Background: an optimization exercise with open tools, aiming at small area, a short achievable clock period and few clock cycles. Do not read the settings as production practice. Function was checked by simulation only, so behaviour that the tests miss may differ from the original. Not every run is shown, and edits may drop behaviour that the tests do not exercise. Power and IR drop assume default switching activity.

==> flow/design.v <==
`timescale 1ns / 1ps
module FBCPU #(
    parameter ADDRESS_WIDTH = 6,
    parameter DATA_WIDTH = 10
)(
    input clk, 
    input rst, 
    output reg [DATA_WIDTH-1:0] MDRIn, 
    output reg RAMWr, 
    output reg [ADDRESS_WIDTH-1:0] MAR, 
    input [DATA_WIDTH-1:0] MDROut, 
    output reg [5:0] PC,
    output HLT
);
reg [DATA_WIDTH - 1:0] IR, IRNext;
reg [5:0] PCNext;
reg [9:0] ACC, ACCNext;
reg [2:0] durum, durumNext;
assign HLT = (durum == 4);
always@(posedge clk) begin
    durum       <= durumNext;
    PC          <= PCNext;
    IR          <= IRNext;
    ACC         <= ACCNext;
end
always@(*) begin
    durumNext   = durum;
    PCNext      = PC;
    IRNext      = IR;
    ACCNext     = ACC;
    MAR         = 0;
    RAMWr       = 0;
    MDRIn       = 0;
    if(rst) begin
        durumNext   = 0;
        PCNext      = 0;
        MAR         = 0;
        RAMWr       = 0;
        IRNext      = 0;
        ACCNext     = 0;
        MDRIn       = 0;
    end else begin
        case(durum)
            0: begin
                MAR = PC;
                RAMWr = 0;
                durumNext = durum + 1;
            end
            1: begin
                IRNext = MDROut;
                PCNext = PC + 1;
                durumNext = durum + 1;
            end
            2: begin
				if(IR[9:6] < 6) begin
                    MAR = IR[5:0];
                    durumNext = 3;
                end else if(IR[9:6] ==  6) begin
                    PCNext = IR[5:0];
                    durumNext = 0;
                end else if(IR[9:6] == 7) begin
                    if(ACC == 0) begin
                        PCNext = IR[5:0];
                    end
                    durumNext = 0;
                end else if(IR[9:6] == 8) begin
                    durumNext = 0;
                end else begin
                    durumNext = 4;
                end
            end
            3: begin
				durumNext = 0;
                RAMWr = 0;
                MAR = 0;
                if(IR[9:6]==0) begin
                    ACCNext = MDROut;
                end else if(IR[9:6] ==  1) begin
                    MAR = IR[5:0];
                    RAMWr = 1;
                    MDRIn = ACC;
                end else if(IR[9:6] ==  2) begin
                    ACCNext = ACC + MDROut;
                end else if(IR[9:6] ==  3) begin
                    ACCNext = ACC - MDROut;
                end else if(IR[9:6] ==  4) begin
                    ACCNext = ACC * MDROut;
                end else if(IR[9:6] ==  5) begin
                    ACCNext = (MDROut == 0) ? 10'h3FF : ACC / MDROut;
                end
            end
            4: begin
                durumNext = durum;
				PCNext = PC;
				IRNext = IR;
				ACCNext = ACC;
				MAR = 0;
				MDRIn = 0;
				RAMWr = 0;
            end
        endcase
    end
end
endmodule
==> flow/run.sh <==
#!/bin/bash
# synth_recipe.tcl (not shown) runs the flow's synth.tcl, then flattens the netlist and writes it again
# the make line also repeats each setting of config.mk as NAME=value (left out here)
make -C /OpenROAD-flow-scripts/flow DESIGN_CONFIG=/design/flow/config.mk WORK_HOME=/design/flow/orfs CLKGATE_MAP_FILE= SYNTH_SCRIPT=/design/flow/synth_recipe.tcl finish
==> flow/config.mk <==
export PLATFORM = sky130hd
export DESIGN_NAME = FBCPU
export DESIGN_NICKNAME = FBCPU
export VERILOG_FILES = /design/flow/design.v
export SDC_FILE = /design/flow/constraint.sdc
export NUM_CORES = 4
export LEC_CHECK = 0
export CAP_MARGIN = 20
export CORE_MARGIN = 2
export CORE_UTILIZATION = 40
export SLEW_MARGIN = 20
==> flow/constraint.sdc <==
create_clock -name core_clock -period 20.0 [get_ports {clk}]
set_input_delay 4.0000 -clock core_clock [delete_from_list [all_inputs] [get_ports {clk}]]
set_output_delay 4.0000 -clock core_clock [all_outputs]
set_load 0.01 [all_outputs]
==> impl_results.md, run 1 <==
* Status: finished clean
* Initial Util at 41.0%
* Measured slew at the worst slew-check pin at 0.800 ns
* Asr flop ratio synth at 0%
* Normalized max-slew margin at approximately 47%
* Crit. End Element: flip-flop
* Total core area at 0.0159 mm^2
* Syn_area_per_cell at 7.53 um^2
* Synth warn at 1
* Final Hold Vio Count at 0
* # clock sinks at 29
* Detailed-route wire length per cell at around 18 um
* Reg2reg path depth at a little over 60
* Reg-to-Reg End: ACC[0]
* Fmax at 0.0529 GHz
* Critical hold path startpoint: IR[5]
* Worst path required time at 20.17 ns
* Number of I/O pins at 36
* Total CTS buffers at 5
* Critical-path top delay cell: or4_1
* Clk buf depth at 2
* Hold EP: IR[5]
* Drt drc at 0
* Most common cell after layout, fill and taps aside: ha_1
* Share of layout cells above drive strength 1 at 7.75%
* DR iter-0 viols at 480
* Multi-input logic area at 0.00551 mm^2
* GP Congestion at about 0.9
* WL final at 20,300 um
Testbench counts for the RTL of run 1, summed over its fixed seeds: cycles 180,667.
[run 1: synth_stat cells (13+ instances only)]
library cell,count,area share (%)
o21ai_0,35,2.7
nand2_1,89,5.1
fa_1,24,7.4
clkbuf_1,32,1.8
inv_1,68,3.9
xor2_1,19,2.5
and2_1,22,2.1
a211oi_1,13,1.5
nor3_1,23,1.8
xnor2_1,31,4.2
a21oi_1,54,4.1
nand3_1,16,1.2
ha_1,106,20
dfxtp_1,29,8.9
nor2_1,82,4.7
[run 1: worst max-delay path, delay by kind of cell]
kind | cells | cell delay (ns)
AO/OA/AOI/OAI | 29 | 6.20
AND/OR/NAND/NOR | 15 | 3.27
adder cells (fa/ha/maj) | 9 | 2.63
multiplexers | 5 | 1.66
buffers and inverters | 7 | 1.28
[run 1: worst max path at each step]
| stage | start | to | slack, ns |
|---|---|---|---|
| 6_report | MDROut[7] | ACC[0] | 1.11 |
| 5_1_grt | MDROut[3] | ACC[0] | 0.0005 |
| 4_1_cts | MDROut[7] | ACC[0] | 1.13 |
| 3_5_place_dp | MDROut[3] | ACC[0] | 0.88 |
| 3_3_place_gp | MDROut[3] | ACC[0] | 1.25 |
| 2_1_floorplan | MDROut[3] | ACC[0] | 2.51 |
[run 1: metal layers]
layer | vias up | wire [um] | GRT usage, %
met5 | - | 0 | 0
met4 | 0 | 592 | 6.46
met3 | 41 | 1390 | 3.11
met2 | 226 | 8810 | 36.7
met1 | 3005 | 9530 | 33.7
li1 | 3118 | - | -
[run 1: cell type report]
type	count	share of cell area [%]
Tap cell	216	3.69
Inverter	69	3.54
Multi-Input combinational cell	725	75.2
Clock inverter	1	0.410
Timing Repair Buffer	59	7.25
Sequential cell	29	7.93
Clock buffer	7	1.95
[run 1: metrics by stage]
stage / area, um^2 / std cells / hold WS, ns
after floorplan: 6530 / 867 / 0.449
after global placement: 7140 / 1098 / 0.475
after detailed placement: 7140 / 1098 / 0.481
after CTS: 7310 / 1106 / 0.488
after global routing: 7320 / 1106 / 0.510
final: 7320 / 1106 / 0.487
[run 1: state kept, by name, summed over array words and instances (netlist names)]
name,cells
IR,10
durum,3
ACC,10
PC,6
[run 1: logic make-up (layout without fill, tap and decap cells)]
group	count (synthesis)	count (layout)	synth area share, %
compound gates	214	214	22.1
xor+xnor	51	51	7.05
fa+ha+maj	130	130	27.7
buf+inv	113	136	6.96
flops	29	29	8.89
mux	27	27	4.68
simple gates	303	303	22.6
[run 1: what timing repair did]
item	CTS	global route
setup endpoints to repair	0	1
hold buffers	0	0
gates resized for setup	0	1
[run 1: power by group]
group          internal [uW]  switching, uW
Clock                   62.2           27.8
Sequential              69.0           19.1
Combinational            142            206
Total                    273            253
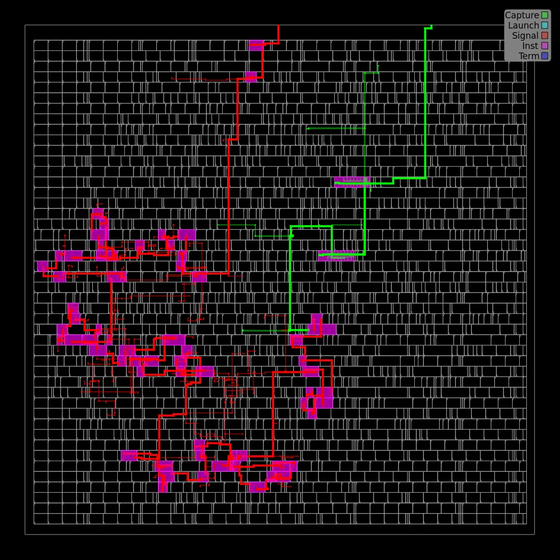
run_1/critical_path.png
Setup WS post-layout: 1.11 ns
fin crit period: 18.89 ns
non-filler instance count after layout: 1,106
Final Util: 45.9%
Total Neg Setup Slack: 0 ns

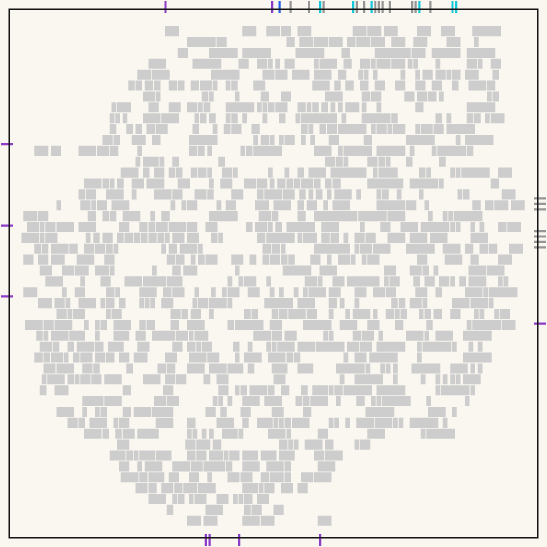
run_1/pinout.png
Scale: 4 px per um. Pins as bars across the die edge, other pins in grey.
legend:
  PC:
    colour: cyan
    pins: 6
    direction: output
    edge: top
  MDROut:
    colour: purple
    pins: 10
    direction: input
    edge: 4 bottom, 3 left, 2 top, 1 right
  rst:
    colour: blue
    pins: 1
    direction: input
    edge: top
all pins by edge: 21 top, 8 right, 4 bottom, 3 left
Die Wd: 132 um
I/O Buffers: 35
die height: 132 um

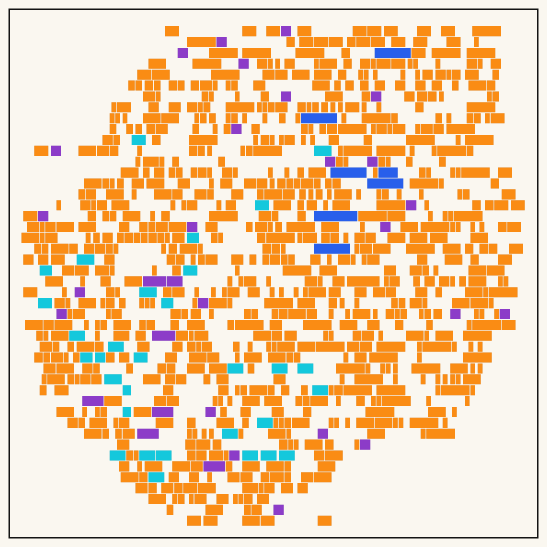
run_1/sizing.png
Scale: 4 px per um.
legend:
  x6 and larger:
    colour: blue
    cells: 7
    share: 0.79%
  x1 and smaller:
    colour: orange
    cells: 821
    share: 92%
  x2:
    colour: cyan
    cells: 31
    share: 3.5%
  x3 and x4:
    colour: purple
    cells: 31
    share: 3.5%

--- run 2 (diff from run 1) ---
==> flow/design.v (replaced) <==
`timescale 1ns / 1ps
module FBCPU #(
    parameter ADDRESS_WIDTH = 6,
    parameter DATA_WIDTH = 10
)(
    input clk,
    input rst,
    output reg [DATA_WIDTH-1:0] MDRIn,
    output reg RAMWr,
    output reg [ADDRESS_WIDTH-1:0] MAR,
    input [DATA_WIDTH-1:0] MDROut,
    output reg [5:0] PC,
    output HLT
);
reg        dec;         
reg        hlt;         
reg        xv;          
reg  [2:0] xop;         
reg  [9:0] ACC;
reg        busy;
reg        mmul;        
reg        ph2;         
reg  [9:0] P;           
reg [10:0] A;           
reg  [3:0] k;           
assign HLT = hlt;
wire [3:0] op    = MDROut[9:6];
wire [5:0] a     = MDROut[5:0];
wire memop = ~op[3] & ~(op[2] & op[1]);
wire isSTO = (op == 4'd1);
wire isJMP = (op == 4'd6);
wire isJZ  = (op == 4'd7);
wire isHLT = op[3] & (op[2] | op[1] | op[0]);
wire accz  = (ACC == 10'd0);
wire md_last = busy & (mmul ? (ACC[9:1] == 9'd0) : (ph2 & (k == 4'd1)));
wire stall = (isSTO | isJZ) ? busy : (memop & busy & ~md_last);
wire taken = isJMP | (isJZ & accz);
wire go    = dec & ~stall;
always @(*) begin
    MDRIn = ACC;
    RAMWr = go & isSTO & ~rst;
    if (go & (memop | taken))
        MAR = a;
    else if (go)
        MAR = PC + 6'd1;
    else
        MAR = PC;
end
wire [10:0] ysel  = mmul ? (ACC[0] ? {1'b0, A[9:0]} : 11'd0)
                         : ~(ph2 ? {1'b0, A[10:1]} : A);
wire [11:0] msum  = {2'b0, P} + {1'b0, ysel} + {11'd0, ~mmul};
wire        ge    = msum[11];       
wire [10:0] adiff = {1'b0, ACC} - {1'b0, MDROut};
wire        mdz   = (MDROut == 10'd0);
always @(posedge clk) begin
    if (rst) begin
        dec  <= 1'b0;
        hlt  <= 1'b0;
        xv   <= 1'b0;
        busy <= 1'b0;
        PC   <= 6'd0;
        ACC  <= 10'd0;
    end else begin
        if (busy) begin
            if (mmul) begin
                if (ACC[9:1] == 9'd0) begin
                    ACC  <= msum[9:0];
                    busy <= 1'b0;
                end else begin
                    P   <= msum[9:0];
                    A   <= {A[9:0], 1'b0};
                    ACC <= {1'b0, ACC[9:1]};
                end
            end else if (!ph2) begin
                if (ge) begin
                    A <= {A[9:0], 1'b0};
                    k <= k + 4'd1;
                end else begin
                    ph2 <= 1'b1;
                end
            end else begin
                if (ge) P <= msum[9:0];
                ACC <= {ACC[8:0], ge};
                A   <= {1'b0, A[10:1]};
                k   <= k - 4'd1;
                if (k == 4'd1) busy <= 1'b0;
            end
        end
        if (hlt) begin
        end else if (!dec) begin
            dec <= 1'b1;
            if (xv) begin
                case (xop)
                    3'd0: ACC <= MDROut;
                    3'd2: ACC <= ACC + MDROut;
                    3'd3: ACC <= adiff[9:0];
                    3'd4: begin
                        if (ACC[9:1] == 9'd0) begin
                            ACC <= ACC[0] ? MDROut : 10'd0;
                        end else begin
                            P    <= ACC[0] ? MDROut : 10'd0;
                            A    <= {MDROut, 1'b0};
                            ACC  <= {1'b0, ACC[9:1]};
                            mmul <= 1'b1;
                            busy <= 1'b1;
                        end
                    end
                    3'd5: begin
                        if (mdz) begin
                            ACC <= 10'h3FF;
                        end else if (adiff[10]) begin
                            ACC <= 10'd0;           
                        end else begin
                            P    <= ACC;
                            A    <= {MDROut, 1'b0};
                            k    <= 4'd1;
                            ACC  <= 10'd0;
                            mmul <= 1'b0;
                            ph2  <= 1'b0;
                            busy <= 1'b1;
                        end
                    end
                    default: ;
                endcase
            end
        end else if (!stall) begin
            if (memop) begin
                PC  <= PC + 6'd1;
                dec <= 1'b0;
                xv  <= ~isSTO;
                xop <= op[2:0];
            end else if (taken) begin
                PC  <= a;
                xv  <= 1'b0;
            end else if (isHLT) begin
                PC  <= PC + 6'd1;
                hlt <= 1'b1;
                dec <= 1'b0;
            end else begin
                PC  <= PC + 6'd1;
                xv  <= 1'b0;
            end
        end
    end
end
endmodule
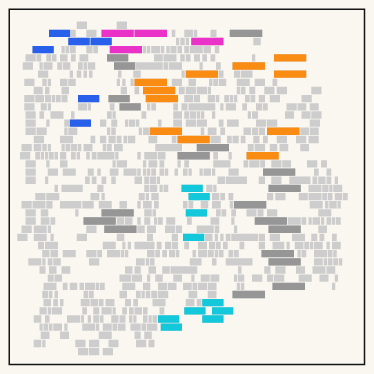
run_2/ff_map.png
Scale: 3 px per um.
legend:
  PC:
    colour: blue
    flops: 6
    where: upper left
  A:
    colour: orange
    flops: 11
    where: top centre
  ACC:
    colour: cyan
    flops: 10
    where: bottom centre
  k:
    colour: magenta
    flops: 4
not coloured: 19

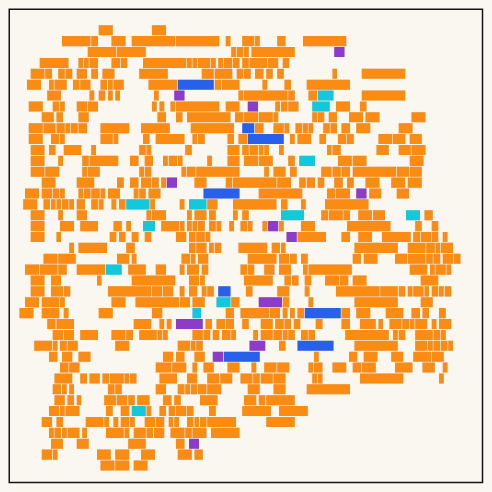
run_2/sizing.png
Scale: 4 px per um.
legend:
  x3 and x4:
    colour: purple
    cells: 12
    share: 1.8%
  x6 and larger:
    colour: blue
    cells: 8
    share: 1.2%
  x1 and smaller:
    colour: orange
    cells: 625
    share: 95%
  x2:
    colour: cyan
    cells: 12
    share: 1.8%

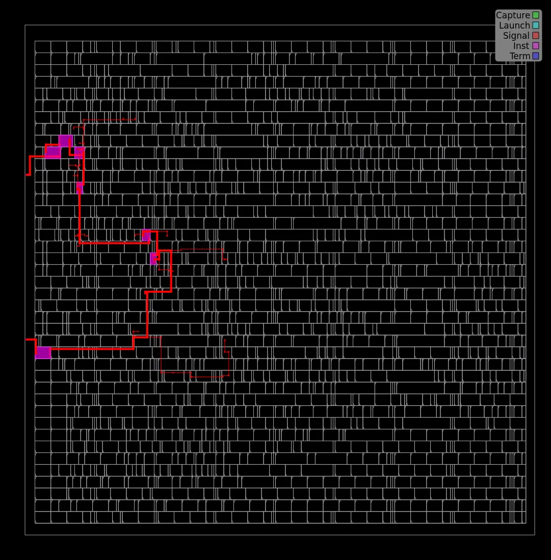
run_2/critical_path.png
fin crit period: 10.64 ns
non-filler instance count after layout: 830
Final Util: 45.6%
Setup WS post-layout: 9.36 ns

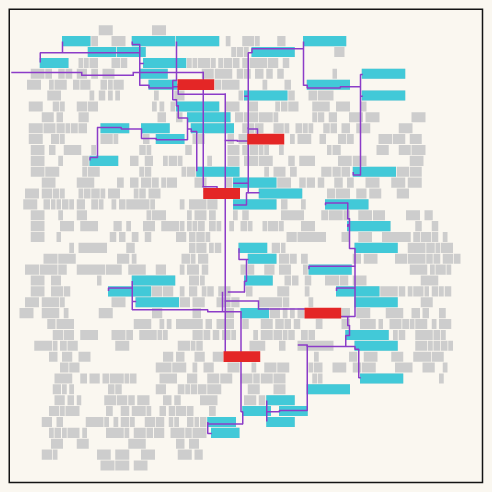
run_2/clock_wires.png
Scale: 4 px per um.
legend:
  clock-net drivers:
    colour: red
    count: 5
  flip-flops:
    colour: cyan
    count: 50
  clock wires:
    colour: purple
    length: 701 um
routed clock nets: 6

==> run 2 against run 1 <==
Compared with the run above:
- still clean
- critical path depth down 58
- sequential share of layout area up 15 points
- design area down 21%
- clock-buffer cell count down 1
- clock skew down 0.0047 ns
- core utilization down 0.32 points
- hold slack better by 0.027 ns
- first-iteration DRC count up 59%
- highest routed layer unchanged
==> impl_results.md, run 2 <==
* Status: finished clean
* Top cell type's share of synthesized area at 17.3%
* GR Util met2 at ~39%
* Largest regs: A: 11 flops, ACC: 10 flops, P: 10 flops
* Measured slew at the worst slew-check pin at 1.03 ns
* Met1 usage at between 30% and 40%
* WL final at 17,200 um
* Worst path required time at 16.00 ns
* Initial Util at 41.0%
* Clk buf depth at 2
* Total CTS buffers at 5
* GP Congestion at 0.892
* Most frequent cells after synthesis: nor2_1 (58), nand2_1 (53), a21oi_1 (46)
* Crit. End Element: output port
* Total core area at 0.0127 mm^2
* Worst setup startpoint: MDROut[7]
* Reg-to-Reg End: P[9]
* Asr flop ratio synth at 0%
* Share of layout cells above drive strength 1 at 4.87%
* Most common cell in the netlist: nor2_1
* Largest register FFs at 11
* Detailed-route wire length per cell at 20.7 um
* Reg2reg path depth at 11
* Number of I/O pins at 36
* Normalized max-slew margin at between 30% and 40%
* Cell taking the most area after synthesis: edfxtp_1
* Final Hold Vio Count at 0
* DR iter-0 viols at 761
* Register bank with the most flops: A
* CTS Hold Bufs at 0
* Synth warn at 1
Testbench counts for the RTL of run 2, summed over its fixed seeds: cycles 108,927.
==> run 2: cell count changes after synthesis, sizes merged, moves of 16 or more <==
cell,change
mux2i,+16
inv,-38
ha,-74
nor2,-24
edfxtp,+30
xnor2,-22
o22ai,+22
fa,-20
and2,-16
nand2,-36
==> run 2: critical path, stage by stage <==
cell and delay, ns:
clkdlybuf4s50_1 0.76, nand2_1 0.19, o21ai_1 0.72, nor2_1 0.09, a31oi_1 0.18, o22a_1 0.15
clkdlybuf4s50_1 0.53
==> run 2: cell families (layout without fill, tap and decap cells) <==
logic type | after synthesis | count (layout) | share of synthesized area, %
and+or+nand+nor | 203 | 203 | 18.6
other | 0 | 1 | 0
xor gates and xnor gates | 18 | 18 | 3.04
muxes | 31 | 31 | 6.07
DFF | 50 | 50 | 25.1
buffers and inverters | 83 | 83 | 6.60
adders and majority gates | 36 | 36 | 9.25
AOI/OAI and AO/OA | 236 | 236 | 31.4
==> run 2: final cells by class <==
type,count,area (um^2),share of cell area (%)
multi-input combinational,524,3560,61.6
timing repair buffer,44,418,7.23
sequential,50,1300,22.5
clock buffer,6,150,2.60
inverter,31,116,2.01
clock inverter,2,17.5,0.303
antenna,1,2.50,0.0433
tap,172,215,3.72
==> run 2: how the worst min path moves through the flow <==
stage / to / cells after the start / from / slack, ns
finish: PC[5] / 2 / PC[5] / 0.51
global route: xv / 2 / xv / 0.55
CTS: xv / 2 / xv / 0.51
detailed placement: xv / 2 / xv / 0.50
global placement: xv / 2 / xv / 0.49
floorplan: xv / 2 / xv / 0.45
==> run 2: per-layer routing <==
layer / vias to the layer above / share of wire (%) / wire length, um
li1: 2498 / - / -
met1: 2545 / 44 / 7480
met2: 290 / 45 / 7790
met3: 41 / 8.3 / 1430
met4: 0 / 2.8 / 474
met5: - / 0 / 0
==> run 2: report_power, final <==
| part | leakage, uW | switching, uW | internal, uW |
|---|---|---|---|
| registers | 0.000452 | 12.4 | 116 |
| logic | 0.00154 | 60.0 | 42.5 |
| clock network | 0.0000830 | 41.3 | 55.0 |
| total | 0.00207 | 114 | 214 |
==> run 2: metrics by stage <==
stage                     setup slack (ns)  util, %  cell area, um^2  std cells
after detailed placement              9.45     44.2             5600        820
after floorplan                      10.60        -             5190        657
final                                 9.36     45.6             5780        830
after CTS                             9.44     45.5             5770        828
after global placement                9.52     44.2             5600        820
after global routing                  9.17     45.6             5780        829
--- run 3 (diff from run 2) ---
==> flow/design.v (replaced) <==
`timescale 1ns / 1ps
module FBCPU #(
    parameter ADDRESS_WIDTH = 6,
    parameter DATA_WIDTH = 10
)(
    input clk,
    input rst,
    output reg [DATA_WIDTH-1:0] MDRIn,
    output reg RAMWr,
    output reg [ADDRESS_WIDTH-1:0] MAR,
    input [DATA_WIDTH-1:0] MDROut,
    output reg [5:0] PC,
    output HLT
);
reg        dec;         
reg        hlt;         
reg  [2:0] xop;         
reg  [9:0] ACC;
reg        busy;
reg        mmul;        
reg        ph2;         
reg  [9:0] P;           
reg [10:0] A;           
reg  [3:0] k;           
assign HLT = hlt;
wire [3:0] op    = MDROut[9:6];
wire [5:0] a     = MDROut[5:0];
wire memop = ~op[3] & ~(op[2] & op[1]);
wire isSTO = (op == 4'd1);
wire isJZ  = (op == 4'd7);
wire isHLT = op[3] & (op[2] | op[1] | op[0]);
wire accz  = (ACC == 10'd0);
wire md_last = mmul ? (P[9:1] == 9'd0) : (ph2 & (k == 4'd1));
wire wait_rd = busy & ~md_last;       
wire wait_ac = busy;                  
wire stall = ~op[3] & (op[2] & op[1] ? (op[0] & wait_ac)
                                     : (isSTO ? wait_ac : wait_rd));
wire use_a = ~op[3] & ~stall & ~(op[2] & op[1] & op[0] & ~accz);
always @(*) begin
    MDRIn = ACC;
    RAMWr = dec & isSTO & ~wait_ac & ~rst;
    if (dec & use_a)
        MAR = a;
    else if (dec & ~stall)
        MAR = PC + 6'd1;
    else
        MAR = PC;
end
wire [10:0] yb  = busy ? ((~mmul & ph2) ? {1'b0, A[10:1]} : A) : {1'b0, MDROut};
wire        inv = busy ? ~mmul : xop[0];
wire        ym  = ~busy | ~mmul | P[0];
wire [10:0] y   = inv ? ~yb : (ym ? yb : 11'd0);
reg  [11:0] c;
reg  [10:0] s;
integer i;
always @(*) begin
    c[0] = inv;
    for (i = 0; i < 11; i = i + 1) begin
        s[i]   = (i < 10 ? ACC[i] : 1'b0) ^ y[i] ^ c[i];
        c[i+1] = ((i < 10 ? ACC[i] : 1'b0) & y[i]) | (c[i] & ((i < 10 ? ACC[i] : 1'b0) ^ y[i]));
    end
end
wire ge  = c[11];                     
wire mdz = (MDROut == 10'd0);
always @(posedge clk) begin
    if (rst) begin
        dec  <= 1'b0;
        hlt  <= 1'b0;
        xop  <= 3'd1;
        busy <= 1'b0;
        PC   <= 6'd0;
        ACC  <= 10'd0;
    end else begin
        if (busy) begin
            if (mmul) begin
                ACC <= s[9:0];
                P   <= {1'b0, P[9:1]};
                A   <= {A[9:0], 1'b0};
                if (P[9:1] == 9'd0) busy <= 1'b0;
            end else if (!ph2) begin
                if (ge) begin
                    A <= {A[9:0], 1'b0};
                    k <= k + 4'd1;
                end else begin
                    ph2 <= 1'b1;
                end
            end else begin
                if (k == 4'd1) begin
                    ACC  <= {P[8:0], ge};
                    busy <= 1'b0;
                end else if (ge) begin
                    ACC <= s[9:0];
                end
                P <= {P[8:0], ge};
                A <= {1'b0, A[10:1]};
                k <= k - 4'd1;
            end
        end
        if (hlt) begin
        end else if (!dec) begin
            dec <= 1'b1;
            case (xop)
                3'd0: ACC <= MDROut;
                3'd2, 3'd3: ACC <= s[9:0];
                3'd4: begin
                    ACC <= ACC[0] ? MDROut : 10'd0;
                    if (ACC[9:1] != 9'd0) begin
                        P    <= {1'b0, ACC[9:1]};
                        A    <= {MDROut, 1'b0};
                        mmul <= 1'b1;
                        busy <= 1'b1;
                    end
                end
                3'd5: begin
                    if (mdz) begin
                        ACC <= 10'h3FF;
                    end else if (!ge) begin
                        ACC <= 10'd0;           
                    end else begin
                        P    <= 10'd0;
                        A    <= {MDROut, 1'b0};
                        k    <= 4'd1;
                        mmul <= 1'b0;
                        ph2  <= 1'b0;
                        busy <= 1'b1;
                    end
                end
                default: ;
            endcase
        end else if (!stall) begin
            if (memop) begin
                PC  <= PC + 6'd1;
                dec <= 1'b0;
                xop <= op[2:0];
            end else if (use_a) begin
                PC  <= a;
            end else if (isHLT) begin
                PC  <= PC + 6'd1;
                hlt <= 1'b1;
                dec <= 1'b0;
            end else begin
                PC  <= PC + 6'd1;
            end
        end
    end
end
endmodule
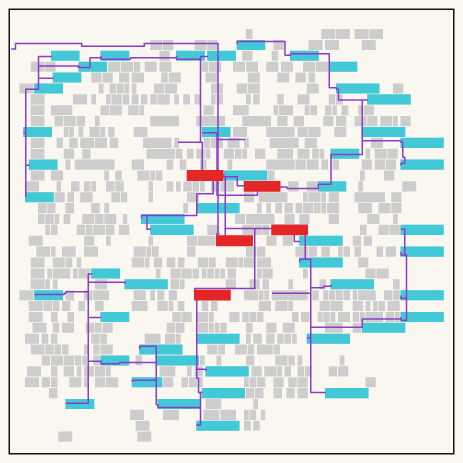
run_3/clock_wires.png
Scale: 4 px per um.
legend:
  clock wires:
    colour: purple
    length: 800 um
  flip-flops:
    colour: cyan
    count: 49
  clock-net drivers:
    colour: red
    count: 5
routed clock nets: 6

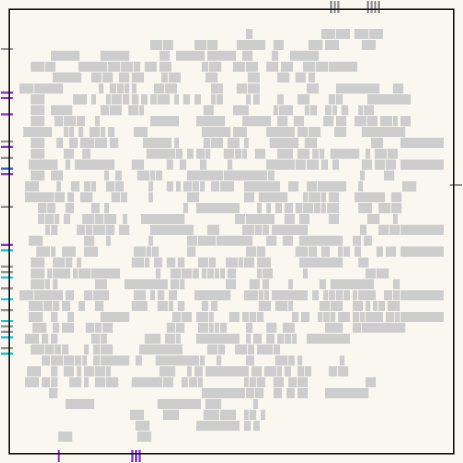
run_3/pinout.png
Scale: 4 px per um. Pins as bars across the die edge, other pins in grey.
legend:
  rst:
    colour: blue
    pins: 1
    direction: input
    edge: left
  MDROut:
    colour: purple
    pins: 10
    direction: input
    edge: 6 left, 4 bottom
  PC:
    colour: cyan
    pins: 6
    direction: output
    edge: left

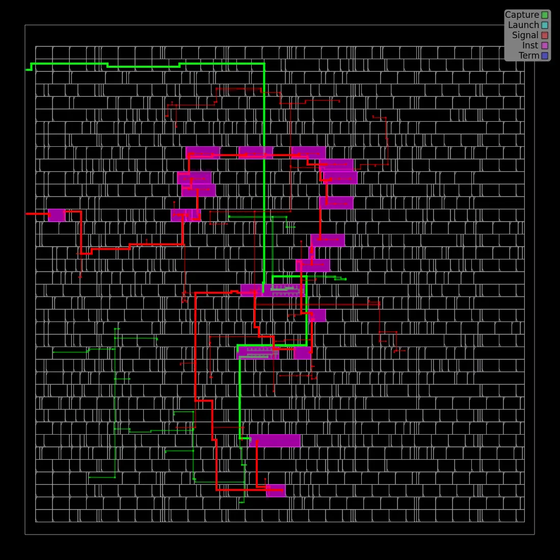
run_3/critical_path.png
fin crit period: 10.91 ns
non-filler instance count after layout: 710
Final Util: 46.8%
Setup WS post-layout: 9.09 ns

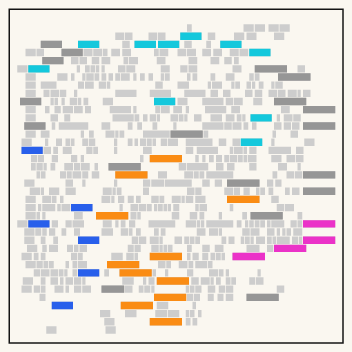
run_3/ff_map.png
Scale: 3 px per um.
Seq/total area: 24.4%
Sequential Area: 0.00125 mm^2
power in sequential cells: 127 uW

==> run 3 against run 2 <==
Compared with the run above:
- still clean
- clock-buffer cell count up 1
- core utilization rose by 1.2 points
- critical path depth up 12
- power down 1.7%
- largest cell class unchanged
==> impl_results.md, run 3 <==
* Hold path depth at 2
* CTS resizes at 0
* Ant. Diodes at 0
* Metal3 WL at 1130 um
* P_int at 211 uW
* Post-DP Area at 0.00497 mm^2
* Asr flop ratio synth at 0%
* Cell taking the most area after synthesis: edfxtp_1
* Crit. End Element: flip-flop
* Total CTS buffers at 5
* Place WS at 8.82 ns
* # clock sinks at ~50
* Detailed-route wire length per cell at 22.4 um
* Largest register FFs at 11
* Status: finished clean
* Die Wd at 111 um
* Syn_area_per_cell at between 8 and 9 um^2
* Largest regs: A: 11 flops, ACC: 10 flops, P: 10 flops
* GP Congestion at ~0.93
* Number of I/O pins at 36
* NetSw at 111 uW
* WL final at 15,900 um
* Comb pwr share at 31.4%
* Register bank with the most flops: A
* DR iter-0 viols at 550
* Final Hold Vio Count at 0
* Normalized max-slew margin at 24.4%
* Reg2reg path depth at 19
* I/O Buffers at 35
Testbench counts for the RTL of run 3, summed over its fixed seeds: cycles 108,927.
## run 3: how the worst max path moves through the flow
stage	startpoint	to	slack (ns)	depth (start not counted)
after global placement	MDROut[0]	A[7]	8.83	19
after global routing	MDROut[0]	A[8]	8.72	19
after CTS	MDROut[0]	A[7]	9.11	19
after floorplan	MDROut[0]	A[6]	10.32	19
final	MDROut[0]	A[7]	9.09	19
after detailed placement	MDROut[0]	A[7]	8.82	19
## run 3: area by class of cell
type	instances	area [um^2]	share of cell area (%)
timing repair buffer	46	430	8.38
clock buffer	7	154	3.00
multi-input combinational	449	3050	59.4
inverter	18	67.6	1.32
tap	140	175	3.41
sequential	49	1250	24.4
clock inverter	1	3.75	0.0731
## run 3: critical path: stages
cell and delay [ns]:
clkdlybuf4s50_1 0.55, xor2_1 0.20, nand2_1 0.09, o21ai_0 0.12, fa_1 0.45, fa_1 0.43
fa_1 0.44, fa_1 0.44, fa_1 0.44, fa_1 0.43, fa_1 0.43, fa_1 0.43
fa_1 0.39, inv_1 0.08, fa_1 0.25, o21ba_2 0.23, o211a_1 0.43, a31oi_2 0.69
mux2_2 0.41
## run 3: per-stage QoR
stage | power, uW | cells
after floorplan | 192 | 564
after global placement | 227 | 700
after detailed placement | 228 | 701
after CTS | 321 | 709
after global routing | 337 | 710
final | 322 | 710
## run 3: cell families (layout without fill, tap and decap cells)
logic type	count (synthesis)	in the layout	share of synthesized area (%)
xor+xnor	14	14	2.69
fa+ha+maj	14	14	5.49
buf+inv	66	72	5.55
compound gates	251	251	38.7
flops	49	49	27.5
mux	7	7	1.73
simple gates	163	163	18.4
## run 3: per-layer routing
metal | vias up | global-route usage [%]
li1 | 2192 | -
met1 | 2317 | 35.0
met2 | 229 | 40.9
met3 | 37 | 3.44
met4 | 0 | 8.25
met5 | - | 0
## run 3: power groups by stage
stage	Clock (uW)	Combinational [uW]	Sequential, uW
after floorplan	0	67.8	125
after global placement	0	97.6	129
after detailed placement	0	98.4	129
after CTS	94.4	99.3	127
after global routing	98.4	110	128
final	93.4	101	127
--- run 4 (diff from run 3) ---
--- a/flow/config.mk
+++ b/flow/config.mk
@@ -5,6 +5,7 @@
 export SDC_FILE = /design/flow/constraint.sdc
 export NUM_CORES = 4
 export LEC_CHECK = 0
+export ABC_AREA = 1
 export CAP_MARGIN = 20
 export CORE_MARGIN = 2
 export CORE_UTILIZATION = 40
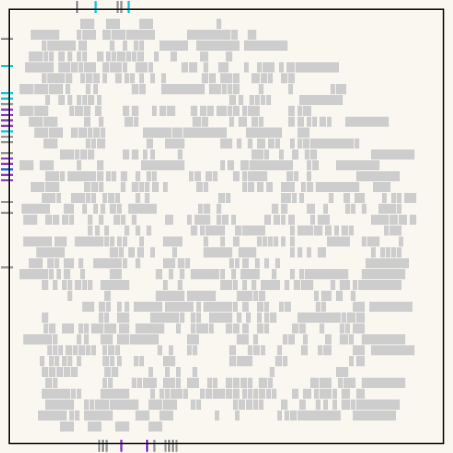
run_4/pinout.png
Scale: 4 px per um. Pins as bars across the die edge, other pins in grey.
legend:
  MDROut:
    colour: purple
    pins: 10
    direction: input
    edge: 8 left, 2 bottom
  rst:
    colour: blue
    pins: 1
    direction: input
    edge: left
  PC:
    colour: cyan
    pins: 6
    direction: output
    edge: 4 left, 2 top
all pins by edge: 21 left, 10 bottom, 5 top

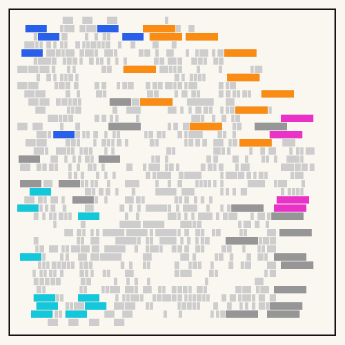
run_4/ff_map.png
Scale: 3 px per um.
legend:
  k:
    colour: magenta
    flops: 4
    where: middle right
  ACC:
    colour: cyan
    flops: 10
    where: lower left
  A:
    colour: orange
    flops: 11
  PC:
    colour: blue
    flops: 6
    where: upper left
power in sequential cells: 129 uW
Seq/total area: 25.6%
Final Util: 45.7%
Sequential Area: 0.00125 mm^2

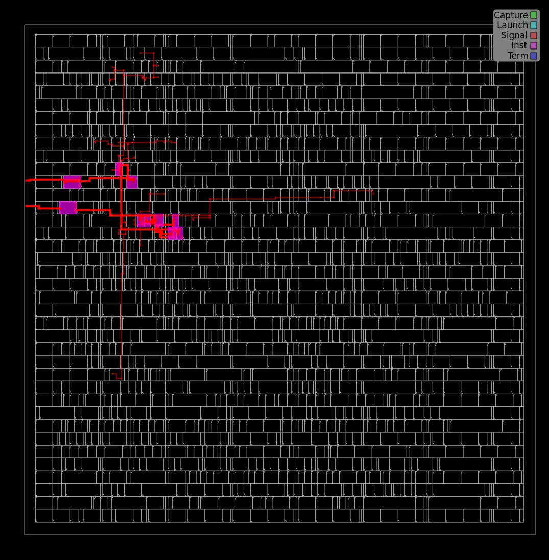
run_4/critical_path.png
fin crit period: 10.73 ns
non-filler instance count after layout: 815
Setup WS post-layout: 9.27 ns

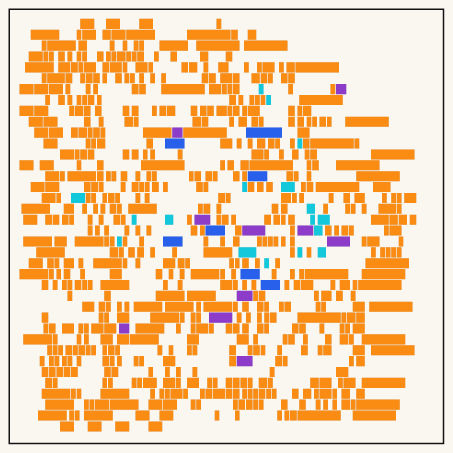
run_4/sizing.png
Scale: 4 px per um.
post-route cell area: 0.00489 mm^2
Layout area overhead: 12.7%
bufs w/o clock: 38

==> run 4 against run 3 <==
Compared with the run above:
- non-clock buffer count down 8
- register-to-register slack better by 0.07 ns
- combinational power up 28%
- still clean on timing, DRC and antenna
- sequential share of layout area up 1.2 points
- critical endpoint is now MAR[0]
- sequential cell count unchanged
- power up 2.7%
- clock-buffer cell count up 1
- synthesized cell count up 16%
- first-iteration DRC count down 13%
- critical path type is now primary input to output port
- global-route usage up 0.19 points
- clock skew up 0.0040 ns
==> impl_results.md, run 4 <==
* Asr flop ratio synth at 0%
* Share of layout cells above drive strength 1 at 5.04%
* Drt drc at 0
* Net Sw Frac at about two fifths
* DR iter-0 viols at 477
* Cell taking the most area after synthesis: edfxtp_1
* NetSw at 129 uW
* Final Hold Vio Count at 0
* Comb pwr share at between 30% and 40%
* Die Wd at 108 um
* Initial Util at 40.6%
* Register bank with the most flops: A
* Dpl cells at roughly 810
* Status: finished clean
* Detailed-route wire length per cell at between 15 and 20 um
* Syn_area_per_cell at 6.65 um^2
* Total Neg Setup Slack at 0 ns
* Fmax at 0.0932 GHz
* P_int at about 200 uW
* GP Congestion at 0.993
* Synth warn at 1
* Worst path required time at ~16 ns
* Ant. Diodes at 0
* Measured slew at the worst slew-check pin at 0.727 ns
* Largest register FFs at 11
* CTS resizes at 0
* Most common cell after layout, fill and taps aside: nand2_1
* Most common cell in the netlist: nand2_1
* Normalized max-slew margin at 51.2%
* Total core area at 0.0107 mm^2
* CTS Hold Bufs at 0
* Reg power frac at between 30% and 40%
* Number of I/O pins at 36
* Share of power burned in the clock network at 21.9%
* Slowest Stage Delay on Critical Path at 0.68 ns
* Crit. End Element: output port
* Largest regs: A: 11 flops, ACC: 10 flops, P: 10 flops
run 4: cell count changes after synthesis, moves of 15 or more:
cell,before,now
a211oi_1,19,3
a21oi_1,58,39
a22oi_1,17,2
clkbuf_1,41,16
inv_1,17,98
nand2_1,48,169
nand3_1,9,48
o21ai_0,32,55
o22ai_1,10,27
run 4: layout make-up:
class | count | area (um^2) | area share [%]
repair buffers | 38 | 373 | 7.62
well taps | 140 | 175 | 3.58
multi-input cells | 472 | 2570 | 52.6
inverters | 108 | 405 | 8.29
flip-flops and latches | 49 | 1250 | 25.6
clock buffers | 8 | 111 | 2.28
run 4: kinds of logic (layout without fill, tap and decap cells):
logic type      count (synthesis)  in the layout  synth area share, %
compound gates                170            170                 24.7
xor+xnor                        6              6                 1.21
fa+ha+maj                      14             14                 5.76
buf+inv                       132            154                 11.9
flops                          49             49                 28.8
simple gates                  282            282                 27.6
run 4: path summary, 6_finish.rpt:
kind	start	end	slack, ns	cells past startpoint
hold / removal	xop[2]	xop[2]	0.50	2
setup / recovery	MDROut[8]	MAR[0]	9.27	10
setup reg to reg	mmul	A[9]	12.27	26
hold reg to reg	xop[2]	xop[2]	0.50	2
run 4: per-layer routing:
metal | part of all wire, % | wire, um | vias to the layer above | GRT usage, %
li1 | - | - | 2254 | -
met2 | 44 | 6440 | 223 | 38.4
met3 | 7.6 | 1110 | 17 | 5.06
met5 | 0 | 0 | - | 0
met4 | 1.1 | 157 | 0 | 5.13
met1 | 47 | 6900 | 2173 | 37.8
run 4: worst max-delay path: cells and delay by family:
family          cells  cell delay, ns
buf+inv             3            1.34
simple gates        5            0.96
compound gates      2            0.42
run 4: power by group through the flow:
stage,Clock (uW),Combinational (uW),Sequential [uW]
2_1_floorplan,0,81.6,129
3_3_place_gp,0,126,131
5_1_grt,77.3,142,131
4_1_cts,72.8,126,129
6_report,72.5,129,129
3_5_place_dp,0,126,132
run 4: through the flow:
step                      area [um^2]  worst slack, ns  util (%)  power, uW
final                            4890             9.27      45.7        331
after CTS                        4890             9.33      45.7        328
after floorplan                  4340            10.54         -        211
after detailed placement         4780             9.08      44.7        257
after global routing             4890             8.97      45.7        351
after global placement           4780             9.26      44.7        257
## Run 5: files that changed since run 4, shown whole
removed: flow/run.sh
==> flow/design.v <==
`timescale 1ns / 1ps
module FBCPU #(
    parameter ADDRESS_WIDTH = 6,
    parameter DATA_WIDTH = 10
)(
    input clk,
    input rst,
    output reg [DATA_WIDTH-1:0] MDRIn,
    output reg RAMWr,
    output reg [ADDRESS_WIDTH-1:0] MAR,
    input [DATA_WIDTH-1:0] MDROut,
    output reg [5:0] PC,
    output HLT
);
reg        dec;         
reg        hlt;         
reg  [2:0] xop;         
reg  [9:0] ACC;
reg        busy;
reg        mmul;        
reg        ph2;         
reg  [9:0] P;           
reg [10:0] A;           
reg  [3:0] k;           
assign HLT = hlt;
wire [3:0] op   = MDROut[9:6];
wire [5:0] a    = MDROut[5:0];
wire       accz = (ACC == 10'd0);
always @(*) begin
    MDRIn = ACC;
    RAMWr = dec & (op == 4'd1) & ~rst;
    MAR   = dec ? a : PC;
end
wire [10:0] yb  = busy ? ((~mmul & ph2) ? {1'b0, A[10:1]} : A) : {1'b0, MDROut};
wire        inv = busy ? ~mmul : xop[0];
wire        ym  = ~busy | ~mmul | P[0];
wire [10:0] y   = inv ? ~yb : (ym ? yb : 11'd0);
wire [10:0] x = {1'b0, ACC};
reg  [10:0] s0, s1;        
reg  [11:0] c0, c1;        
reg         k4r, k8r0, k8r1;
integer i;
always @(*) begin
    k4r = 1'b0; k8r0 = 1'b0; k8r1 = 1'b0;
    c0 = 12'd0;
    c1 = 12'd0;
    c0[0] = inv;
    c1[0] = inv;
    for (i = 0; i < 11; i = i + 1) begin
        if (i == 4) k4r = c0[4];
        if (i == 8) begin k8r0 = c0[8]; k8r1 = c1[8]; end
        if (i == 4 || i == 8) begin
            c0[i] = 1'b0;
            c1[i] = 1'b1;
        end
        s0[i]   = x[i] ^ y[i] ^ c0[i];
        c0[i+1] = (x[i] & y[i]) | (c0[i] & (x[i] ^ y[i]));
        s1[i]   = x[i] ^ y[i] ^ c1[i];
        c1[i+1] = (x[i] & y[i]) | (c1[i] & (x[i] ^ y[i]));
    end
end
wire        k4 = k4r;
wire        k8 = k4 ? k8r1 : k8r0;
wire [10:0] s  = {k8 ? s1[10:8] : s0[10:8], k4 ? s1[7:4] : s0[7:4], s0[3:0]};
wire        c11 = k8 ? c1[11] : c0[11];
wire ge  = c11;                     
wire md_last = mmul ? (P[9:1] == 9'd0) : (ph2 & (k == 4'd1));
always @(posedge clk) begin
    if (rst) begin
        dec  <= 1'b0;
        hlt  <= 1'b0;
        xop  <= 3'd1;
        busy <= 1'b0;
        PC   <= 6'd0;
        ACC  <= 10'd0;
    end else begin
        if (busy) begin
            if (mmul) begin
                ACC <= s[9:0];
                P   <= {1'b0, P[9:1]};
                A   <= {A[9:0], 1'b0};
                if (P[9:1] == 9'd0) begin
                    busy <= 1'b0;
                    dec  <= 1'b1;
                end
            end else if (!ph2) begin
                if (A == 11'd0) begin
                    ACC  <= 10'h3FF;            
                    busy <= 1'b0;
                    dec  <= 1'b1;
                end else if (k == 4'd0) begin
                    ACC  <= 10'd0;              
                    busy <= 1'b0;
                    dec  <= 1'b1;
                end else if (ge) begin
                    A <= {A[9:0], 1'b0};
                    k <= k + 4'd1;
                end else begin
                    ph2 <= 1'b1;
                end
            end else begin
                if (k == 4'd1) begin
                    ACC  <= {P[8:0], ge};
                    busy <= 1'b0;
                    dec  <= 1'b1;
                end else if (ge) begin
                    ACC <= s[9:0];
                end
                P <= {P[8:0], ge};
                A <= {1'b0, A[10:1]};
                k <= k - 4'd1;
            end
        end
        if (hlt) begin
        end else if (!dec) begin
            xop <= 3'd1;
            if (!busy) dec <= 1'b1;
            case (xop)
                3'd0: ACC <= MDROut;
                3'd2, 3'd3: ACC <= s[9:0];
                3'd4: begin
                    ACC <= ACC[0] ? MDROut : 10'd0;
                    if (ACC[9:1] != 9'd0) begin
                        P    <= {1'b0, ACC[9:1]};
                        A    <= {MDROut, 1'b0};
                        mmul <= 1'b1;
                        busy <= 1'b1;
                        dec  <= 1'b0;
                    end
                end
                3'd5: begin
                    P    <= 10'd0;
                    A    <= {MDROut, 1'b0};
                    k    <= {3'd0, ge};
                    mmul <= 1'b0;
                    ph2  <= 1'b0;
                    busy <= 1'b1;
                    dec  <= 1'b0;
                end
                default: ;
            endcase
        end else begin
            if (op[3]) begin
                PC  <= PC + 6'd1;
                dec <= 1'b0;
                hlt <= op[2] | op[1] | op[0];
            end else if (op[2] & op[1] & (~op[0] | accz)) begin
                PC  <= a;                       
            end else begin
                PC  <= PC + 6'd1;
                dec <= 1'b0;
                xop <= op[2:0];                 
            end
        end
    end
end
endmodule
==> flow/flow/run.sh <==
#!/bin/bash
# Standard ORFS layout (standard.sh, unchanged synthesis) with two
# changes to how the layout is optimised, not to the constraints:
#  - port buffers are buf_2 instead of the resizer's default pick
#  - repair_timing aims for a larger setup margin, so it shortens the
#    critical paths although the 20 ns clock is met with room to spare
set -euo pipefail
bash standard.sh \
  "BUFFER_PORTS_ARGS=-buffer_cell sky130_fd_sc_hd__buf_2" \
  "SETUP_SLACK_MARGIN=${MARGIN:-11}" \
  finish > layout.log 2>&1
==> flow/standard.sh <==
#!/bin/bash
# synth_recipe.tcl (not shown) runs the flow's synth.tcl, then flattens the netlist and writes it again
# the make line also repeats each setting of config.mk as NAME=value (left out here)
make -C /OpenROAD-flow-scripts/flow DESIGN_CONFIG=/design/flow/config.mk WORK_HOME=/design/flow/orfs CLKGATE_MAP_FILE= SYNTH_SCRIPT=/design/flow/synth_recipe.tcl "${@:-finish}"
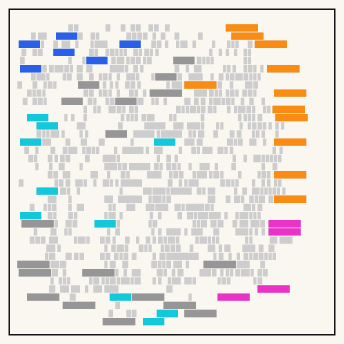
run_5/ff_map.png
Scale: 3 px per um.
legend:
  k:
    colour: magenta
    flops: 4
    where: lower right
  PC:
    colour: blue
    flops: 6
    where: upper left
  A:
    colour: orange
    flops: 11
  ACC:
    colour: cyan
    flops: 10
not coloured: 18

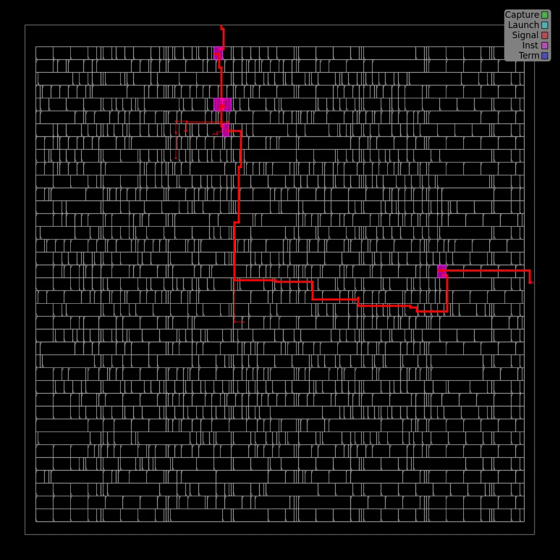
run_5/critical_path.png
non-filler instance count after layout: 810
Final Util: 45.5%
Setup WS post-layout: 11.27 ns
fin crit period: 8.73 ns

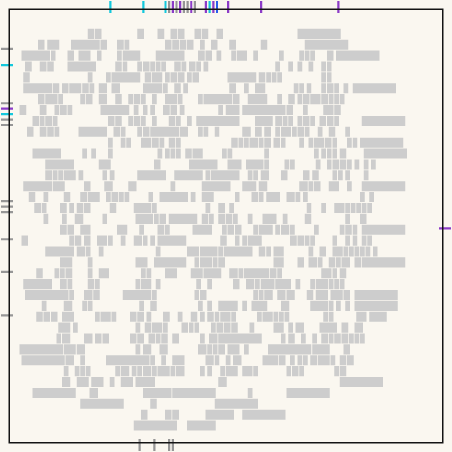
run_5/pinout.png
Scale: 4 px per um. Pins as bars across the die edge, other pins in grey.
legend:
  MDROut:
    colour: purple
    pins: 10
    direction: input
    edge: 8 top, 1 left, 1 right
  rst:
    colour: blue
    pins: 1
    direction: input
    edge: top
  PC:
    colour: cyan
    pins: 6
    direction: output
    edge: 4 top, 2 left
all pins by edge: 18 top, 13 left, 4 bottom, 1 right

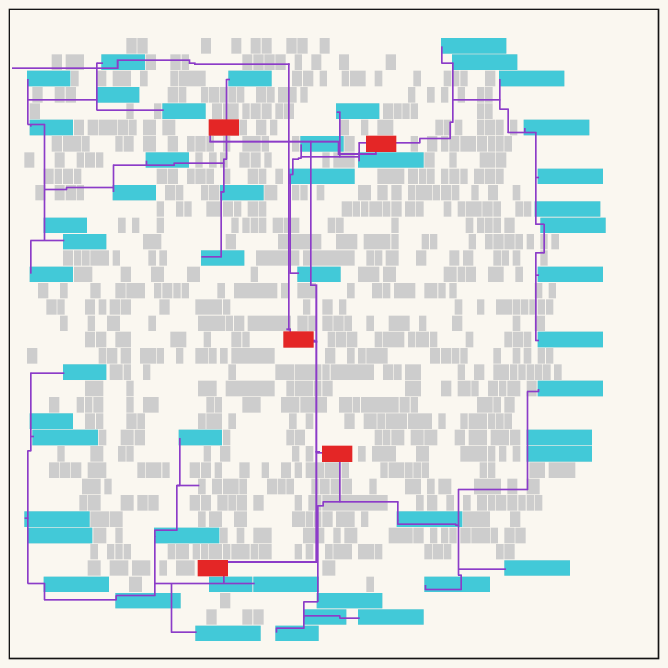
run_5/clock_wires.png
Scale: 6 px per um.
legend:
  clock-net drivers:
    colour: red
    count: 5
  flip-flops:
    colour: cyan
    count: 49
  clock wires:
    colour: purple
    length: 776 um
flops lie: all over the die

==> run 5 against run 4 <==
Compared with the run above:
- sequential share of layout area is 0.80 points higher
- first-iteration DRC count is 31% lower
- sequential power is 13% higher
- setup slack better by 2.0 ns
- still clean on timing, DRC and antenna
- power is 35% higher
- sequential cell count stayed put
- clock power is 1% higher
- non-clock buffer count is 8 higher
- critical endpoint is now RAMWr
- highest routed layer unchanged
==> impl_results.md, run 5 <==
* Status: finished clean
* Post-route cell area at 0.00474 mm^2
* # clock sinks at 49
* Share of power burned in the clock network at 16.4%
* Total core area at approximately 0.010 mm^2
* Largest regs: A: 11 flops, ACC: 10 flops, P: 10 flops
* Crit. End Element: output port
* Most common cell in the netlist: nand2_1
* Pwr Total at around 450 uW
* I/O Buffers at 35
* Reg-to-Reg End: A[3]
* Critical hold path startpoint: xop[2]
* Comb pwr share at about half
* P_int at between 200 and 250 uW
* Total CTS buffers at 5
* Syn_area_per_cell at 6.68 um^2
* Cell taking the most area after synthesis: edfxtp_1
* Hold path depth at 2
* Share of layout cells above drive strength 1 at 11.1%
* Most frequent cells after synthesis: nand2_1 (159), inv_1 (92), o21ai_0 (56)
* Initial Util at 41.5%
* Largest register FFs at 11
* WL final at 14,200 um
* Asr flop ratio synth at 0%
* Synth warn at 1
Testbench counts for the RTL of run 5, summed over its fixed seeds: cycles 118,611.
run 5: changes by cell type in the layout (fill, tap and decap cells not counted), sizes merged, moves of 9 or more:
cell / delta
o211ai: +12
a221oi: -18
nand2: -9
nor2: +9
inv: -10
buf: +43
nand3: -22
clkdlybuf4s50: -35
run 5: cells by family (layout without fill, tap and decap cells):
kind of cell    Yosys count  after routing  share of synthesized area (%)
simple gates            267            267                           26.2
compound gates          176            176                           24.2
buf+inv                 124            151                           11.3
flops                    49             49                           28.9
fa+ha+maj                17             17                           6.31
xor+xnor                  7              7                           1.42
mux                       7              7                           1.62
run 5: what timing repair did:
item | in CTS | in global routing
buffers inserted | 0 | 7
setup endpoints to repair | 0 | 20
resized for setup | 0 | 3
run 5: worst max-delay path by stage:
stage / start / endpoint / slack (ns)
floorplan: MDROut[0] / A[9] / 11.43
global placement: MDROut[0] / A[10] / 10.81
detailed placement: MDROut[0] / A[10] / 10.69
CTS: MDROut[0] / A[10] / 11.08
global route: MDROut[0] / A[10] / 11.01
finish: MDROut[8] / RAMWr / 11.27
run 5: area by class of cell:
class	instances	area share [%]
Sequential cell	49	26.4
Inverter	97	7.68
Clock inverter	2	0.712
Multi-Input combinational cell	474	54.7
Timing Repair Buffer	46	5.44
Tap cell	136	3.59
Clock buffer	6	1.53
run 5: routing by layer:
layer | global-route usage [%] | share of wire, % | vias up
li1 | - | - | 2240
met2 | 40.3 | 47 | 165
met5 | 0 | 0 | -
met4 | 7.78 | 1.8 | 0
met1 | 35.0 | 46 | 2169
met3 | 2.53 | 5.1 | 18
run 5: worst max-delay path: stages:
cell     delay [ns]
buf_2          0.17
nor2_1         0.16
nand3_1        0.08
nor3_1         0.15
buf_2          0.16
run 5: power by group through the flow:
stage               Clock, uW  Combinational (uW)  Sequential [uW]
floorplan                   0                 160              143
global placement            0                 214              148
detailed placement          0                 216              148
CTS                      75.5                 218              146
global route             78.4                 256              149
finish                   73.4                 228              146
run 5: stage by stage:
stage | hold slack [ns] | util [%] | instances
detailed placement | 0.482 | 43.9 | 795
CTS | 0.495 | 44.9 | 803
global route | 0.544 | 45.5 | 810
floorplan | 0.458 | - | 647
global placement | 0.478 | 43.9 | 795
finish | 0.501 | 45.5 | 810
--- run 6 (diff from run 5) ---
--- a/flow/design.v
+++ b/flow/design.v
@@ -20,8 +20,9 @@
 reg        mmul;        
 reg        ph2;         
 reg  [9:0] P;           
-reg [10:0] A;           
+reg  [9:0] A;           
 reg  [3:0] k;           
+reg        pb;          
 assign HLT = hlt;
 wire [3:0] op   = MDROut[9:6];
 wire [5:0] a    = MDROut[5:0];
@@ -31,9 +32,12 @@
     RAMWr = dec & (op == 4'd1) & ~rst;
     MAR   = dec ? a : PC;
 end
-wire [10:0] yb  = busy ? ((~mmul & ph2) ? {1'b0, A[10:1]} : A) : {1'b0, MDROut};
-wire        inv = busy ? ~mmul : xop[0];
-wire        ym  = ~busy | ~mmul | P[0];
+wire        bone  = P[0] ^ pb;
+wire        btwo  = ~bone & (P[1] ^ P[0]);
+wire        bzero = ~bone & ~btwo;
+wire [10:0] yb  = busy ? ((mmul ? btwo : ~ph2) ? {A, 1'b0} : {1'b0, A}) : {1'b0, MDROut};
+wire        inv = busy ? (~mmul | (P[1] & ~bzero)) : xop[0];
+wire        ym  = ~busy | ~mmul | ~bzero;
 wire [10:0] y   = inv ? ~yb : (ym ? yb : 11'd0);
 wire [10:0] x = {1'b0, ACC};
 reg  [10:0] s0, s1;        
@@ -64,7 +68,7 @@
 wire [10:0] s  = {k8 ? s1[10:8] : s0[10:8], k4 ? s1[7:4] : s0[7:4], s0[3:0]};
 wire        c11 = k8 ? c1[11] : c0[11];
 wire ge  = c11;                     
-wire md_last = mmul ? (P[9:1] == 9'd0) : (ph2 & (k == 4'd1));
+wire mul_end = (P[9:1] == 9'd0) | (A[7:0] == 8'd0);
 always @(posedge clk) begin
     if (rst) begin
         dec  <= 1'b0;
@@ -77,14 +81,15 @@
         if (busy) begin
             if (mmul) begin
                 ACC <= s[9:0];
-                P   <= {1'b0, P[9:1]};
-                A   <= {A[9:0], 1'b0};
-                if (P[9:1] == 9'd0) begin
+                P   <= {2'b0, P[9:2]};
+                pb  <= P[1];
+                A   <= {A[7:0], 2'b0};
+                if (mul_end) begin
                     busy <= 1'b0;
                     dec  <= 1'b1;
                 end
             end else if (!ph2) begin
-                if (A == 11'd0) begin
+                if (A == 10'd0) begin
                     ACC  <= 10'h3FF;            
                     busy <= 1'b0;
                     dec  <= 1'b1;
@@ -93,7 +98,7 @@
                     busy <= 1'b0;
                     dec  <= 1'b1;
                 end else if (ge) begin
-                    A <= {A[9:0], 1'b0};
+                    A <= {A[8:0], 1'b0};
                     k <= k + 4'd1;
                 end else begin
                     ph2 <= 1'b1;
@@ -107,7 +112,7 @@
                     ACC <= s[9:0];
                 end
                 P <= {P[8:0], ge};
-                A <= {1'b0, A[10:1]};
+                A <= {1'b0, A[9:1]};
                 k <= k - 4'd1;
             end
         end
@@ -122,7 +127,8 @@
                     ACC <= ACC[0] ? MDROut : 10'd0;
                     if (ACC[9:1] != 9'd0) begin
                         P    <= {1'b0, ACC[9:1]};
-                        A    <= {MDROut, 1'b0};
+                        pb   <= 1'b0;
+                        A    <= {MDROut[8:0], 1'b0};
                         mmul <= 1'b1;
                         busy <= 1'b1;
                         dec  <= 1'b0;
@@ -130,7 +136,7 @@
                 end
                 3'd5: begin
                     P    <= 10'd0;
-                    A    <= {MDROut, 1'b0};
+                    A    <= MDROut;
                     k    <= {3'd0, ge};
                     mmul <= 1'b0;
                     ph2  <= 1'b0;
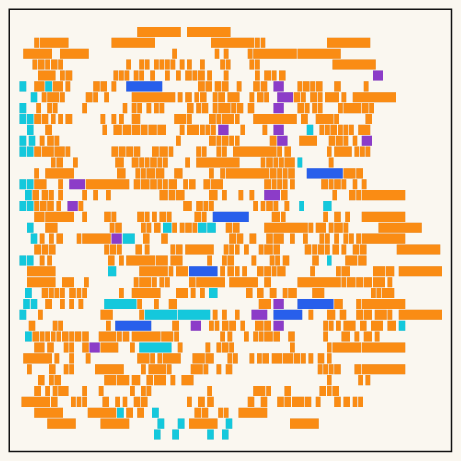
run_6/sizing.png
Scale: 4 px per um.
legend:
  x2:
    colour: cyan
    cells: 50
    share: 6.9%
  x1 and smaller:
    colour: orange
    cells: 652
    share: 90%
  x6 and larger:
    colour: blue
    cells: 7
    share: 0.96%
  x3 and x4:
    colour: purple
    cells: 17
    share: 2.3%

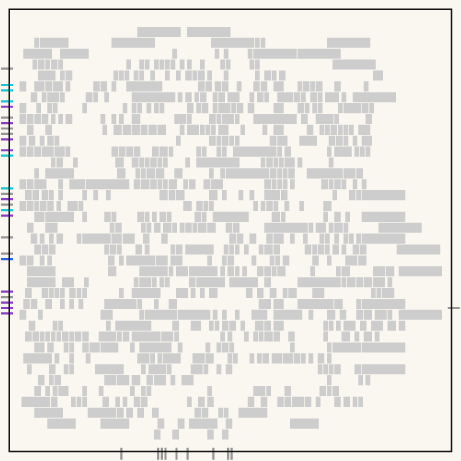
run_6/pinout.png
Scale: 4 px per um. Pins as bars across the die edge, other pins in grey.
Die Wd: 110 um
die height: 110 um

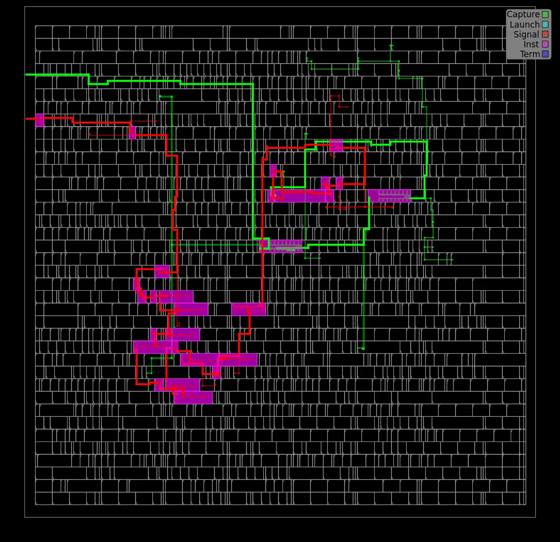
run_6/critical_path.png
non-filler instance count after layout: 866
fin crit period: 8.63 ns

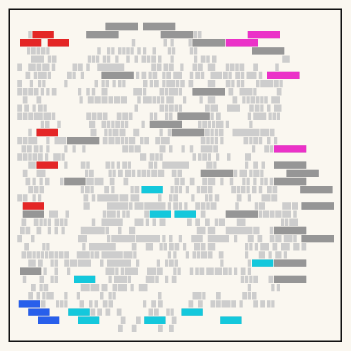
run_6/ff_map.png
Scale: 3 px per um.
legend:
  ACC:
    colour: cyan
    flops: 10
  k:
    colour: magenta
    flops: 4
    where: upper right
  xop:
    colour: blue
    flops: 3
  PC:
    colour: red
    flops: 6

==> run 6 against run 5 <==
Compared with the run above:
- combinational power increased by 4%
- setup slack improved by 0.096 ns
- highest routed layer unchanged
- global-route usage increased by 3.2 points
- sequential share of layout area decreased by 1.4 points
- still clean
- critical path depth increased by 20
- core utilization increased by 0.36 points
- wire length increased by 16%
- design area increased by 5.8%
==> impl_results.md, run 6 <==
* Status: finished clean
* Total CTS buffers at 5
* Worst path required time at 20.07 ns
* Total core area at 0.0109 mm^2
* Number of I/O pins at 36
* Share of layout cells above drive strength 1 at roughly 10%
* Asr flop ratio synth at 0%
* CTS Hold Bufs at 0
* Cell taking the most area after synthesis: edfxtp_1
* R2r setup slk at 13.47 ns
* GP Congestion at 0.962
* Total Neg Setup Slack at 0 ns
* Reg power frac at a little under a third
* Net Sw Frac at 46.3%
* P_int at about 260 uW
* Critical-path top delay cell: fa_2
* Hold path depth at 2
* NetSw at 222 uW
* Layout area overhead at 11.2%
* Buf+Inv Stages, Crit Path at 6
* Ant. Diodes at 0
* Drt drc at 0
* Most common cell in the netlist: nand2_1
* Detailed-route wire length per cell at 19.0 um
* Top cell type's share of synthesized area at 18.0%
* I/O Buffers at 35
* Fmax at roughly 0.12 GHz
* Synth area leaders: edfxtp_1 (18%), nand2_1 (15%), dfxtp_1 (9.8%)
* Final Hold Vio Count at 0
* Share of power burned in the clock network at 18.8%
* Initial Util at between 40% and 50%
* Most common cell after layout, fill and taps aside: nand2_1
* Hold EP: xop[1]
* Most frequent cells after synthesis: nand2_1 (186), inv_1 (90), o21ai_0 (61)
* Crit. End Element: flip-flop
* Measured slew at the worst slew-check pin at between 1 and 1.5 ns
* Reg-to-Reg End: A[8]
* Reg2reg path depth at 27
* # clock sinks at 49
* DR iter-0 viols at 646
* Synth warn at 1
Testbench counts for the RTL of run 6, summed over its fixed seeds: cycles 111,508.
-- run 6: cell count changes in the layout (fill, tap and decap cells not counted), sizes merged, moves of 5 or more --
cell    change
nand3      +18
clkinv      +6
nand2      +26
mux2i       -6
o221ai      -7
a221oi     +14
a21oi       +5
nand4       -8
-- run 6: what timing repair did --
item                                    CTS  global route
endpoints found under the setup margin    9            26
gates cloned                              1             0
pin swaps                                 1             3
resized for setup                         0             9
buffers inserted                          0             9
-- run 6: worst max-delay path by stage --
stage               startpoint  cells after the start  endpoint
finish               MDROut[0]                     25      A[8]
global route         MDROut[0]                     25      A[8]
CTS                  MDROut[0]                     26      A[1]
detailed placement   MDROut[0]                     26      A[1]
global placement     MDROut[0]                     25      A[1]
floorplan            MDROut[0]                     25      A[1]
-- run 6: logic make-up after synthesis --
kind of cell	synth area share (%)
mux	0.222
buf+inv	11.3
flops	27.7
fa+ha+maj	6.05
compound gates	25.3
xor+xnor	1.55
simple gates	27.8
-- run 6: final cells by class --
type | count | area [um^2] | area share, %
Clock buffer | 8 | 138 | 2.74
Sequential cell | 49 | 1250 | 24.9
Multi-Input combinational cell | 520 | 2790 | 55.5
Timing Repair Buffer | 49 | 293 | 5.84
Tap cell | 140 | 175 | 3.49
Inverter | 100 | 375 | 7.48
-- run 6: worst register-to-register path, stage by stage, from the launching register on --
cell	delay, ns
edfxtp_1	0.63
nor2_4	0.33
inv_1	0.09
nand2_1	0.32
clkinv_1	0.32
nand3_1	0.19
o21ai_2	0.08
o21ai_1	0.12
inv_1	0.06
fa_1	0.41
fa_1	0.43
fa_1	0.39
inv_1	0.09
fa_2	0.22
o21ai_0	0.12
fa_2	0.39
fa_1	0.40
inv_1	0.09
fa_2	0.23
a21oi_1	0.10
fa_2	0.47
nor2_8	0.20
buf_4	0.16
nand2_1	0.07
o21ai_0	0.16
o21ai_1	0.09
nand2_1	0.07
nand2_1	0.04
-- run 6: per-layer routing --
metal	GRT usage, %	share of wire [%]
met5	0	0
met4	10.6	3.2
met3	5.76	10
met2	43.7	45
met1	38.5	42
-- run 6: power by group through the flow --
stage               Clock (uW)  Sequential, uW  Combinational (uW)
global placement             0             152                 216
detailed placement           0             152                 217
global route              94.7             153                 265
floorplan                    0             145                 156
finish                    90.1             151                 238
CTS                       91.4             150                 219
-- run 6: through the flow --
stage / instance area (um^2) / utilization [%] / setup WS, ns / hold WS (ns) / cells
floorplan: 4510 / - / 11.43 / 0.459 / 696
global placement: 4770 / 43.6 / 10.77 / 0.489 / 848
detailed placement: 4770 / 43.6 / 10.66 / 0.493 / 848
CTS: 4920 / 45.0 / 11.06 / 0.503 / 857
global route: 5020 / 45.9 / 11.04 / 0.533 / 866
finish: 5020 / 45.9 / 11.37 / 0.497 / 866
--- run 7 (diff from run 6) ---
--- a/flow/design.v
+++ b/flow/design.v
@@ -67,7 +67,8 @@
 wire        k8 = k4 ? k8r1 : k8r0;
 wire [10:0] s  = {k8 ? s1[10:8] : s0[10:8], k4 ? s1[7:4] : s0[7:4], s0[3:0]};
 wire        c11 = k8 ? c1[11] : c0[11];
-wire ge  = c11;                     
+wire ge  = c11;
+wire mdz = (MDROut == 10'd0);                     
 wire mul_end = (P[9:1] == 9'd0) | (A[7:0] == 8'd0);
 always @(posedge clk) begin
     if (rst) begin
@@ -89,15 +90,7 @@
                     dec  <= 1'b1;
                 end
             end else if (!ph2) begin
-                if (A == 10'd0) begin
-                    ACC  <= 10'h3FF;            
-                    busy <= 1'b0;
-                    dec  <= 1'b1;
-                end else if (k == 4'd0) begin
-                    ACC  <= 10'd0;              
-                    busy <= 1'b0;
-                    dec  <= 1'b1;
-                end else if (ge) begin
+                if (ge) begin
                     A <= {A[8:0], 1'b0};
                     k <= k + 4'd1;
                 end else begin
@@ -137,11 +130,17 @@
                 3'd5: begin
                     P    <= 10'd0;
                     A    <= MDROut;
-                    k    <= {3'd0, ge};
+                    k    <= 4'd1;
                     mmul <= 1'b0;
                     ph2  <= 1'b0;
-                    busy <= 1'b1;
-                    dec  <= 1'b0;
+                    if (mdz) begin
+                        ACC  <= 10'h3FF;        
+                    end else if (!ge) begin
+                        ACC  <= 10'd0;          
+                    end else begin
+                        busy <= 1'b1;
+                        dec  <= 1'b0;
+                    end
                 end
                 default: ;
             endcase
--- a/flow/flow/run.sh
+++ b/flow/flow/run.sh
@@ -7,5 +7,5 @@
 set -euo pipefail
 bash standard.sh \
   "BUFFER_PORTS_ARGS=-buffer_cell sky130_fd_sc_hd__buf_2" \
-  "SETUP_SLACK_MARGIN=${MARGIN:-11}" \
+  "SETUP_SLACK_MARGIN=${MARGIN:-11.5}" \
   finish > layout.log 2>&1
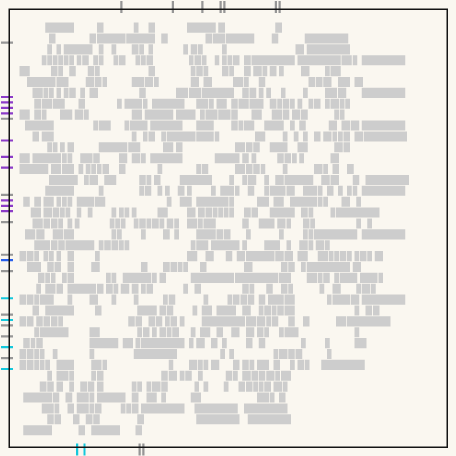
run_7/pinout.png
Scale: 4 px per um. Pins as bars across the die edge, other pins in grey.
legend:
  MDROut:
    colour: purple
    pins: 10
    direction: input
    edge: left
  PC:
    colour: cyan
    pins: 6
    direction: output
    edge: 4 left, 2 bottom
  rst:
    colour: blue
    pins: 1
    direction: input
    edge: left
all pins by edge: 25 left, 7 top, 4 bottom

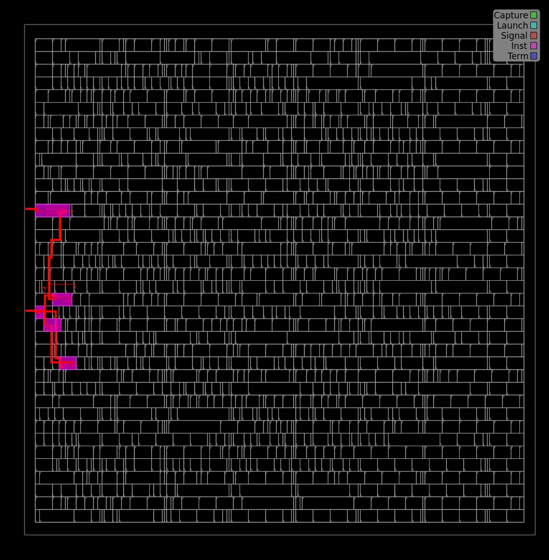
run_7/critical_path.png
fin crit period: 8.57 ns
Final Util: 46.9%

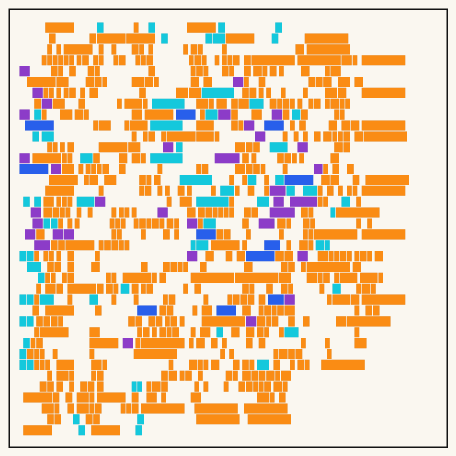
run_7/sizing.png
Scale: 4 px per um.
legend:
  x2:
    colour: cyan
    cells: 66
    share: 9.5%
  x1 and smaller:
    colour: orange
    cells: 587
    share: 84%
  x6 and larger:
    colour: blue
    cells: 11
    share: 1.6%
  x3 and x4:
    colour: purple
    cells: 34
    share: 4.9%
bufs w/o clock: 59
post-route cell area: 0.00506 mm^2
Layout area overhead: 14.5%

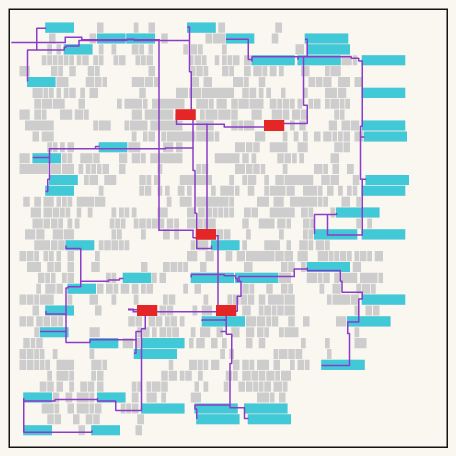
run_7/clock_wires.png
Scale: 4 px per um.
legend:
  flip-flops:
    colour: cyan
    count: 49
  clock-net drivers:
    colour: red
    count: 5
  clock wires:
    colour: purple
    length: 836 um
flops lie: all over the die
routed clock nets: 6

==> run 7 against run 6 <==
Compared with the run above:
- critical path depth decreased by 20
- first-iteration DRC count decreased by 12%
- synthesized cell count decreased by 5.5%
- setup slack improved by 0.064 ns
- sequential cell count unchanged
- hold slack gained 0.034 ns
- via count shrank 1.6%
- sequential share of layout area fell by 0.23 points
- global-route usage decreased by 0.072 points
- power grew 3.8%
- design area increased by 0.92%
- cell count fell by 3.2%
==> impl_results.md, run 7 <==
* Status: finished clean
* Die height at 109 um
* Clk buf depth at 2
* Most common cell in the netlist: nand2_1
* Setup WS post-layout at between 10 and 15 ns
* Detailed-route wire length per cell at 19.3 um
* Worst path required time at 16.00 ns
* Top cell type's share of synthesized area at 18.3%
* WL final at 16,200 um
* Most common cell after layout, fill and taps aside: nand2_1
* I/O Buffers at 35
* Total CTS buffers at 5
* Normalized max-slew margin at about 24%
* Largest regs: ACC: 10 flops, A: 10 flops, P: 10 flops
* Total Neg Setup Slack at 0 ns
* Syn_area_per_cell at approximately 6.7 um^2
* Initial Util at 41.0%
* Delay-heaviest family, CP: simple AND/OR/NAND/NOR gates
* Synth area leaders: edfxtp_1 (18%), nand2_1 (12%), dfxtp_1 (10%)
* Total core area at approximately 0.011 mm^2
* Measured slew at the worst slew-check pin at between 1 and 1.5 ns
* DR iter-0 viols at 569
* CTS Hold Bufs at 0
* Asr flop ratio synth at 0%
* Drt drc at 0
* Number of I/O pins at 36
* Place WS at 10.46 ns
* Synth warn at 1
* Die Wd at 109 um
* Crit. End Element: output port
* CP Cell Sequence: buf_12 -> nor2_4 -> nand3_2 -> nor3_2 -> buf_2
* Final Hold Vio Count at 0
* Ant. Diodes at 0
* Buf+Inv Stages, Crit Path at 2
* Share of layout cells above drive strength 1 at between 10% and 20%
Testbench counts for the RTL of run 7, summed over its fixed seeds: cycles 109,453.
## run 7: changes by cell type after synthesis, sizes merged, moves of 3 or more
cell and change:
o221ai -11, a31oi -4, nand3 +8, inv -9, nand4 +3, a22oi +5
nand2 -47, nor3 -5, nand3b +4, a221oi -3, a21oi +9, o22ai +13
nor2 -5
## run 7: final timing paths
check | slack, ns | start | endpoint | depth (start not counted)
setup / recovery | 11.43 | MDROut[8] | RAMWr | 5
hold / removal | 0.53 | xop[1] | xop[1] | 2
setup reg to reg | 13.73 | mmul | ACC[1] | 29
hold reg to reg | 0.53 | xop[1] | xop[1] | 2
## run 7: power by group
part / switching [uW] / internal [uW] / leakage (uW) / total [uW]
sequential: 27.7 / 128 / 0.000446 / 156
clock: 38.3 / 24.3 / 0.0000411 / 62.6
combinational: 172 / 107 / 0.00164 / 279
total: 238 / 259 / 0.00213 / 498
## run 7: layer usage
| metal | routed length (um) | global-route usage [%] | share of wire (%) | vias up |
|---|---|---|---|---|
| met5 | 0 | 0 | 0 | - |
| met4 | 443 | 9.52 | 2.7 | 0 |
| met3 | 1730 | 5.32 | 11 | 30 |
| met2 | 7150 | 42.7 | 44 | 322 |
| met1 | 6880 | 39.7 | 42 | 2309 |
| li1 | - | - | - | 2361 |
## run 7: repair_timing
item / in CTS / in global routing
pin swaps: 3 / 8
endpoints found under the setup margin: 31 / 31
resized for setup: 24 / 13
cloned: 2 / 0
buffers inserted: 10 / 9
endpoints found under the hold margin: 0 / 0
## run 7: cells by family (layout without fill, tap and decap cells)
kind of cell,Yosys count,in the layout,share of synthesized area [%]
AND/OR/NAND/NOR,263,265,26.0
flip-flops,49,49,28.3
buffers and inverters,119,157,11.0
XOR/XNOR,7,7,1.39
adder cells (fa/ha/maj),16,16,5.89
AO/OA/AOI/OAI,204,204,27.4
## run 7: cell type report
cell class                      instances  area [um^2]
Fill cell                            1094         5730
Multi-Input combinational cell        492         2780
Sequential cell                        49         1250
Timing Repair Buffer                   59          427
Inverter                               90          353
Tap cell                              140          175
Clock buffer                            6         72.6
Clock inverter                          2         10.0
## run 7: stage by stage
step	util [%]	total power, uW	hold WS [ns]	cells
5_1_grt	46.9	533	0.548	838
3_3_place_gp	43.4	398	0.484	809
2_1_floorplan	-	328	0.458	658
3_5_place_dp	43.4	400	0.507	809
6_report	46.9	498	0.530	838
4_1_cts	45.9	480	0.523	829
## run 7: worst reg2reg max path, delay by kind of cell, from the launching register on
family,cells,cell delay [ns]
and+or+nand+nor,10,1.40
adders and majority gates,8,2.70
buffers and inverters,5,0.81
DFF,1,0.58
AOI/OAI and AO/OA,6,0.73
--- run 8 (diff from run 7) ---
--- a/flow/design.v
+++ b/flow/design.v
@@ -21,7 +21,6 @@
 reg        ph2;         
 reg  [9:0] P;           
 reg  [9:0] A;           
-reg  [3:0] k;           
 reg        pb;          
 assign HLT = hlt;
 wire [3:0] op   = MDROut[9:6];
@@ -67,8 +66,8 @@
 wire        k8 = k4 ? k8r1 : k8r0;
 wire [10:0] s  = {k8 ? s1[10:8] : s0[10:8], k4 ? s1[7:4] : s0[7:4], s0[3:0]};
 wire        c11 = k8 ? c1[11] : c0[11];
-wire ge  = c11;
-wire mdz = (MDROut == 10'd0);                     
+wire ge  = c11;                     
+wire mdz = (MDROut == 10'd0);
 wire mul_end = (P[9:1] == 9'd0) | (A[7:0] == 8'd0);
 always @(posedge clk) begin
     if (rst) begin
@@ -83,7 +82,6 @@
             if (mmul) begin
                 ACC <= s[9:0];
                 P   <= {2'b0, P[9:2]};
-                pb  <= P[1];
                 A   <= {A[7:0], 2'b0};
                 if (mul_end) begin
                     busy <= 1'b0;
@@ -92,12 +90,10 @@
             end else if (!ph2) begin
                 if (ge) begin
                     A <= {A[8:0], 1'b0};
-                    k <= k + 4'd1;
-                end else begin
-                    ph2 <= 1'b1;
+                    P <= {1'b0, P[9:1]};
                 end
             end else begin
-                if (k == 4'd1) begin
+                if (P[9]) begin
                     ACC  <= {P[8:0], ge};
                     busy <= 1'b0;
                     dec  <= 1'b1;
@@ -106,33 +102,30 @@
                 end
                 P <= {P[8:0], ge};
                 A <= {1'b0, A[9:1]};
-                k <= k - 4'd1;
             end
+        end else begin
+            A    <= xop[0] ? MDROut : {MDROut[8:0], 1'b0};
+            P    <= xop[0] ? 10'h200 : {1'b0, ACC[9:1]};
+            mmul <= ~xop[0];
         end
+        pb  <= busy & P[1];             
+        ph2 <= busy & (ph2 | ~ge);      
+        xop <= op[2:0] | {2'b0, op[3]};
         if (hlt) begin
         end else if (!dec) begin
-            xop <= 3'd1;
-            if (!busy) dec <= 1'b1;
+            if (!busy) begin
+            dec <= 1'b1;
             case (xop)
                 3'd0: ACC <= MDROut;
                 3'd2, 3'd3: ACC <= s[9:0];
                 3'd4: begin
                     ACC <= ACC[0] ? MDROut : 10'd0;
                     if (ACC[9:1] != 9'd0) begin
-                        P    <= {1'b0, ACC[9:1]};
-                        pb   <= 1'b0;
-                        A    <= {MDROut[8:0], 1'b0};
-                        mmul <= 1'b1;
                         busy <= 1'b1;
                         dec  <= 1'b0;
                     end
                 end
                 3'd5: begin
-                    P    <= 10'd0;
-                    A    <= MDROut;
-                    k    <= 4'd1;
-                    mmul <= 1'b0;
-                    ph2  <= 1'b0;
                     if (mdz) begin
                         ACC  <= 10'h3FF;        
                     end else if (!ge) begin
@@ -144,6 +137,7 @@
                 end
                 default: ;
             endcase
+            end
         end else begin
             if (op[3]) begin
                 PC  <= PC + 6'd1;
@@ -152,9 +146,8 @@
             end else if (op[2] & op[1] & (~op[0] | accz)) begin
                 PC  <= a;                       
             end else begin
-                PC  <= PC + 6'd1;
+                PC  <= PC + 6'd1;               
                 dec <= 1'b0;
-                xop <= op[2:0];                 
             end
         end
     end
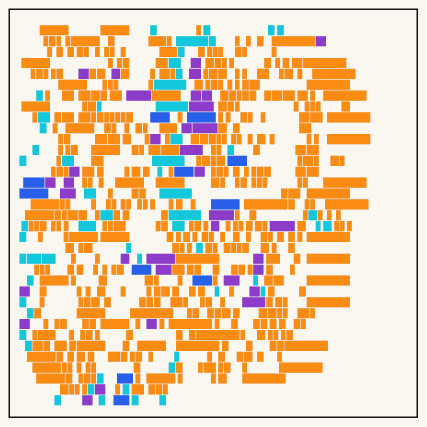
run_8/sizing.png
Scale: 4 px per um.
legend:
  x2:
    colour: cyan
    cells: 56
    share: 9.4%
  x1 and smaller:
    colour: orange
    cells: 493
    share: 83%
  x3 and x4:
    colour: purple
    cells: 34
    share: 5.7%
  x6 and larger:
    colour: blue
    cells: 11
    share: 1.9%
Layout area overhead: 16.3%
bufs w/o clock: 50

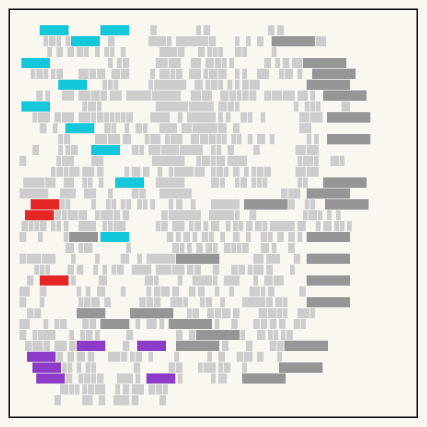
run_8/ff_map.png
Scale: 4 px per um.
legend:
  PC:
    colour: purple
    flops: 6
    where: lower left
  xop:
    colour: red
    flops: 3
  ACC:
    colour: cyan
    flops: 10
not coloured: 26
Seq/total area: 25.5%
Final Util: 48.0%
power in sequential cells: 121 uW
Sequential Area: 0.00113 mm^2

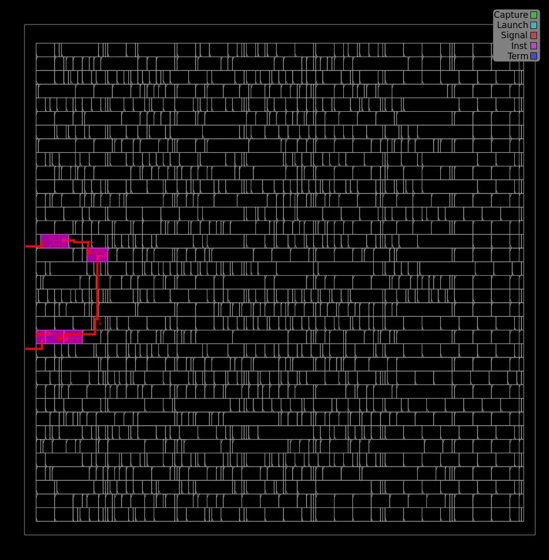
run_8/critical_path.png
non-filler instance count after layout: 723
fin crit period: 8.52 ns
Setup WS post-layout: 11.48 ns

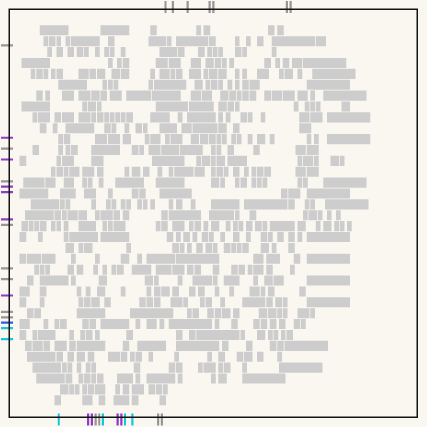
run_8/pinout.png
Scale: 4 px per um. Pins as bars across the die edge, other pins in grey.
die height: 102 um
Die Wd: 102 um

==> run 8 against run 7 <==
Compared with the run above:
- still clean
- fmax rose by 0.52%
- design area fell by 12%
- synthesized cell count down 15%
- sequential share of layout area increased by 0.79 points
- largest cell class unchanged
- highest routed layer unchanged
==> impl_results.md, run 8 <==
* Number of I/O pins at 36
* I/O Buffers at 35
* Measured slew at the worst slew-check pin at 1.13 ns
* Multi-input logic area at 0.00240 mm^2
* R2r setup slk at 13.59 ns
* Cell taking the most area after synthesis: edfxtp_1
* Share of layout cells above drive strength 1 at 17.0%
* Most frequent cells after synthesis: nand2_1 (130), inv_1 (68), a21oi_1 (63)
* Slowest Stage Delay on Critical Path at 0.14 ns
* Final Hold Vio Count at 0
* Critical hold path startpoint: PC[1]
* Normalized max-slew margin at 24.1%
* Crit. End Element: output port
* Most common cell after layout, fill and taps aside: nand2_1
* Syn_area_per_cell at 6.80 um^2
* Ant. Diodes at 0
* Reg2reg path depth at 27
* Detailed-route wire length per cell at ~18 um
* Critical-path top delay cell: buf_2
* # clock sinks at 45
* GP Congestion at 0.914
* Hold path depth at 2
* Dpl cells at 700
* Status: finished clean
* Clk buf depth at 2
* Total Neg Setup Slack at 0 ns
Testbench counts for the RTL of run 8, summed over its fixed seeds: cycles 109,453.
## run 8: cell types whose count changed after synthesis, moves of 5 or more
cell | before | now
nand3_1 | 51 | 22
o22ai_1 | 41 | 18
inv_1 | 80 | 68
nand2_1 | 141 | 130
nor2_1 | 40 | 29
nand4_1 | 6 | 15
o21ai_0 | 59 | 50
o221ai_1 | 1 | 9
a21oi_1 | 58 | 63
## run 8: worst max-delay path by stage
stage | start | to | slack [ns] | cells past startpoint
2_1_floorplan | MDROut[6] | RAMWr | 11.50 | 3
3_3_place_gp | MDROut[0] | P[7] | 10.74 | 19
3_5_place_dp | MDROut[0] | P[5] | 10.67 | 19
4_1_cts | MDROut[0] | A[0] | 11.46 | 20
5_1_grt | MDROut[8] | RAMWr | 11.42 | 5
6_report | MDROut[8] | RAMWr | 11.48 | 5
## run 8: cell type report
cell class / count / share of cell area (%)
Tap cell: 129 / 3.64
Clock inverter: 3 / 0.395
Multi-Input combinational cell: 411 / 54.0
Clock buffer: 5 / 1.55
Timing Repair Buffer: 50 / 7.84
Sequential cell: 45 / 25.5
Inverter: 80 / 7.05
## run 8: power by group
group | leakage [uW] | internal (uW) | switching, uW
Combinational | 0.00142 | 57.9 | 101
Sequential | 0.000411 | 108 | 13.3
Clock | 0.0000439 | 24.2 | 34.7
## run 8: what timing repair did
item / 4_1_cts / 5_1_grt
pin swaps: 4 / 7
setup buffers: 6 / 6
gates resized for setup: 19 / 23
setup endpoints to repair: 36 / 39
cloned: 2 / 1
## run 8: layer usage
layer	wire (um)	vias to the layer above	global-route usage (%)	part of all wire [%]
met5	0	-	0	0
met4	263	0	8.63	2.0
met2	5910	232	39.1	44
met3	1220	21	3.31	9.2
li1	-	2020	-	-
met1	5890	1993	38.3	44
## run 8: worst register-to-register path, stage by stage (launching register included)
cell	delay, ns
edfxtp_1	0.51
nand2_1	0.63
inv_1	0.54
nand4_1	0.18
nand2_1	0.17
inv_1	0.11
nand2_1	0.09
o21ai_2	0.06
fa_2	0.37
fa_2	0.37
fa_1	0.40
inv_2	0.07
fa_2	0.23
o21ai_2	0.07
fa_2	0.36
fa_1	0.38
inv_1	0.08
fa_2	0.23
nor2_1	0.06
a21oi_2	0.12
fa_2	0.50
nand4_1	0.14
nand3_1	0.09
nand2_1	0.11
nand2_1	0.10
o21ai_1	0.12
nand2_1	0.09
a21oi_2	0.17
## run 8: kinds of logic (layout without fill, tap and decap cells)
kind of cell / count (synthesis) / after routing / synth area share [%]
AO/OA/AOI/OAI: 179 / 180 / 27.4
AND/OR/NAND/NOR: 211 / 213 / 24.7
buffers and inverters: 108 / 138 / 11.3
XOR/XNOR: 5 / 5 / 1.15
adder cells (fa/ha/maj): 13 / 13 / 5.84
flip-flops: 45 / 45 / 29.7
## run 8: through the flow
| stage | total power (uW) | setup slack (ns) | utilization (%) |
|---|---|---|---|
| 2_1_floorplan | 219 | 11.50 | - |
| 3_3_place_gp | 260 | 10.74 | 44.2 |
| 3_5_place_dp | 260 | 10.67 | 44.2 |
| 4_1_cts | 322 | 11.46 | 46.7 |
| 5_1_grt | 360 | 11.42 | 48.0 |
| 6_report | 339 | 11.48 | 48.0 |
--- run 9 (diff from run 8) ---
--- a/flow/design.v
+++ b/flow/design.v
@@ -67,7 +67,6 @@
 wire [10:0] s  = {k8 ? s1[10:8] : s0[10:8], k4 ? s1[7:4] : s0[7:4], s0[3:0]};
 wire        c11 = k8 ? c1[11] : c0[11];
 wire ge  = c11;                     
-wire mdz = (MDROut == 10'd0);
 wire mul_end = (P[9:1] == 9'd0) | (A[7:0] == 8'd0);
 always @(posedge clk) begin
     if (rst) begin
@@ -88,7 +87,7 @@
                     dec  <= 1'b1;
                 end
             end else if (!ph2) begin
-                if (ge) begin
+                if (ge & ~P[0]) begin
                     A <= {A[8:0], 1'b0};
                     P <= {1'b0, P[9:1]};
                 end
@@ -109,7 +108,7 @@
             mmul <= ~xop[0];
         end
         pb  <= busy & P[1];             
-        ph2 <= busy & (ph2 | ~ge);      
+        ph2 <= busy & (ph2 | ~ge | P[0]);   
         xop <= op[2:0] | {2'b0, op[3]};
         if (hlt) begin
         end else if (!dec) begin
@@ -126,9 +125,7 @@
                     end
                 end
                 3'd5: begin
-                    if (mdz) begin
-                        ACC  <= 10'h3FF;        
-                    end else if (!ge) begin
+                    if (!ge) begin
                         ACC  <= 10'd0;          
                     end else begin
                         busy <= 1'b1;
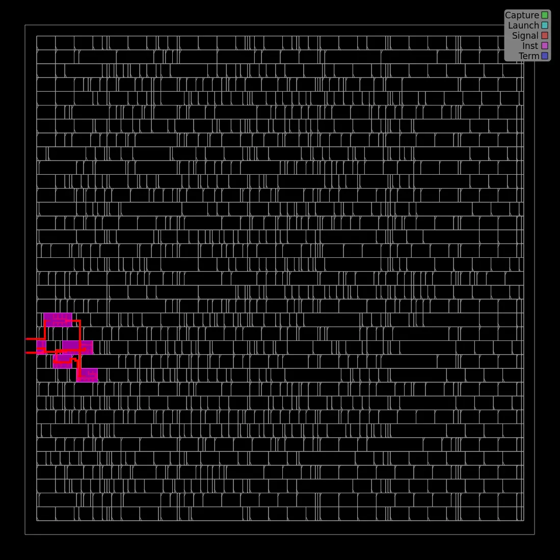
run_9/critical_path.png
fin crit period: 8.54 ns
Setup WS post-layout: 11.46 ns
Final Util: 46.5%

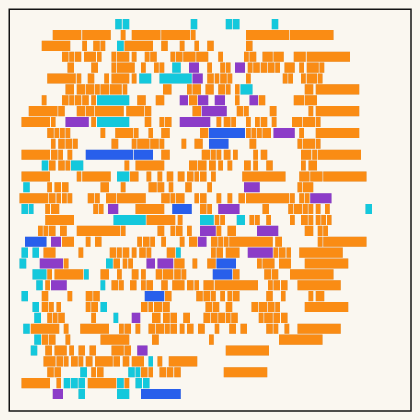
run_9/sizing.png
Scale: 4 px per um.
Layout area overhead: 14.7%
post-route cell area: 0.00424 mm^2

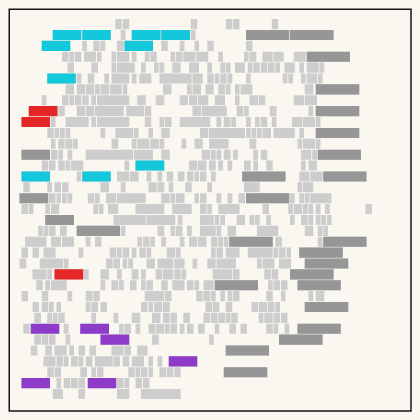
run_9/ff_map.png
Scale: 4 px per um.
legend:
  ACC:
    colour: cyan
    flops: 10
  xop:
    colour: red
    flops: 3
  PC:
    colour: purple
    flops: 6
    where: lower left
power in sequential cells: 119 uW
Seq/total area: 26.7%

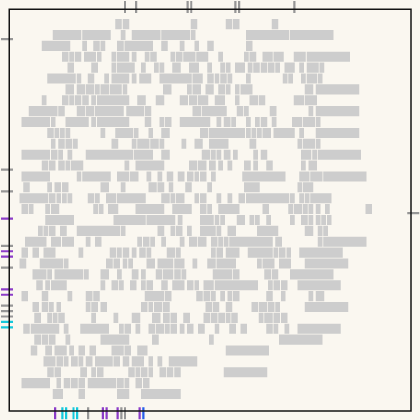
run_9/pinout.png
Scale: 4 px per um. Pins as bars across the die edge, other pins in grey.
legend:
  rst:
    colour: blue
    pins: 1
    direction: input
    edge: bottom
  PC:
    colour: cyan
    pins: 6
    direction: output
    edge: 4 bottom, 2 left
  MDROut:
    colour: purple
    pins: 10
    direction: input
    edge: 5 left, 5 bottom
all pins by edge: 15 left, 13 bottom, 7 top, 1 right
Die Wd: 100 um
die height: 100 um

==> run 9 against run 8 <==
Compared with the run above:
- clock-buffer cell count rose by 2
- critical endpoint unchanged
- synthesized area fell by 3.1%
- global-route usage rose by 0.71 points
- combinational power fell by about 30%
- still clean on timing, DRC and antenna
- sequential share of layout area rose by 1.2 points
- design area fell by 4.5%
- via count fell by 5.4%
- fmax fell by 0.21%
- critical path type unchanged
==> impl_results.md, run 9 <==
* Number of I/O pins at 36
* Leading register cell type out of synthesis: edfxtp_1
* Share of power burned in the clock network at 23.5%
* Reg-to-Reg End: P[0]
* Most frequent cells after synthesis: nand2_1 (99), inv_1 (74), a21oi_1 (64)
* Synth warn at 1
* R2r setup slk at approximately 13 ns
* Buf+Inv Stages, Crit Path at 2
* Slowest Stage Delay on Critical Path at about 0.14 ns
* Clk buf depth at 2
* Syn_area_per_cell at 7.02 um^2
* GP Congestion at 0.984
* Reg2reg path depth at 24
* Normalized max-slew margin at 37.2%
* CTS Hold Bufs at 0
* Net Sw Frac at 39.8%
* Critical hold path startpoint: PC[5]
* Hold path depth at 2
* Total core area at 0.00911 mm^2
* Synth area leaders: edfxtp_1 (19%), dfxtp_1 (12%), nand2_1 (10%)
* Worst path required time at 16.00 ns
* VDD IR max at 0.0330 mV
* Largest regs: ACC: 10 flops, A: 10 flops, P: 10 flops
* Drt drc at 0
* Comb pwr share at roughly 37%
* I/O Buffers at 35
* Status: finished clean
* Ant. Diodes at 0
* P_int at roughly 180 uW
* Synthesized area at roughly 0.0037 mm^2
* # clock sinks at 45
* DR iter-0 viols at roughly 470
* CP Cell Sequence: buf_8 -> nor2_4 -> nand3_2 -> nor3_4 -> buf_2
* Delay-heaviest family, CP: simple AND/OR/NAND/NOR gates
* Top cell type's share of synthesized area at between 10% and 20%
* Crit. End Element: output port
* Place WS at 10.94 ns
* Final Hold Vio Count at 0
* Cell taking the most area after synthesis: edfxtp_1
* WL final at 12,900 um
* Hold EP: PC[5]
* Most common cell after layout, fill and taps aside: nand2_1
* Fmax at 0.117 GHz
* Hold_ws at 0.537 ns
* Detailed-route wire length per cell at around 19 um
* Asr flop ratio synth at 0%
* Initial Util at 40.5%
* Share of layout cells above drive strength 1 at 16.0%
* Measured slew at the worst slew-check pin at 0.941 ns
* Total CTS buffers at 5
* Total Neg Setup Slack at 0 ns
* NetSw at 120 uW
* Most common cell in the netlist: nand2_1
* Pwr Total at 302 uW
Testbench counts for the RTL of run 9, summed over its fixed seeds: cycles 111,993.
[run 9: cell count changes after synthesis, sizes merged, moves of 4 or more]
cell	previous run	this run
clkbuf	19	13
nand2	133	101
a221oi	10	3
nand3	25	29
o22ai	18	26
o21ai	58	53
[run 9: worst max path at each step]
stage,from,to,slack (ns),cells after the start
after global routing,MDROut[9],RAMWr,11.42,5
after global placement,MDROut[0],P[8],11.03,21
after detailed placement,MDROut[0],P[8],10.94,21
final,MDROut[9],RAMWr,11.46,5
after CTS,MDROut[9],RAMWr,11.45,5
after floorplan,rst,RAMWr,11.45,4
[run 9: layer usage]
metal	vias up	part of all wire, %	track usage, %
met2	239	43	39.9
met1	1872	43	37.5
met3	27	10	5.50
met5	-	0	0
met4	0	3.8	11.3
li1	1897	-	-
[run 9: power by group through the flow]
stage               sequential, uW  clock, uW  combinational [uW]
finish                         119       71.1                 112
global route                   121       74.2                 124
CTS                            119       72.0                 109
detailed placement             121          0                 102
global placement               121          0                 102
floorplan                      117          0                75.1
[run 9: cell type report]
| class | instances | area, um^2 |
|---|---|---|
| tap | 111 | 139 |
| clock buffer | 7 | 108 |
| clock inverter | 1 | 6.26 |
| sequential | 45 | 1130 |
| fill | 944 | 4870 |
| inverter | 81 | 314 |
| timing repair buffer | 44 | 303 |
| multi-input combinational | 379 | 2240 |
[run 9: kinds of logic (layout without fill, tap and decap cells)]
family	after synthesis	count (layout)	share of synthesized area (%)
AND/OR/NAND/NOR	183	183	23.0
AO/OA/AOI/OAI	174	177	27.1
buffers and inverters	105	133	11.8
adder cells (fa/ha/maj)	13	13	6.03
flip-flops	45	45	30.6
XOR/XNOR	6	6	1.42
[run 9: what timing repair did]
action	in CTS	in global routing
setup buffers	7	0
hold endpoints to repair	0	0
gates resized for setup	19	9
endpoints found under the setup margin	25	37
cloned	4	0
pin swaps	7	2
[run 9: worst min-delay path, stage by stage (launching register included)]
cell	delay [ns]
dfxtp_1	0.36
nand2_1	0.08
a21oi_1	0.06
[run 9: metrics by stage]
step	area [um^2]	std cells
5_1_grt	4240	668
3_5_place_dp	3930	649
3_3_place_gp	3930	649
2_1_floorplan	3760	526
6_report	4240	668
4_1_cts	4220	668
--- run 10 (diff from run 9) ---
--- a/flow/design.v
+++ b/flow/design.v
@@ -103,8 +103,8 @@
                 A <= {1'b0, A[9:1]};
             end
         end else begin
-            A    <= xop[0] ? MDROut : {MDROut[8:0], 1'b0};
-            P    <= xop[0] ? 10'h200 : {1'b0, ACC[9:1]};
+            A    <= MDROut;
+            P    <= xop[0] ? 10'h200 : ACC;
             mmul <= ~xop[0];
         end
         pb  <= busy & P[1];             
@@ -118,8 +118,8 @@
                 3'd0: ACC <= MDROut;
                 3'd2, 3'd3: ACC <= s[9:0];
                 3'd4: begin
-                    ACC <= ACC[0] ? MDROut : 10'd0;
-                    if (ACC[9:1] != 9'd0) begin
+                    ACC <= 10'd0;
+                    if (!accz) begin
                         busy <= 1'b1;
                         dec  <= 1'b0;
                     end
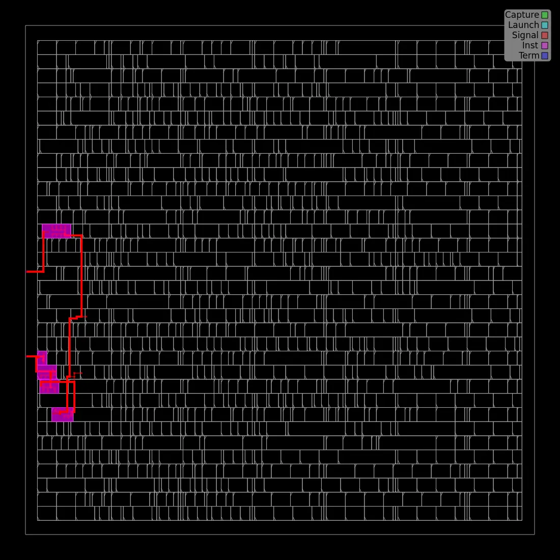
run_10/critical_path.png
non-filler instance count after layout: 665
fin crit period: 8.53 ns
Setup WS post-layout: 11.47 ns

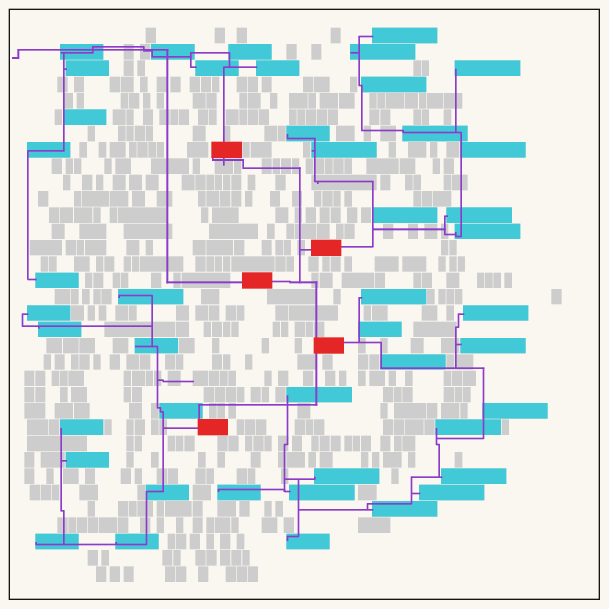
run_10/clock_wires.png
Scale: 6 px per um.
share of power burned in the clock network: 24.6%
Power Clock: 73.1 uW
Layout Skew: 0.0132 ns

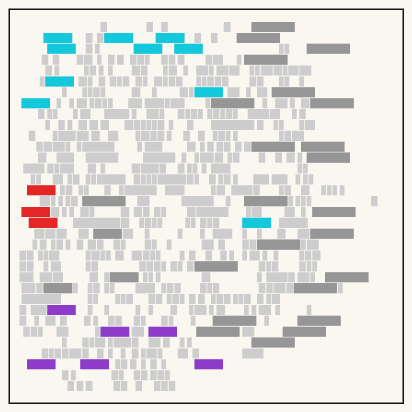
run_10/ff_map.png
Scale: 4 px per um.
legend:
  ACC:
    colour: cyan
    flops: 10
  xop:
    colour: red
    flops: 3
  PC:
    colour: purple
    flops: 6
not coloured: 26
Seq/total area: 27.0%
Final Util: 48.4%
power in sequential cells: 117 uW

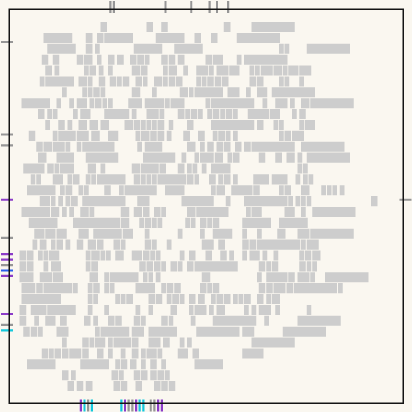
run_10/pinout.png
Scale: 4 px per um. Pins as bars across the die edge, other pins in grey.
legend:
  MDROut:
    colour: purple
    pins: 10
    direction: input
    edge: 5 bottom, 5 left
  PC:
    colour: cyan
    pins: 6
    direction: output
    edge: 5 bottom, 1 left
  rst:
    colour: blue
    pins: 1
    direction: input
    edge: left
all pins by edge: 15 bottom, 13 left, 7 top, 1 right

==> run 10 against run 9 <==
Compared with the run above:
- via count fell by 2.9%
- fmax about the same
- still clean
- clock-buffer cell count shrank 2
- cell count decreased by 0.45%
- sequential share of layout area is 0.35 points higher
- clock power grew 2.8%
- combinational power decreased by 4%
==> impl_results.md, run 10 <==
* P_int at between 150 and 200 uW
* Reg power frac at 39.5%
* Ant. Diodes at 0
* Measured slew at the worst slew-check pin at 0.622 ns
* Leading register cell type out of synthesis: edfxtp_1
* Post-route cell area at 0.00418 mm^2
* Net Sw Frac at roughly 38%
* Total CTS buffers at 5
* Die Wd at 98.1 um
* NetSw at 114 uW
* Largest regs: ACC: 10 flops, A: 10 flops, P: 10 flops
* DR iter-0 viols at 483
* Worst path required time at roughly 16 ns
* Die height at 98.1 um
* PwrDens at 71.1 mW/mm^2
* Fill count at 861
* Most common cell after layout, fill and taps aside: nand2_1
* Final Hold Vio Count at 0
* I/O Buffers at 35
* Synth warn at 1
* Layout area overhead at 18.1%
* Cell taking the most area after synthesis: edfxtp_1
* Most frequent cells after synthesis: nand2_1 (100), inv_1 (76), o21ai_0 (70)
* Multi-input logic area at 0.00215 mm^2
* Syn_area_per_cell at between 6 and 7 um^2
* # clock sinks at 45
* Status: finished clean
* Total core area at 0.00864 mm^2
* Initial Util at 41.0%
* Crit. End Element: output port
* Drt drc at 0
* Clk buf depth at 2
* Fmax at 0.117 GHz
* Share of layout cells above drive strength 1 at roughly 16%
* Detailed-route wire length per cell at 18.2 um
* VDD IR max at 0.0308 mV
* WL final at 12,100 um
* Max_cap viols at 0
* GP Congestion at 0.927
* Comb pwr share at 35.9%
* Synthesized area at 0.00354 mm^2
* Post-DP Area at 0.00380 mm^2
* CTS Hold Bufs at 0
* Dpl cells at 640
* Synth area leaders: edfxtp_1 (19%), dfxtp_1 (12%), nand2_1 (11%)
Testbench counts for the RTL of run 10, summed over its fixed seeds: cycles 113,290.
==> run 10: cell count changes in the layout (fill, tap and decap cells not counted), moves of 6 or more <==
cell,change
o221ai_1,+6
inv_1,+8
a21oi_1,-28
buf_4,+6
nor3_1,+7
nor2_1,+10
o21ai_0,+22
o22ai_1,-7
==> run 10: repair_timing <==
item / CTS / global route
gates resized for setup: 14 / 14
gates cloned: 2 / 4
endpoints found under the setup margin: 23 / 35
pin swaps: 3 / 7
buffers inserted: 5 / 6
==> run 10: cell families after synthesis <==
group                      share of synthesized area, %
and+or+nand+nor                                    23.3
buffers and inverters                              11.1
adders and majority gates                          6.29
DFF                                                31.9
AOI/OAI and AO/OA                                  25.9
xor gates and xnor gates                           1.48
==> run 10: worst paths after layout <==
kind                            startpoint     to  slack (ns)  cells after the start
worst max-delay path             MDROut[9]  RAMWr       11.47                      5
worst min-delay path                 PC[1]  PC[1]        0.51                      2
worst max register to register        P[0]   P[1]       13.97                     26
worst min register to register       PC[1]  PC[1]        0.51                      2
==> run 10: layout make-up <==
class,count,area share (%)
inverters,79,7.09
well taps,108,3.23
multi-input cells,374,51.4
clock buffers,5,1.65
flip-flops and latches,45,27.0
repair buffers,51,8.44
clock inverters,3,1.11
==> run 10: power groups by stage <==
stage	clock network, uW	registers, uW	logic, uW
6_report	73.1	117	107
5_1_grt	78.0	119	117
4_1_cts	74.5	117	98.9
3_5_place_dp	0	119	94.9
3_3_place_gp	0	119	95.2
2_1_floorplan	0	117	67.0
==> run 10: layer usage <==
metal	vias to the layer above	share of wire, %	GRT usage [%]
li1	1854	-	-
met1	1820	43	35.3
met2	219	45	37.0
met3	26	9.7	4.15
met4	0	2.2	7.69
met5	-	0	0
==> run 10: critical path: stages <==
cell and delay [ns]:
buf_8 0.11, nor2_4 0.11, nand3_2 0.07, nor3_2 0.10
buf_2 0.14
==> run 10: per-stage QoR <==
stage | utilization, % | total power [uW] | hold WS, ns | setup slack (ns)
finish | 48.4 | 297 | 0.509 | 11.47
global placement | 44.0 | 214 | 0.490 | 11.02
global route | 48.4 | 314 | 0.540 | 11.45
CTS | 46.9 | 291 | 0.507 | 11.42
floorplan | - | 184 | 0.492 | 11.54
detailed placement | 44.0 | 214 | 0.495 | 10.89
--- run 11 (diff from run 10) ---
--- a/flow/flow/run.sh
+++ b/flow/flow/run.sh
@@ -7,5 +7,5 @@
 set -euo pipefail
 bash standard.sh \
   "BUFFER_PORTS_ARGS=-buffer_cell sky130_fd_sc_hd__buf_2" \
-  "SETUP_SLACK_MARGIN=${MARGIN:-11.5}" \
+  "SETUP_SLACK_MARGIN=${MARGIN:-11.3}" \
   finish > layout.log 2>&1
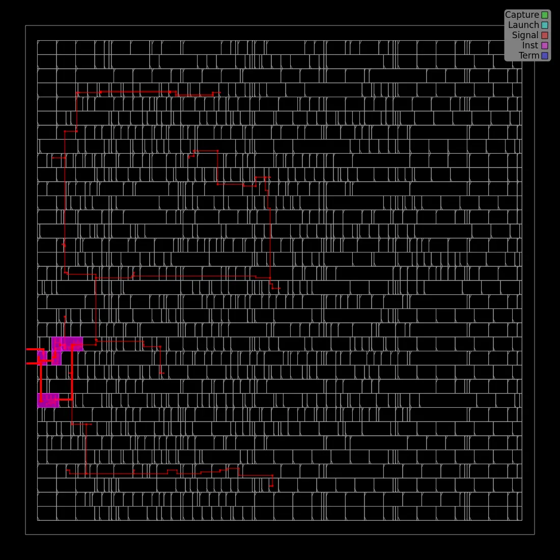
run_11/critical_path.png
fin crit period: 8.61 ns
non-filler instance count after layout: 655
Final Util: 46.2%
Setup WS post-layout: 11.39 ns

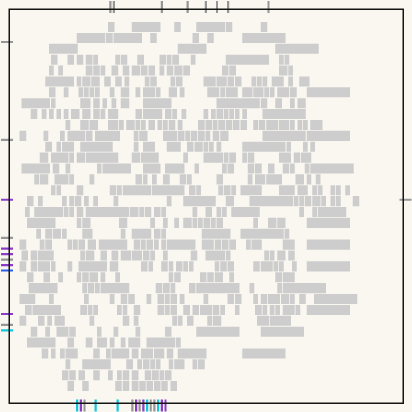
run_11/pinout.png
Scale: 4 px per um. Pins as bars across the die edge, other pins in grey.
legend:
  rst:
    colour: blue
    pins: 1
    direction: input
    edge: left
  MDROut:
    colour: purple
    pins: 10
    direction: input
    edge: 5 bottom, 5 left
  PC:
    colour: cyan
    pins: 6
    direction: output
    edge: 5 bottom, 1 left
all pins by edge: 15 bottom, 12 left, 8 top, 1 right

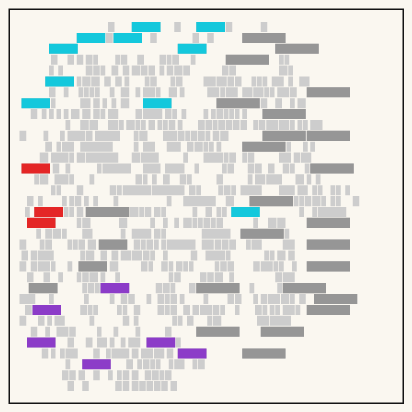
run_11/ff_map.png
Scale: 4 px per um.
legend:
  xop:
    colour: red
    flops: 3
  ACC:
    colour: cyan
    flops: 10
  PC:
    colour: purple
    flops: 6
not coloured: 26
power in sequential cells: 118 uW
Seq/total area: 28.3%

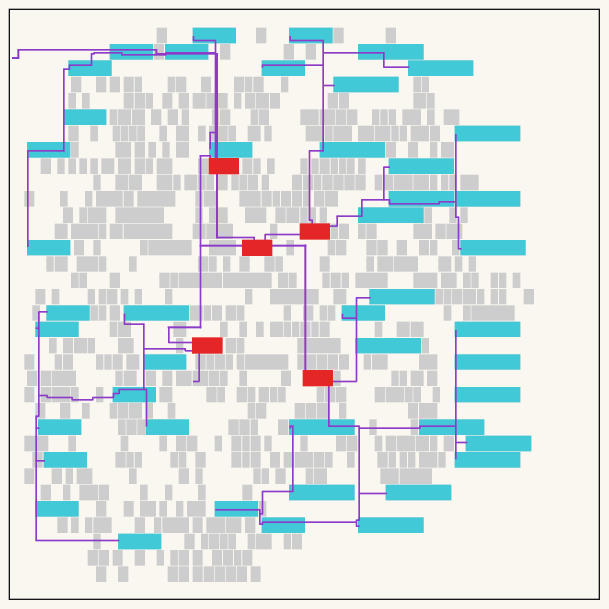
run_11/clock_wires.png
Scale: 6 px per um.
Layout Skew: 0.0110 ns
share of power burned in the clock network: 21.4%

==> run 11 against run 10 <==
Compared with the run above:
- still clean on timing, DRC and antenna
- synthesized area is the same
- fmax decreased by 0.84%
- design area decreased by 4.5%
- global-route usage decreased by 0.58 points
- critical endpoint unchanged
- largest power group unchanged
- highest routed layer unchanged
==> impl_results.md, run 11 <==
* Normalized max-slew margin at around three fifths
* Crit Reg-Reg Startpoint: P[0]
* Worst path required time at around 16 ns
* Most common cell after layout, fill and taps aside: nand2_1
* Initial Util at 41.0%
* Place WS at roughly 11 ns
* Clk buf depth at 2
* Detailed-route wire length per cell at 17.6 um
* Comb pwr share at 36.5%
* Reg2reg path depth at 26
* Slowest Stage Delay on Critical Path at 0.16 ns
* Hold_ws at 0.507 ns
* Hold path depth at 2
* Critical-path top delay cell: buf_6
* Synth warn at 1
* Status: finished clean
* # clock sinks at 45
* WL final at roughly 11,000 um
* Max_cap viols at 0
* Number of I/O pins at 36
* CTS Hold Bufs at 0
* Delay-heaviest family, CP: buffers and inverters
* PwrDens at between 60 and 70 mW/mm^2
* Asr flop ratio synth at 0%
* NetSw at 112 uW
* Most frequent cells after synthesis: nand2_1 (100), inv_1 (76), o21ai_0 (70)
==> run 11: cell counts after synthesis <==
No cell type changed its count.
==> run 11: repair_timing <==
| action | CTS | global route |
|---|---|---|
| gates cloned | 1 | 3 |
| setup endpoints to repair | 21 | 35 |
| hold endpoints to repair | 0 | 0 |
| pin swaps | 0 | 4 |
| setup buffers | 0 | 3 |
| gates resized for setup | 6 | 10 |
==> run 11: final cells by class <==
class                   instances  area (um^2)  share of cell area [%]
clock buffers                   5         68.8                    1.72
repair buffers                 42          234                    5.86
clock inverters                 3         21.3                   0.533
well taps                     108          135                    3.38
flip-flops and latches         45         1130                    28.3
multi-input cells             373         2110                    52.7
inverters                      79          297                    7.43
==> run 11: worst reg2reg max path: stages (launching register included) <==
cell	delay [ns]
edfxtp_1	0.48
inv_1	0.14
nand2_1	0.06
nand2_1	0.07
nand3_1	0.07
nand2_1	0.33
clkinv_1	0.35
nand3_1	0.17
o21ai_2	0.07
o21ai_0	0.15
inv_1	0.07
fa_1	0.42
fa_2	0.38
fa_1	0.40
inv_1	0.09
fa_2	0.23
o21ai_0	0.11
fa_1	0.43
fa_1	0.39
inv_1	0.08
fa_2	0.22
nand2_1	0.06
o21ai_0	0.12
fa_2	0.38
nand3_4	0.17
nor2_4	0.23
o21a_4	0.24
==> run 11: how the worst min path moves through the flow <==
stage | slack [ns] | to
finish | 0.51 | PC[1]
global route | 0.54 | PC[1]
CTS | 0.51 | PC[1]
detailed placement | 0.49 | PC[1]
global placement | 0.49 | PC[1]
floorplan | 0.49 | hlt
==> run 11: cells by family (layout without fill, tap and decap cells) <==
| logic type | after synthesis | in the layout | share of synthesized area, % |
|---|---|---|---|
| flops | 45 | 45 | 31.9 |
| buf+inv | 100 | 129 | 11.1 |
| simple gates | 193 | 195 | 23.3 |
| xor+xnor | 6 | 6 | 1.48 |
| compound gates | 157 | 159 | 25.9 |
| fa+ha+maj | 13 | 13 | 6.29 |
==> run 11: through the flow <==
step                util [%]  cells  cell area (um^2)
finish                  46.2    655              3990
floorplan                  -    514              3540
detailed placement      43.9    640              3790
global route            46.2    655              3990
CTS                     45.3    649              3910
global placement        43.9    640              3790
==> run 11: metal layers <==
metal	up-vias	global-route usage, %	part of all wire [%]
met5	-	0	0
met4	0	5.77	1.5
met3	15	3.65	10
met2	217	37.1	45
met1	1794	34.6	43
li1	1837	-	-
==> run 11: power groups by stage <==
stage	Combinational [uW]	Clock [uW]	Sequential, uW
after floorplan	66.6	0	117
after global placement	94.3	0	119
after detailed placement	94.6	0	119
after CTS	96.4	61.1	117
after global routing	113	65.1	119
final	102	59.8	118

==> gallery <==
Sizing map.
Scale: 4 px per um.
shot_01.png
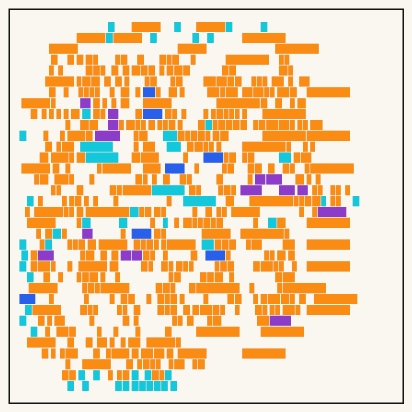
shot_02.png
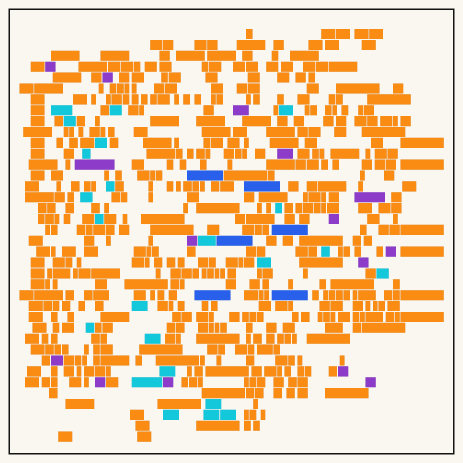
shot_03.png
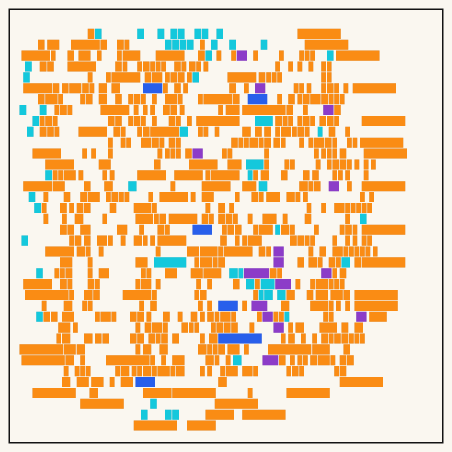
| picture | from |
|---|---|
| shot_02.png | run 3 |
| shot_01.png | run 11 |
| shot_03.png | run 5 |


==> notes/layouts.md <==
Pictures saved along the way, in no particular order.

Clock wires, drivers and flops.
image #1
Scale: 6 px per um.
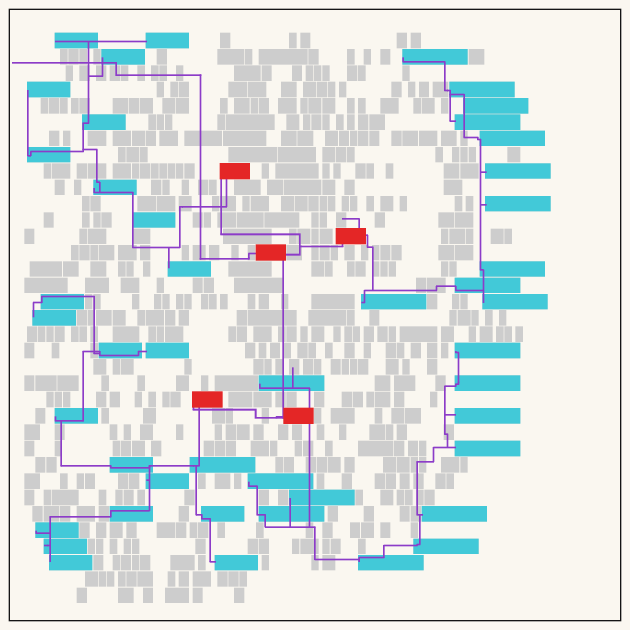
image #2
Scale: 6 px per um.
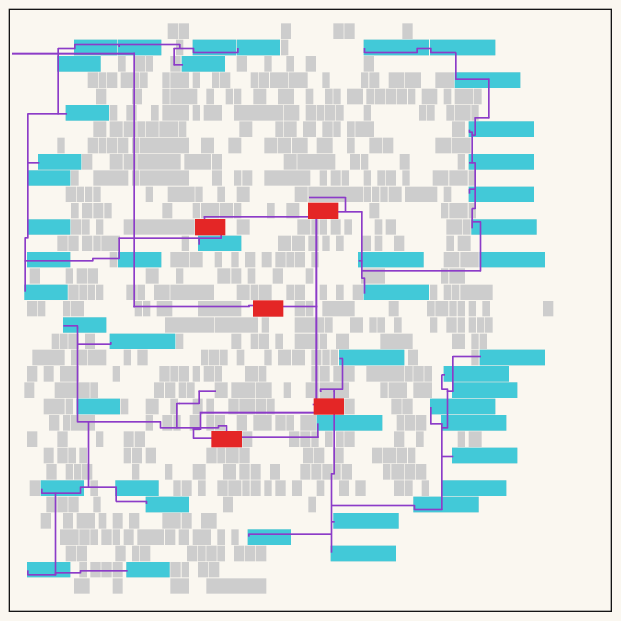
image #3
Scale: 4 px per um.
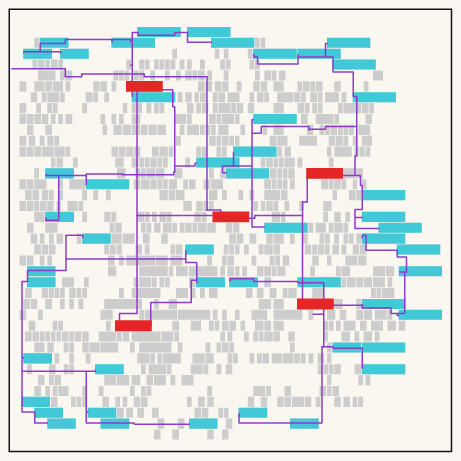
image #4
Scale: 6 px per um.
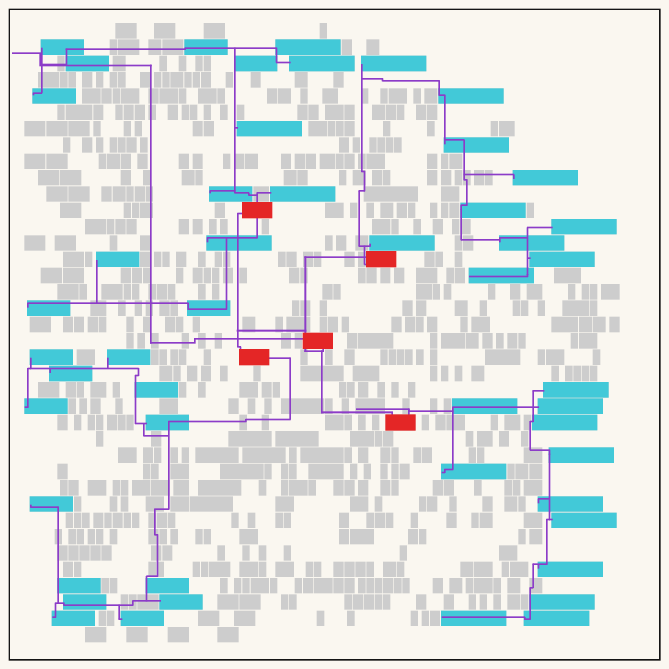
image #5
Scale: 4 px per um.
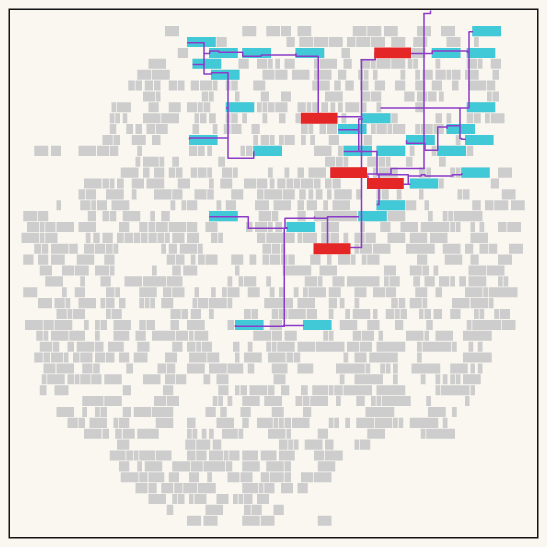
- run 8 = image #1
- run 4 = image #4
- run 1 = image #5
- run 9 = image #2
- run 6 = image #3

-- static timing again, ports no longer ideal --
Ports are ideal in the flow. The routed layouts listed here were re-timed in OpenROAD.
Step 1 (the two cells are an assumption about what drives the block):
set clk [get_ports {clk}]
set_driving_cell -lib_cell sky130_fd_sc_hd__clkbuf_16 $clk
set_driving_cell -lib_cell sky130_fd_sc_hd__buf_2 [delete_from_list [all_inputs] $clk]
Step 2 adds t to the input delays and takes it off the output delays; t is the mean of the earliest and latest rising clock arrival at the registers after step 1. Input paths then give back, and output paths get back, about the clock's delay inside the block.
Slacks: ideal ports / drivers / drivers and shift; pairs: ideal ports / drivers.
run | t, ns | setup WS [ns] | latest minus earliest clock arrival (ns) | worst slew at a driven data input, ns | cell pins on the clock port's net
run 1 | 0.309 | 1.110 / 1.119 / 0.810 | 0.009 / 0.008 | 0.03 | 1
run 2 | 0.332 | 9.362 / 9.339 / 9.339 | 0.003 / 0.002 | 0.04 | 1
run 3 | 0.330 | 9.088 / 9.107 / 8.777 | 0.009 / 0.009 | 0.04 | 1
run 4 | 0.349 | 9.274 / 9.250 / 9.028 | 0.013 / 0.013 | 0.03 | 1
run 5 | 0.353 | 11.273 / 11.246 / 11.034 | 0.011 / 0.010 | 0.03 | 1
run 6 | 0.344 | 11.369 / 11.354 / 11.045 | 0.006 / 0.006 | 0.03 | 1
run 7 | 0.349 | 11.433 / 11.388 / 11.388 | 0.009 / 0.008 | 0.06 | 1
run 8 | 0.336 | 11.477 / 11.439 / 11.384 | 0.011 / 0.011 | 0.06 | 1
run 9 | 0.341 | 11.459 / 11.369 / 11.369 | 0.013 / 0.014 | 0.15 | 1
run 10 | 0.339 | 11.467 / 11.414 / 11.414 | 0.013 / 0.014 | 0.11 | 1
run 11 | 0.337 | 11.395 / 11.362 / 11.185 | 0.011 / 0.011 | 0.04 | 1
After both steps setup and hold are still met in every run listed. The setup slack of run 6, which loses most, moves by -0.015 ns with the drivers and by -0.324 ns with both steps.
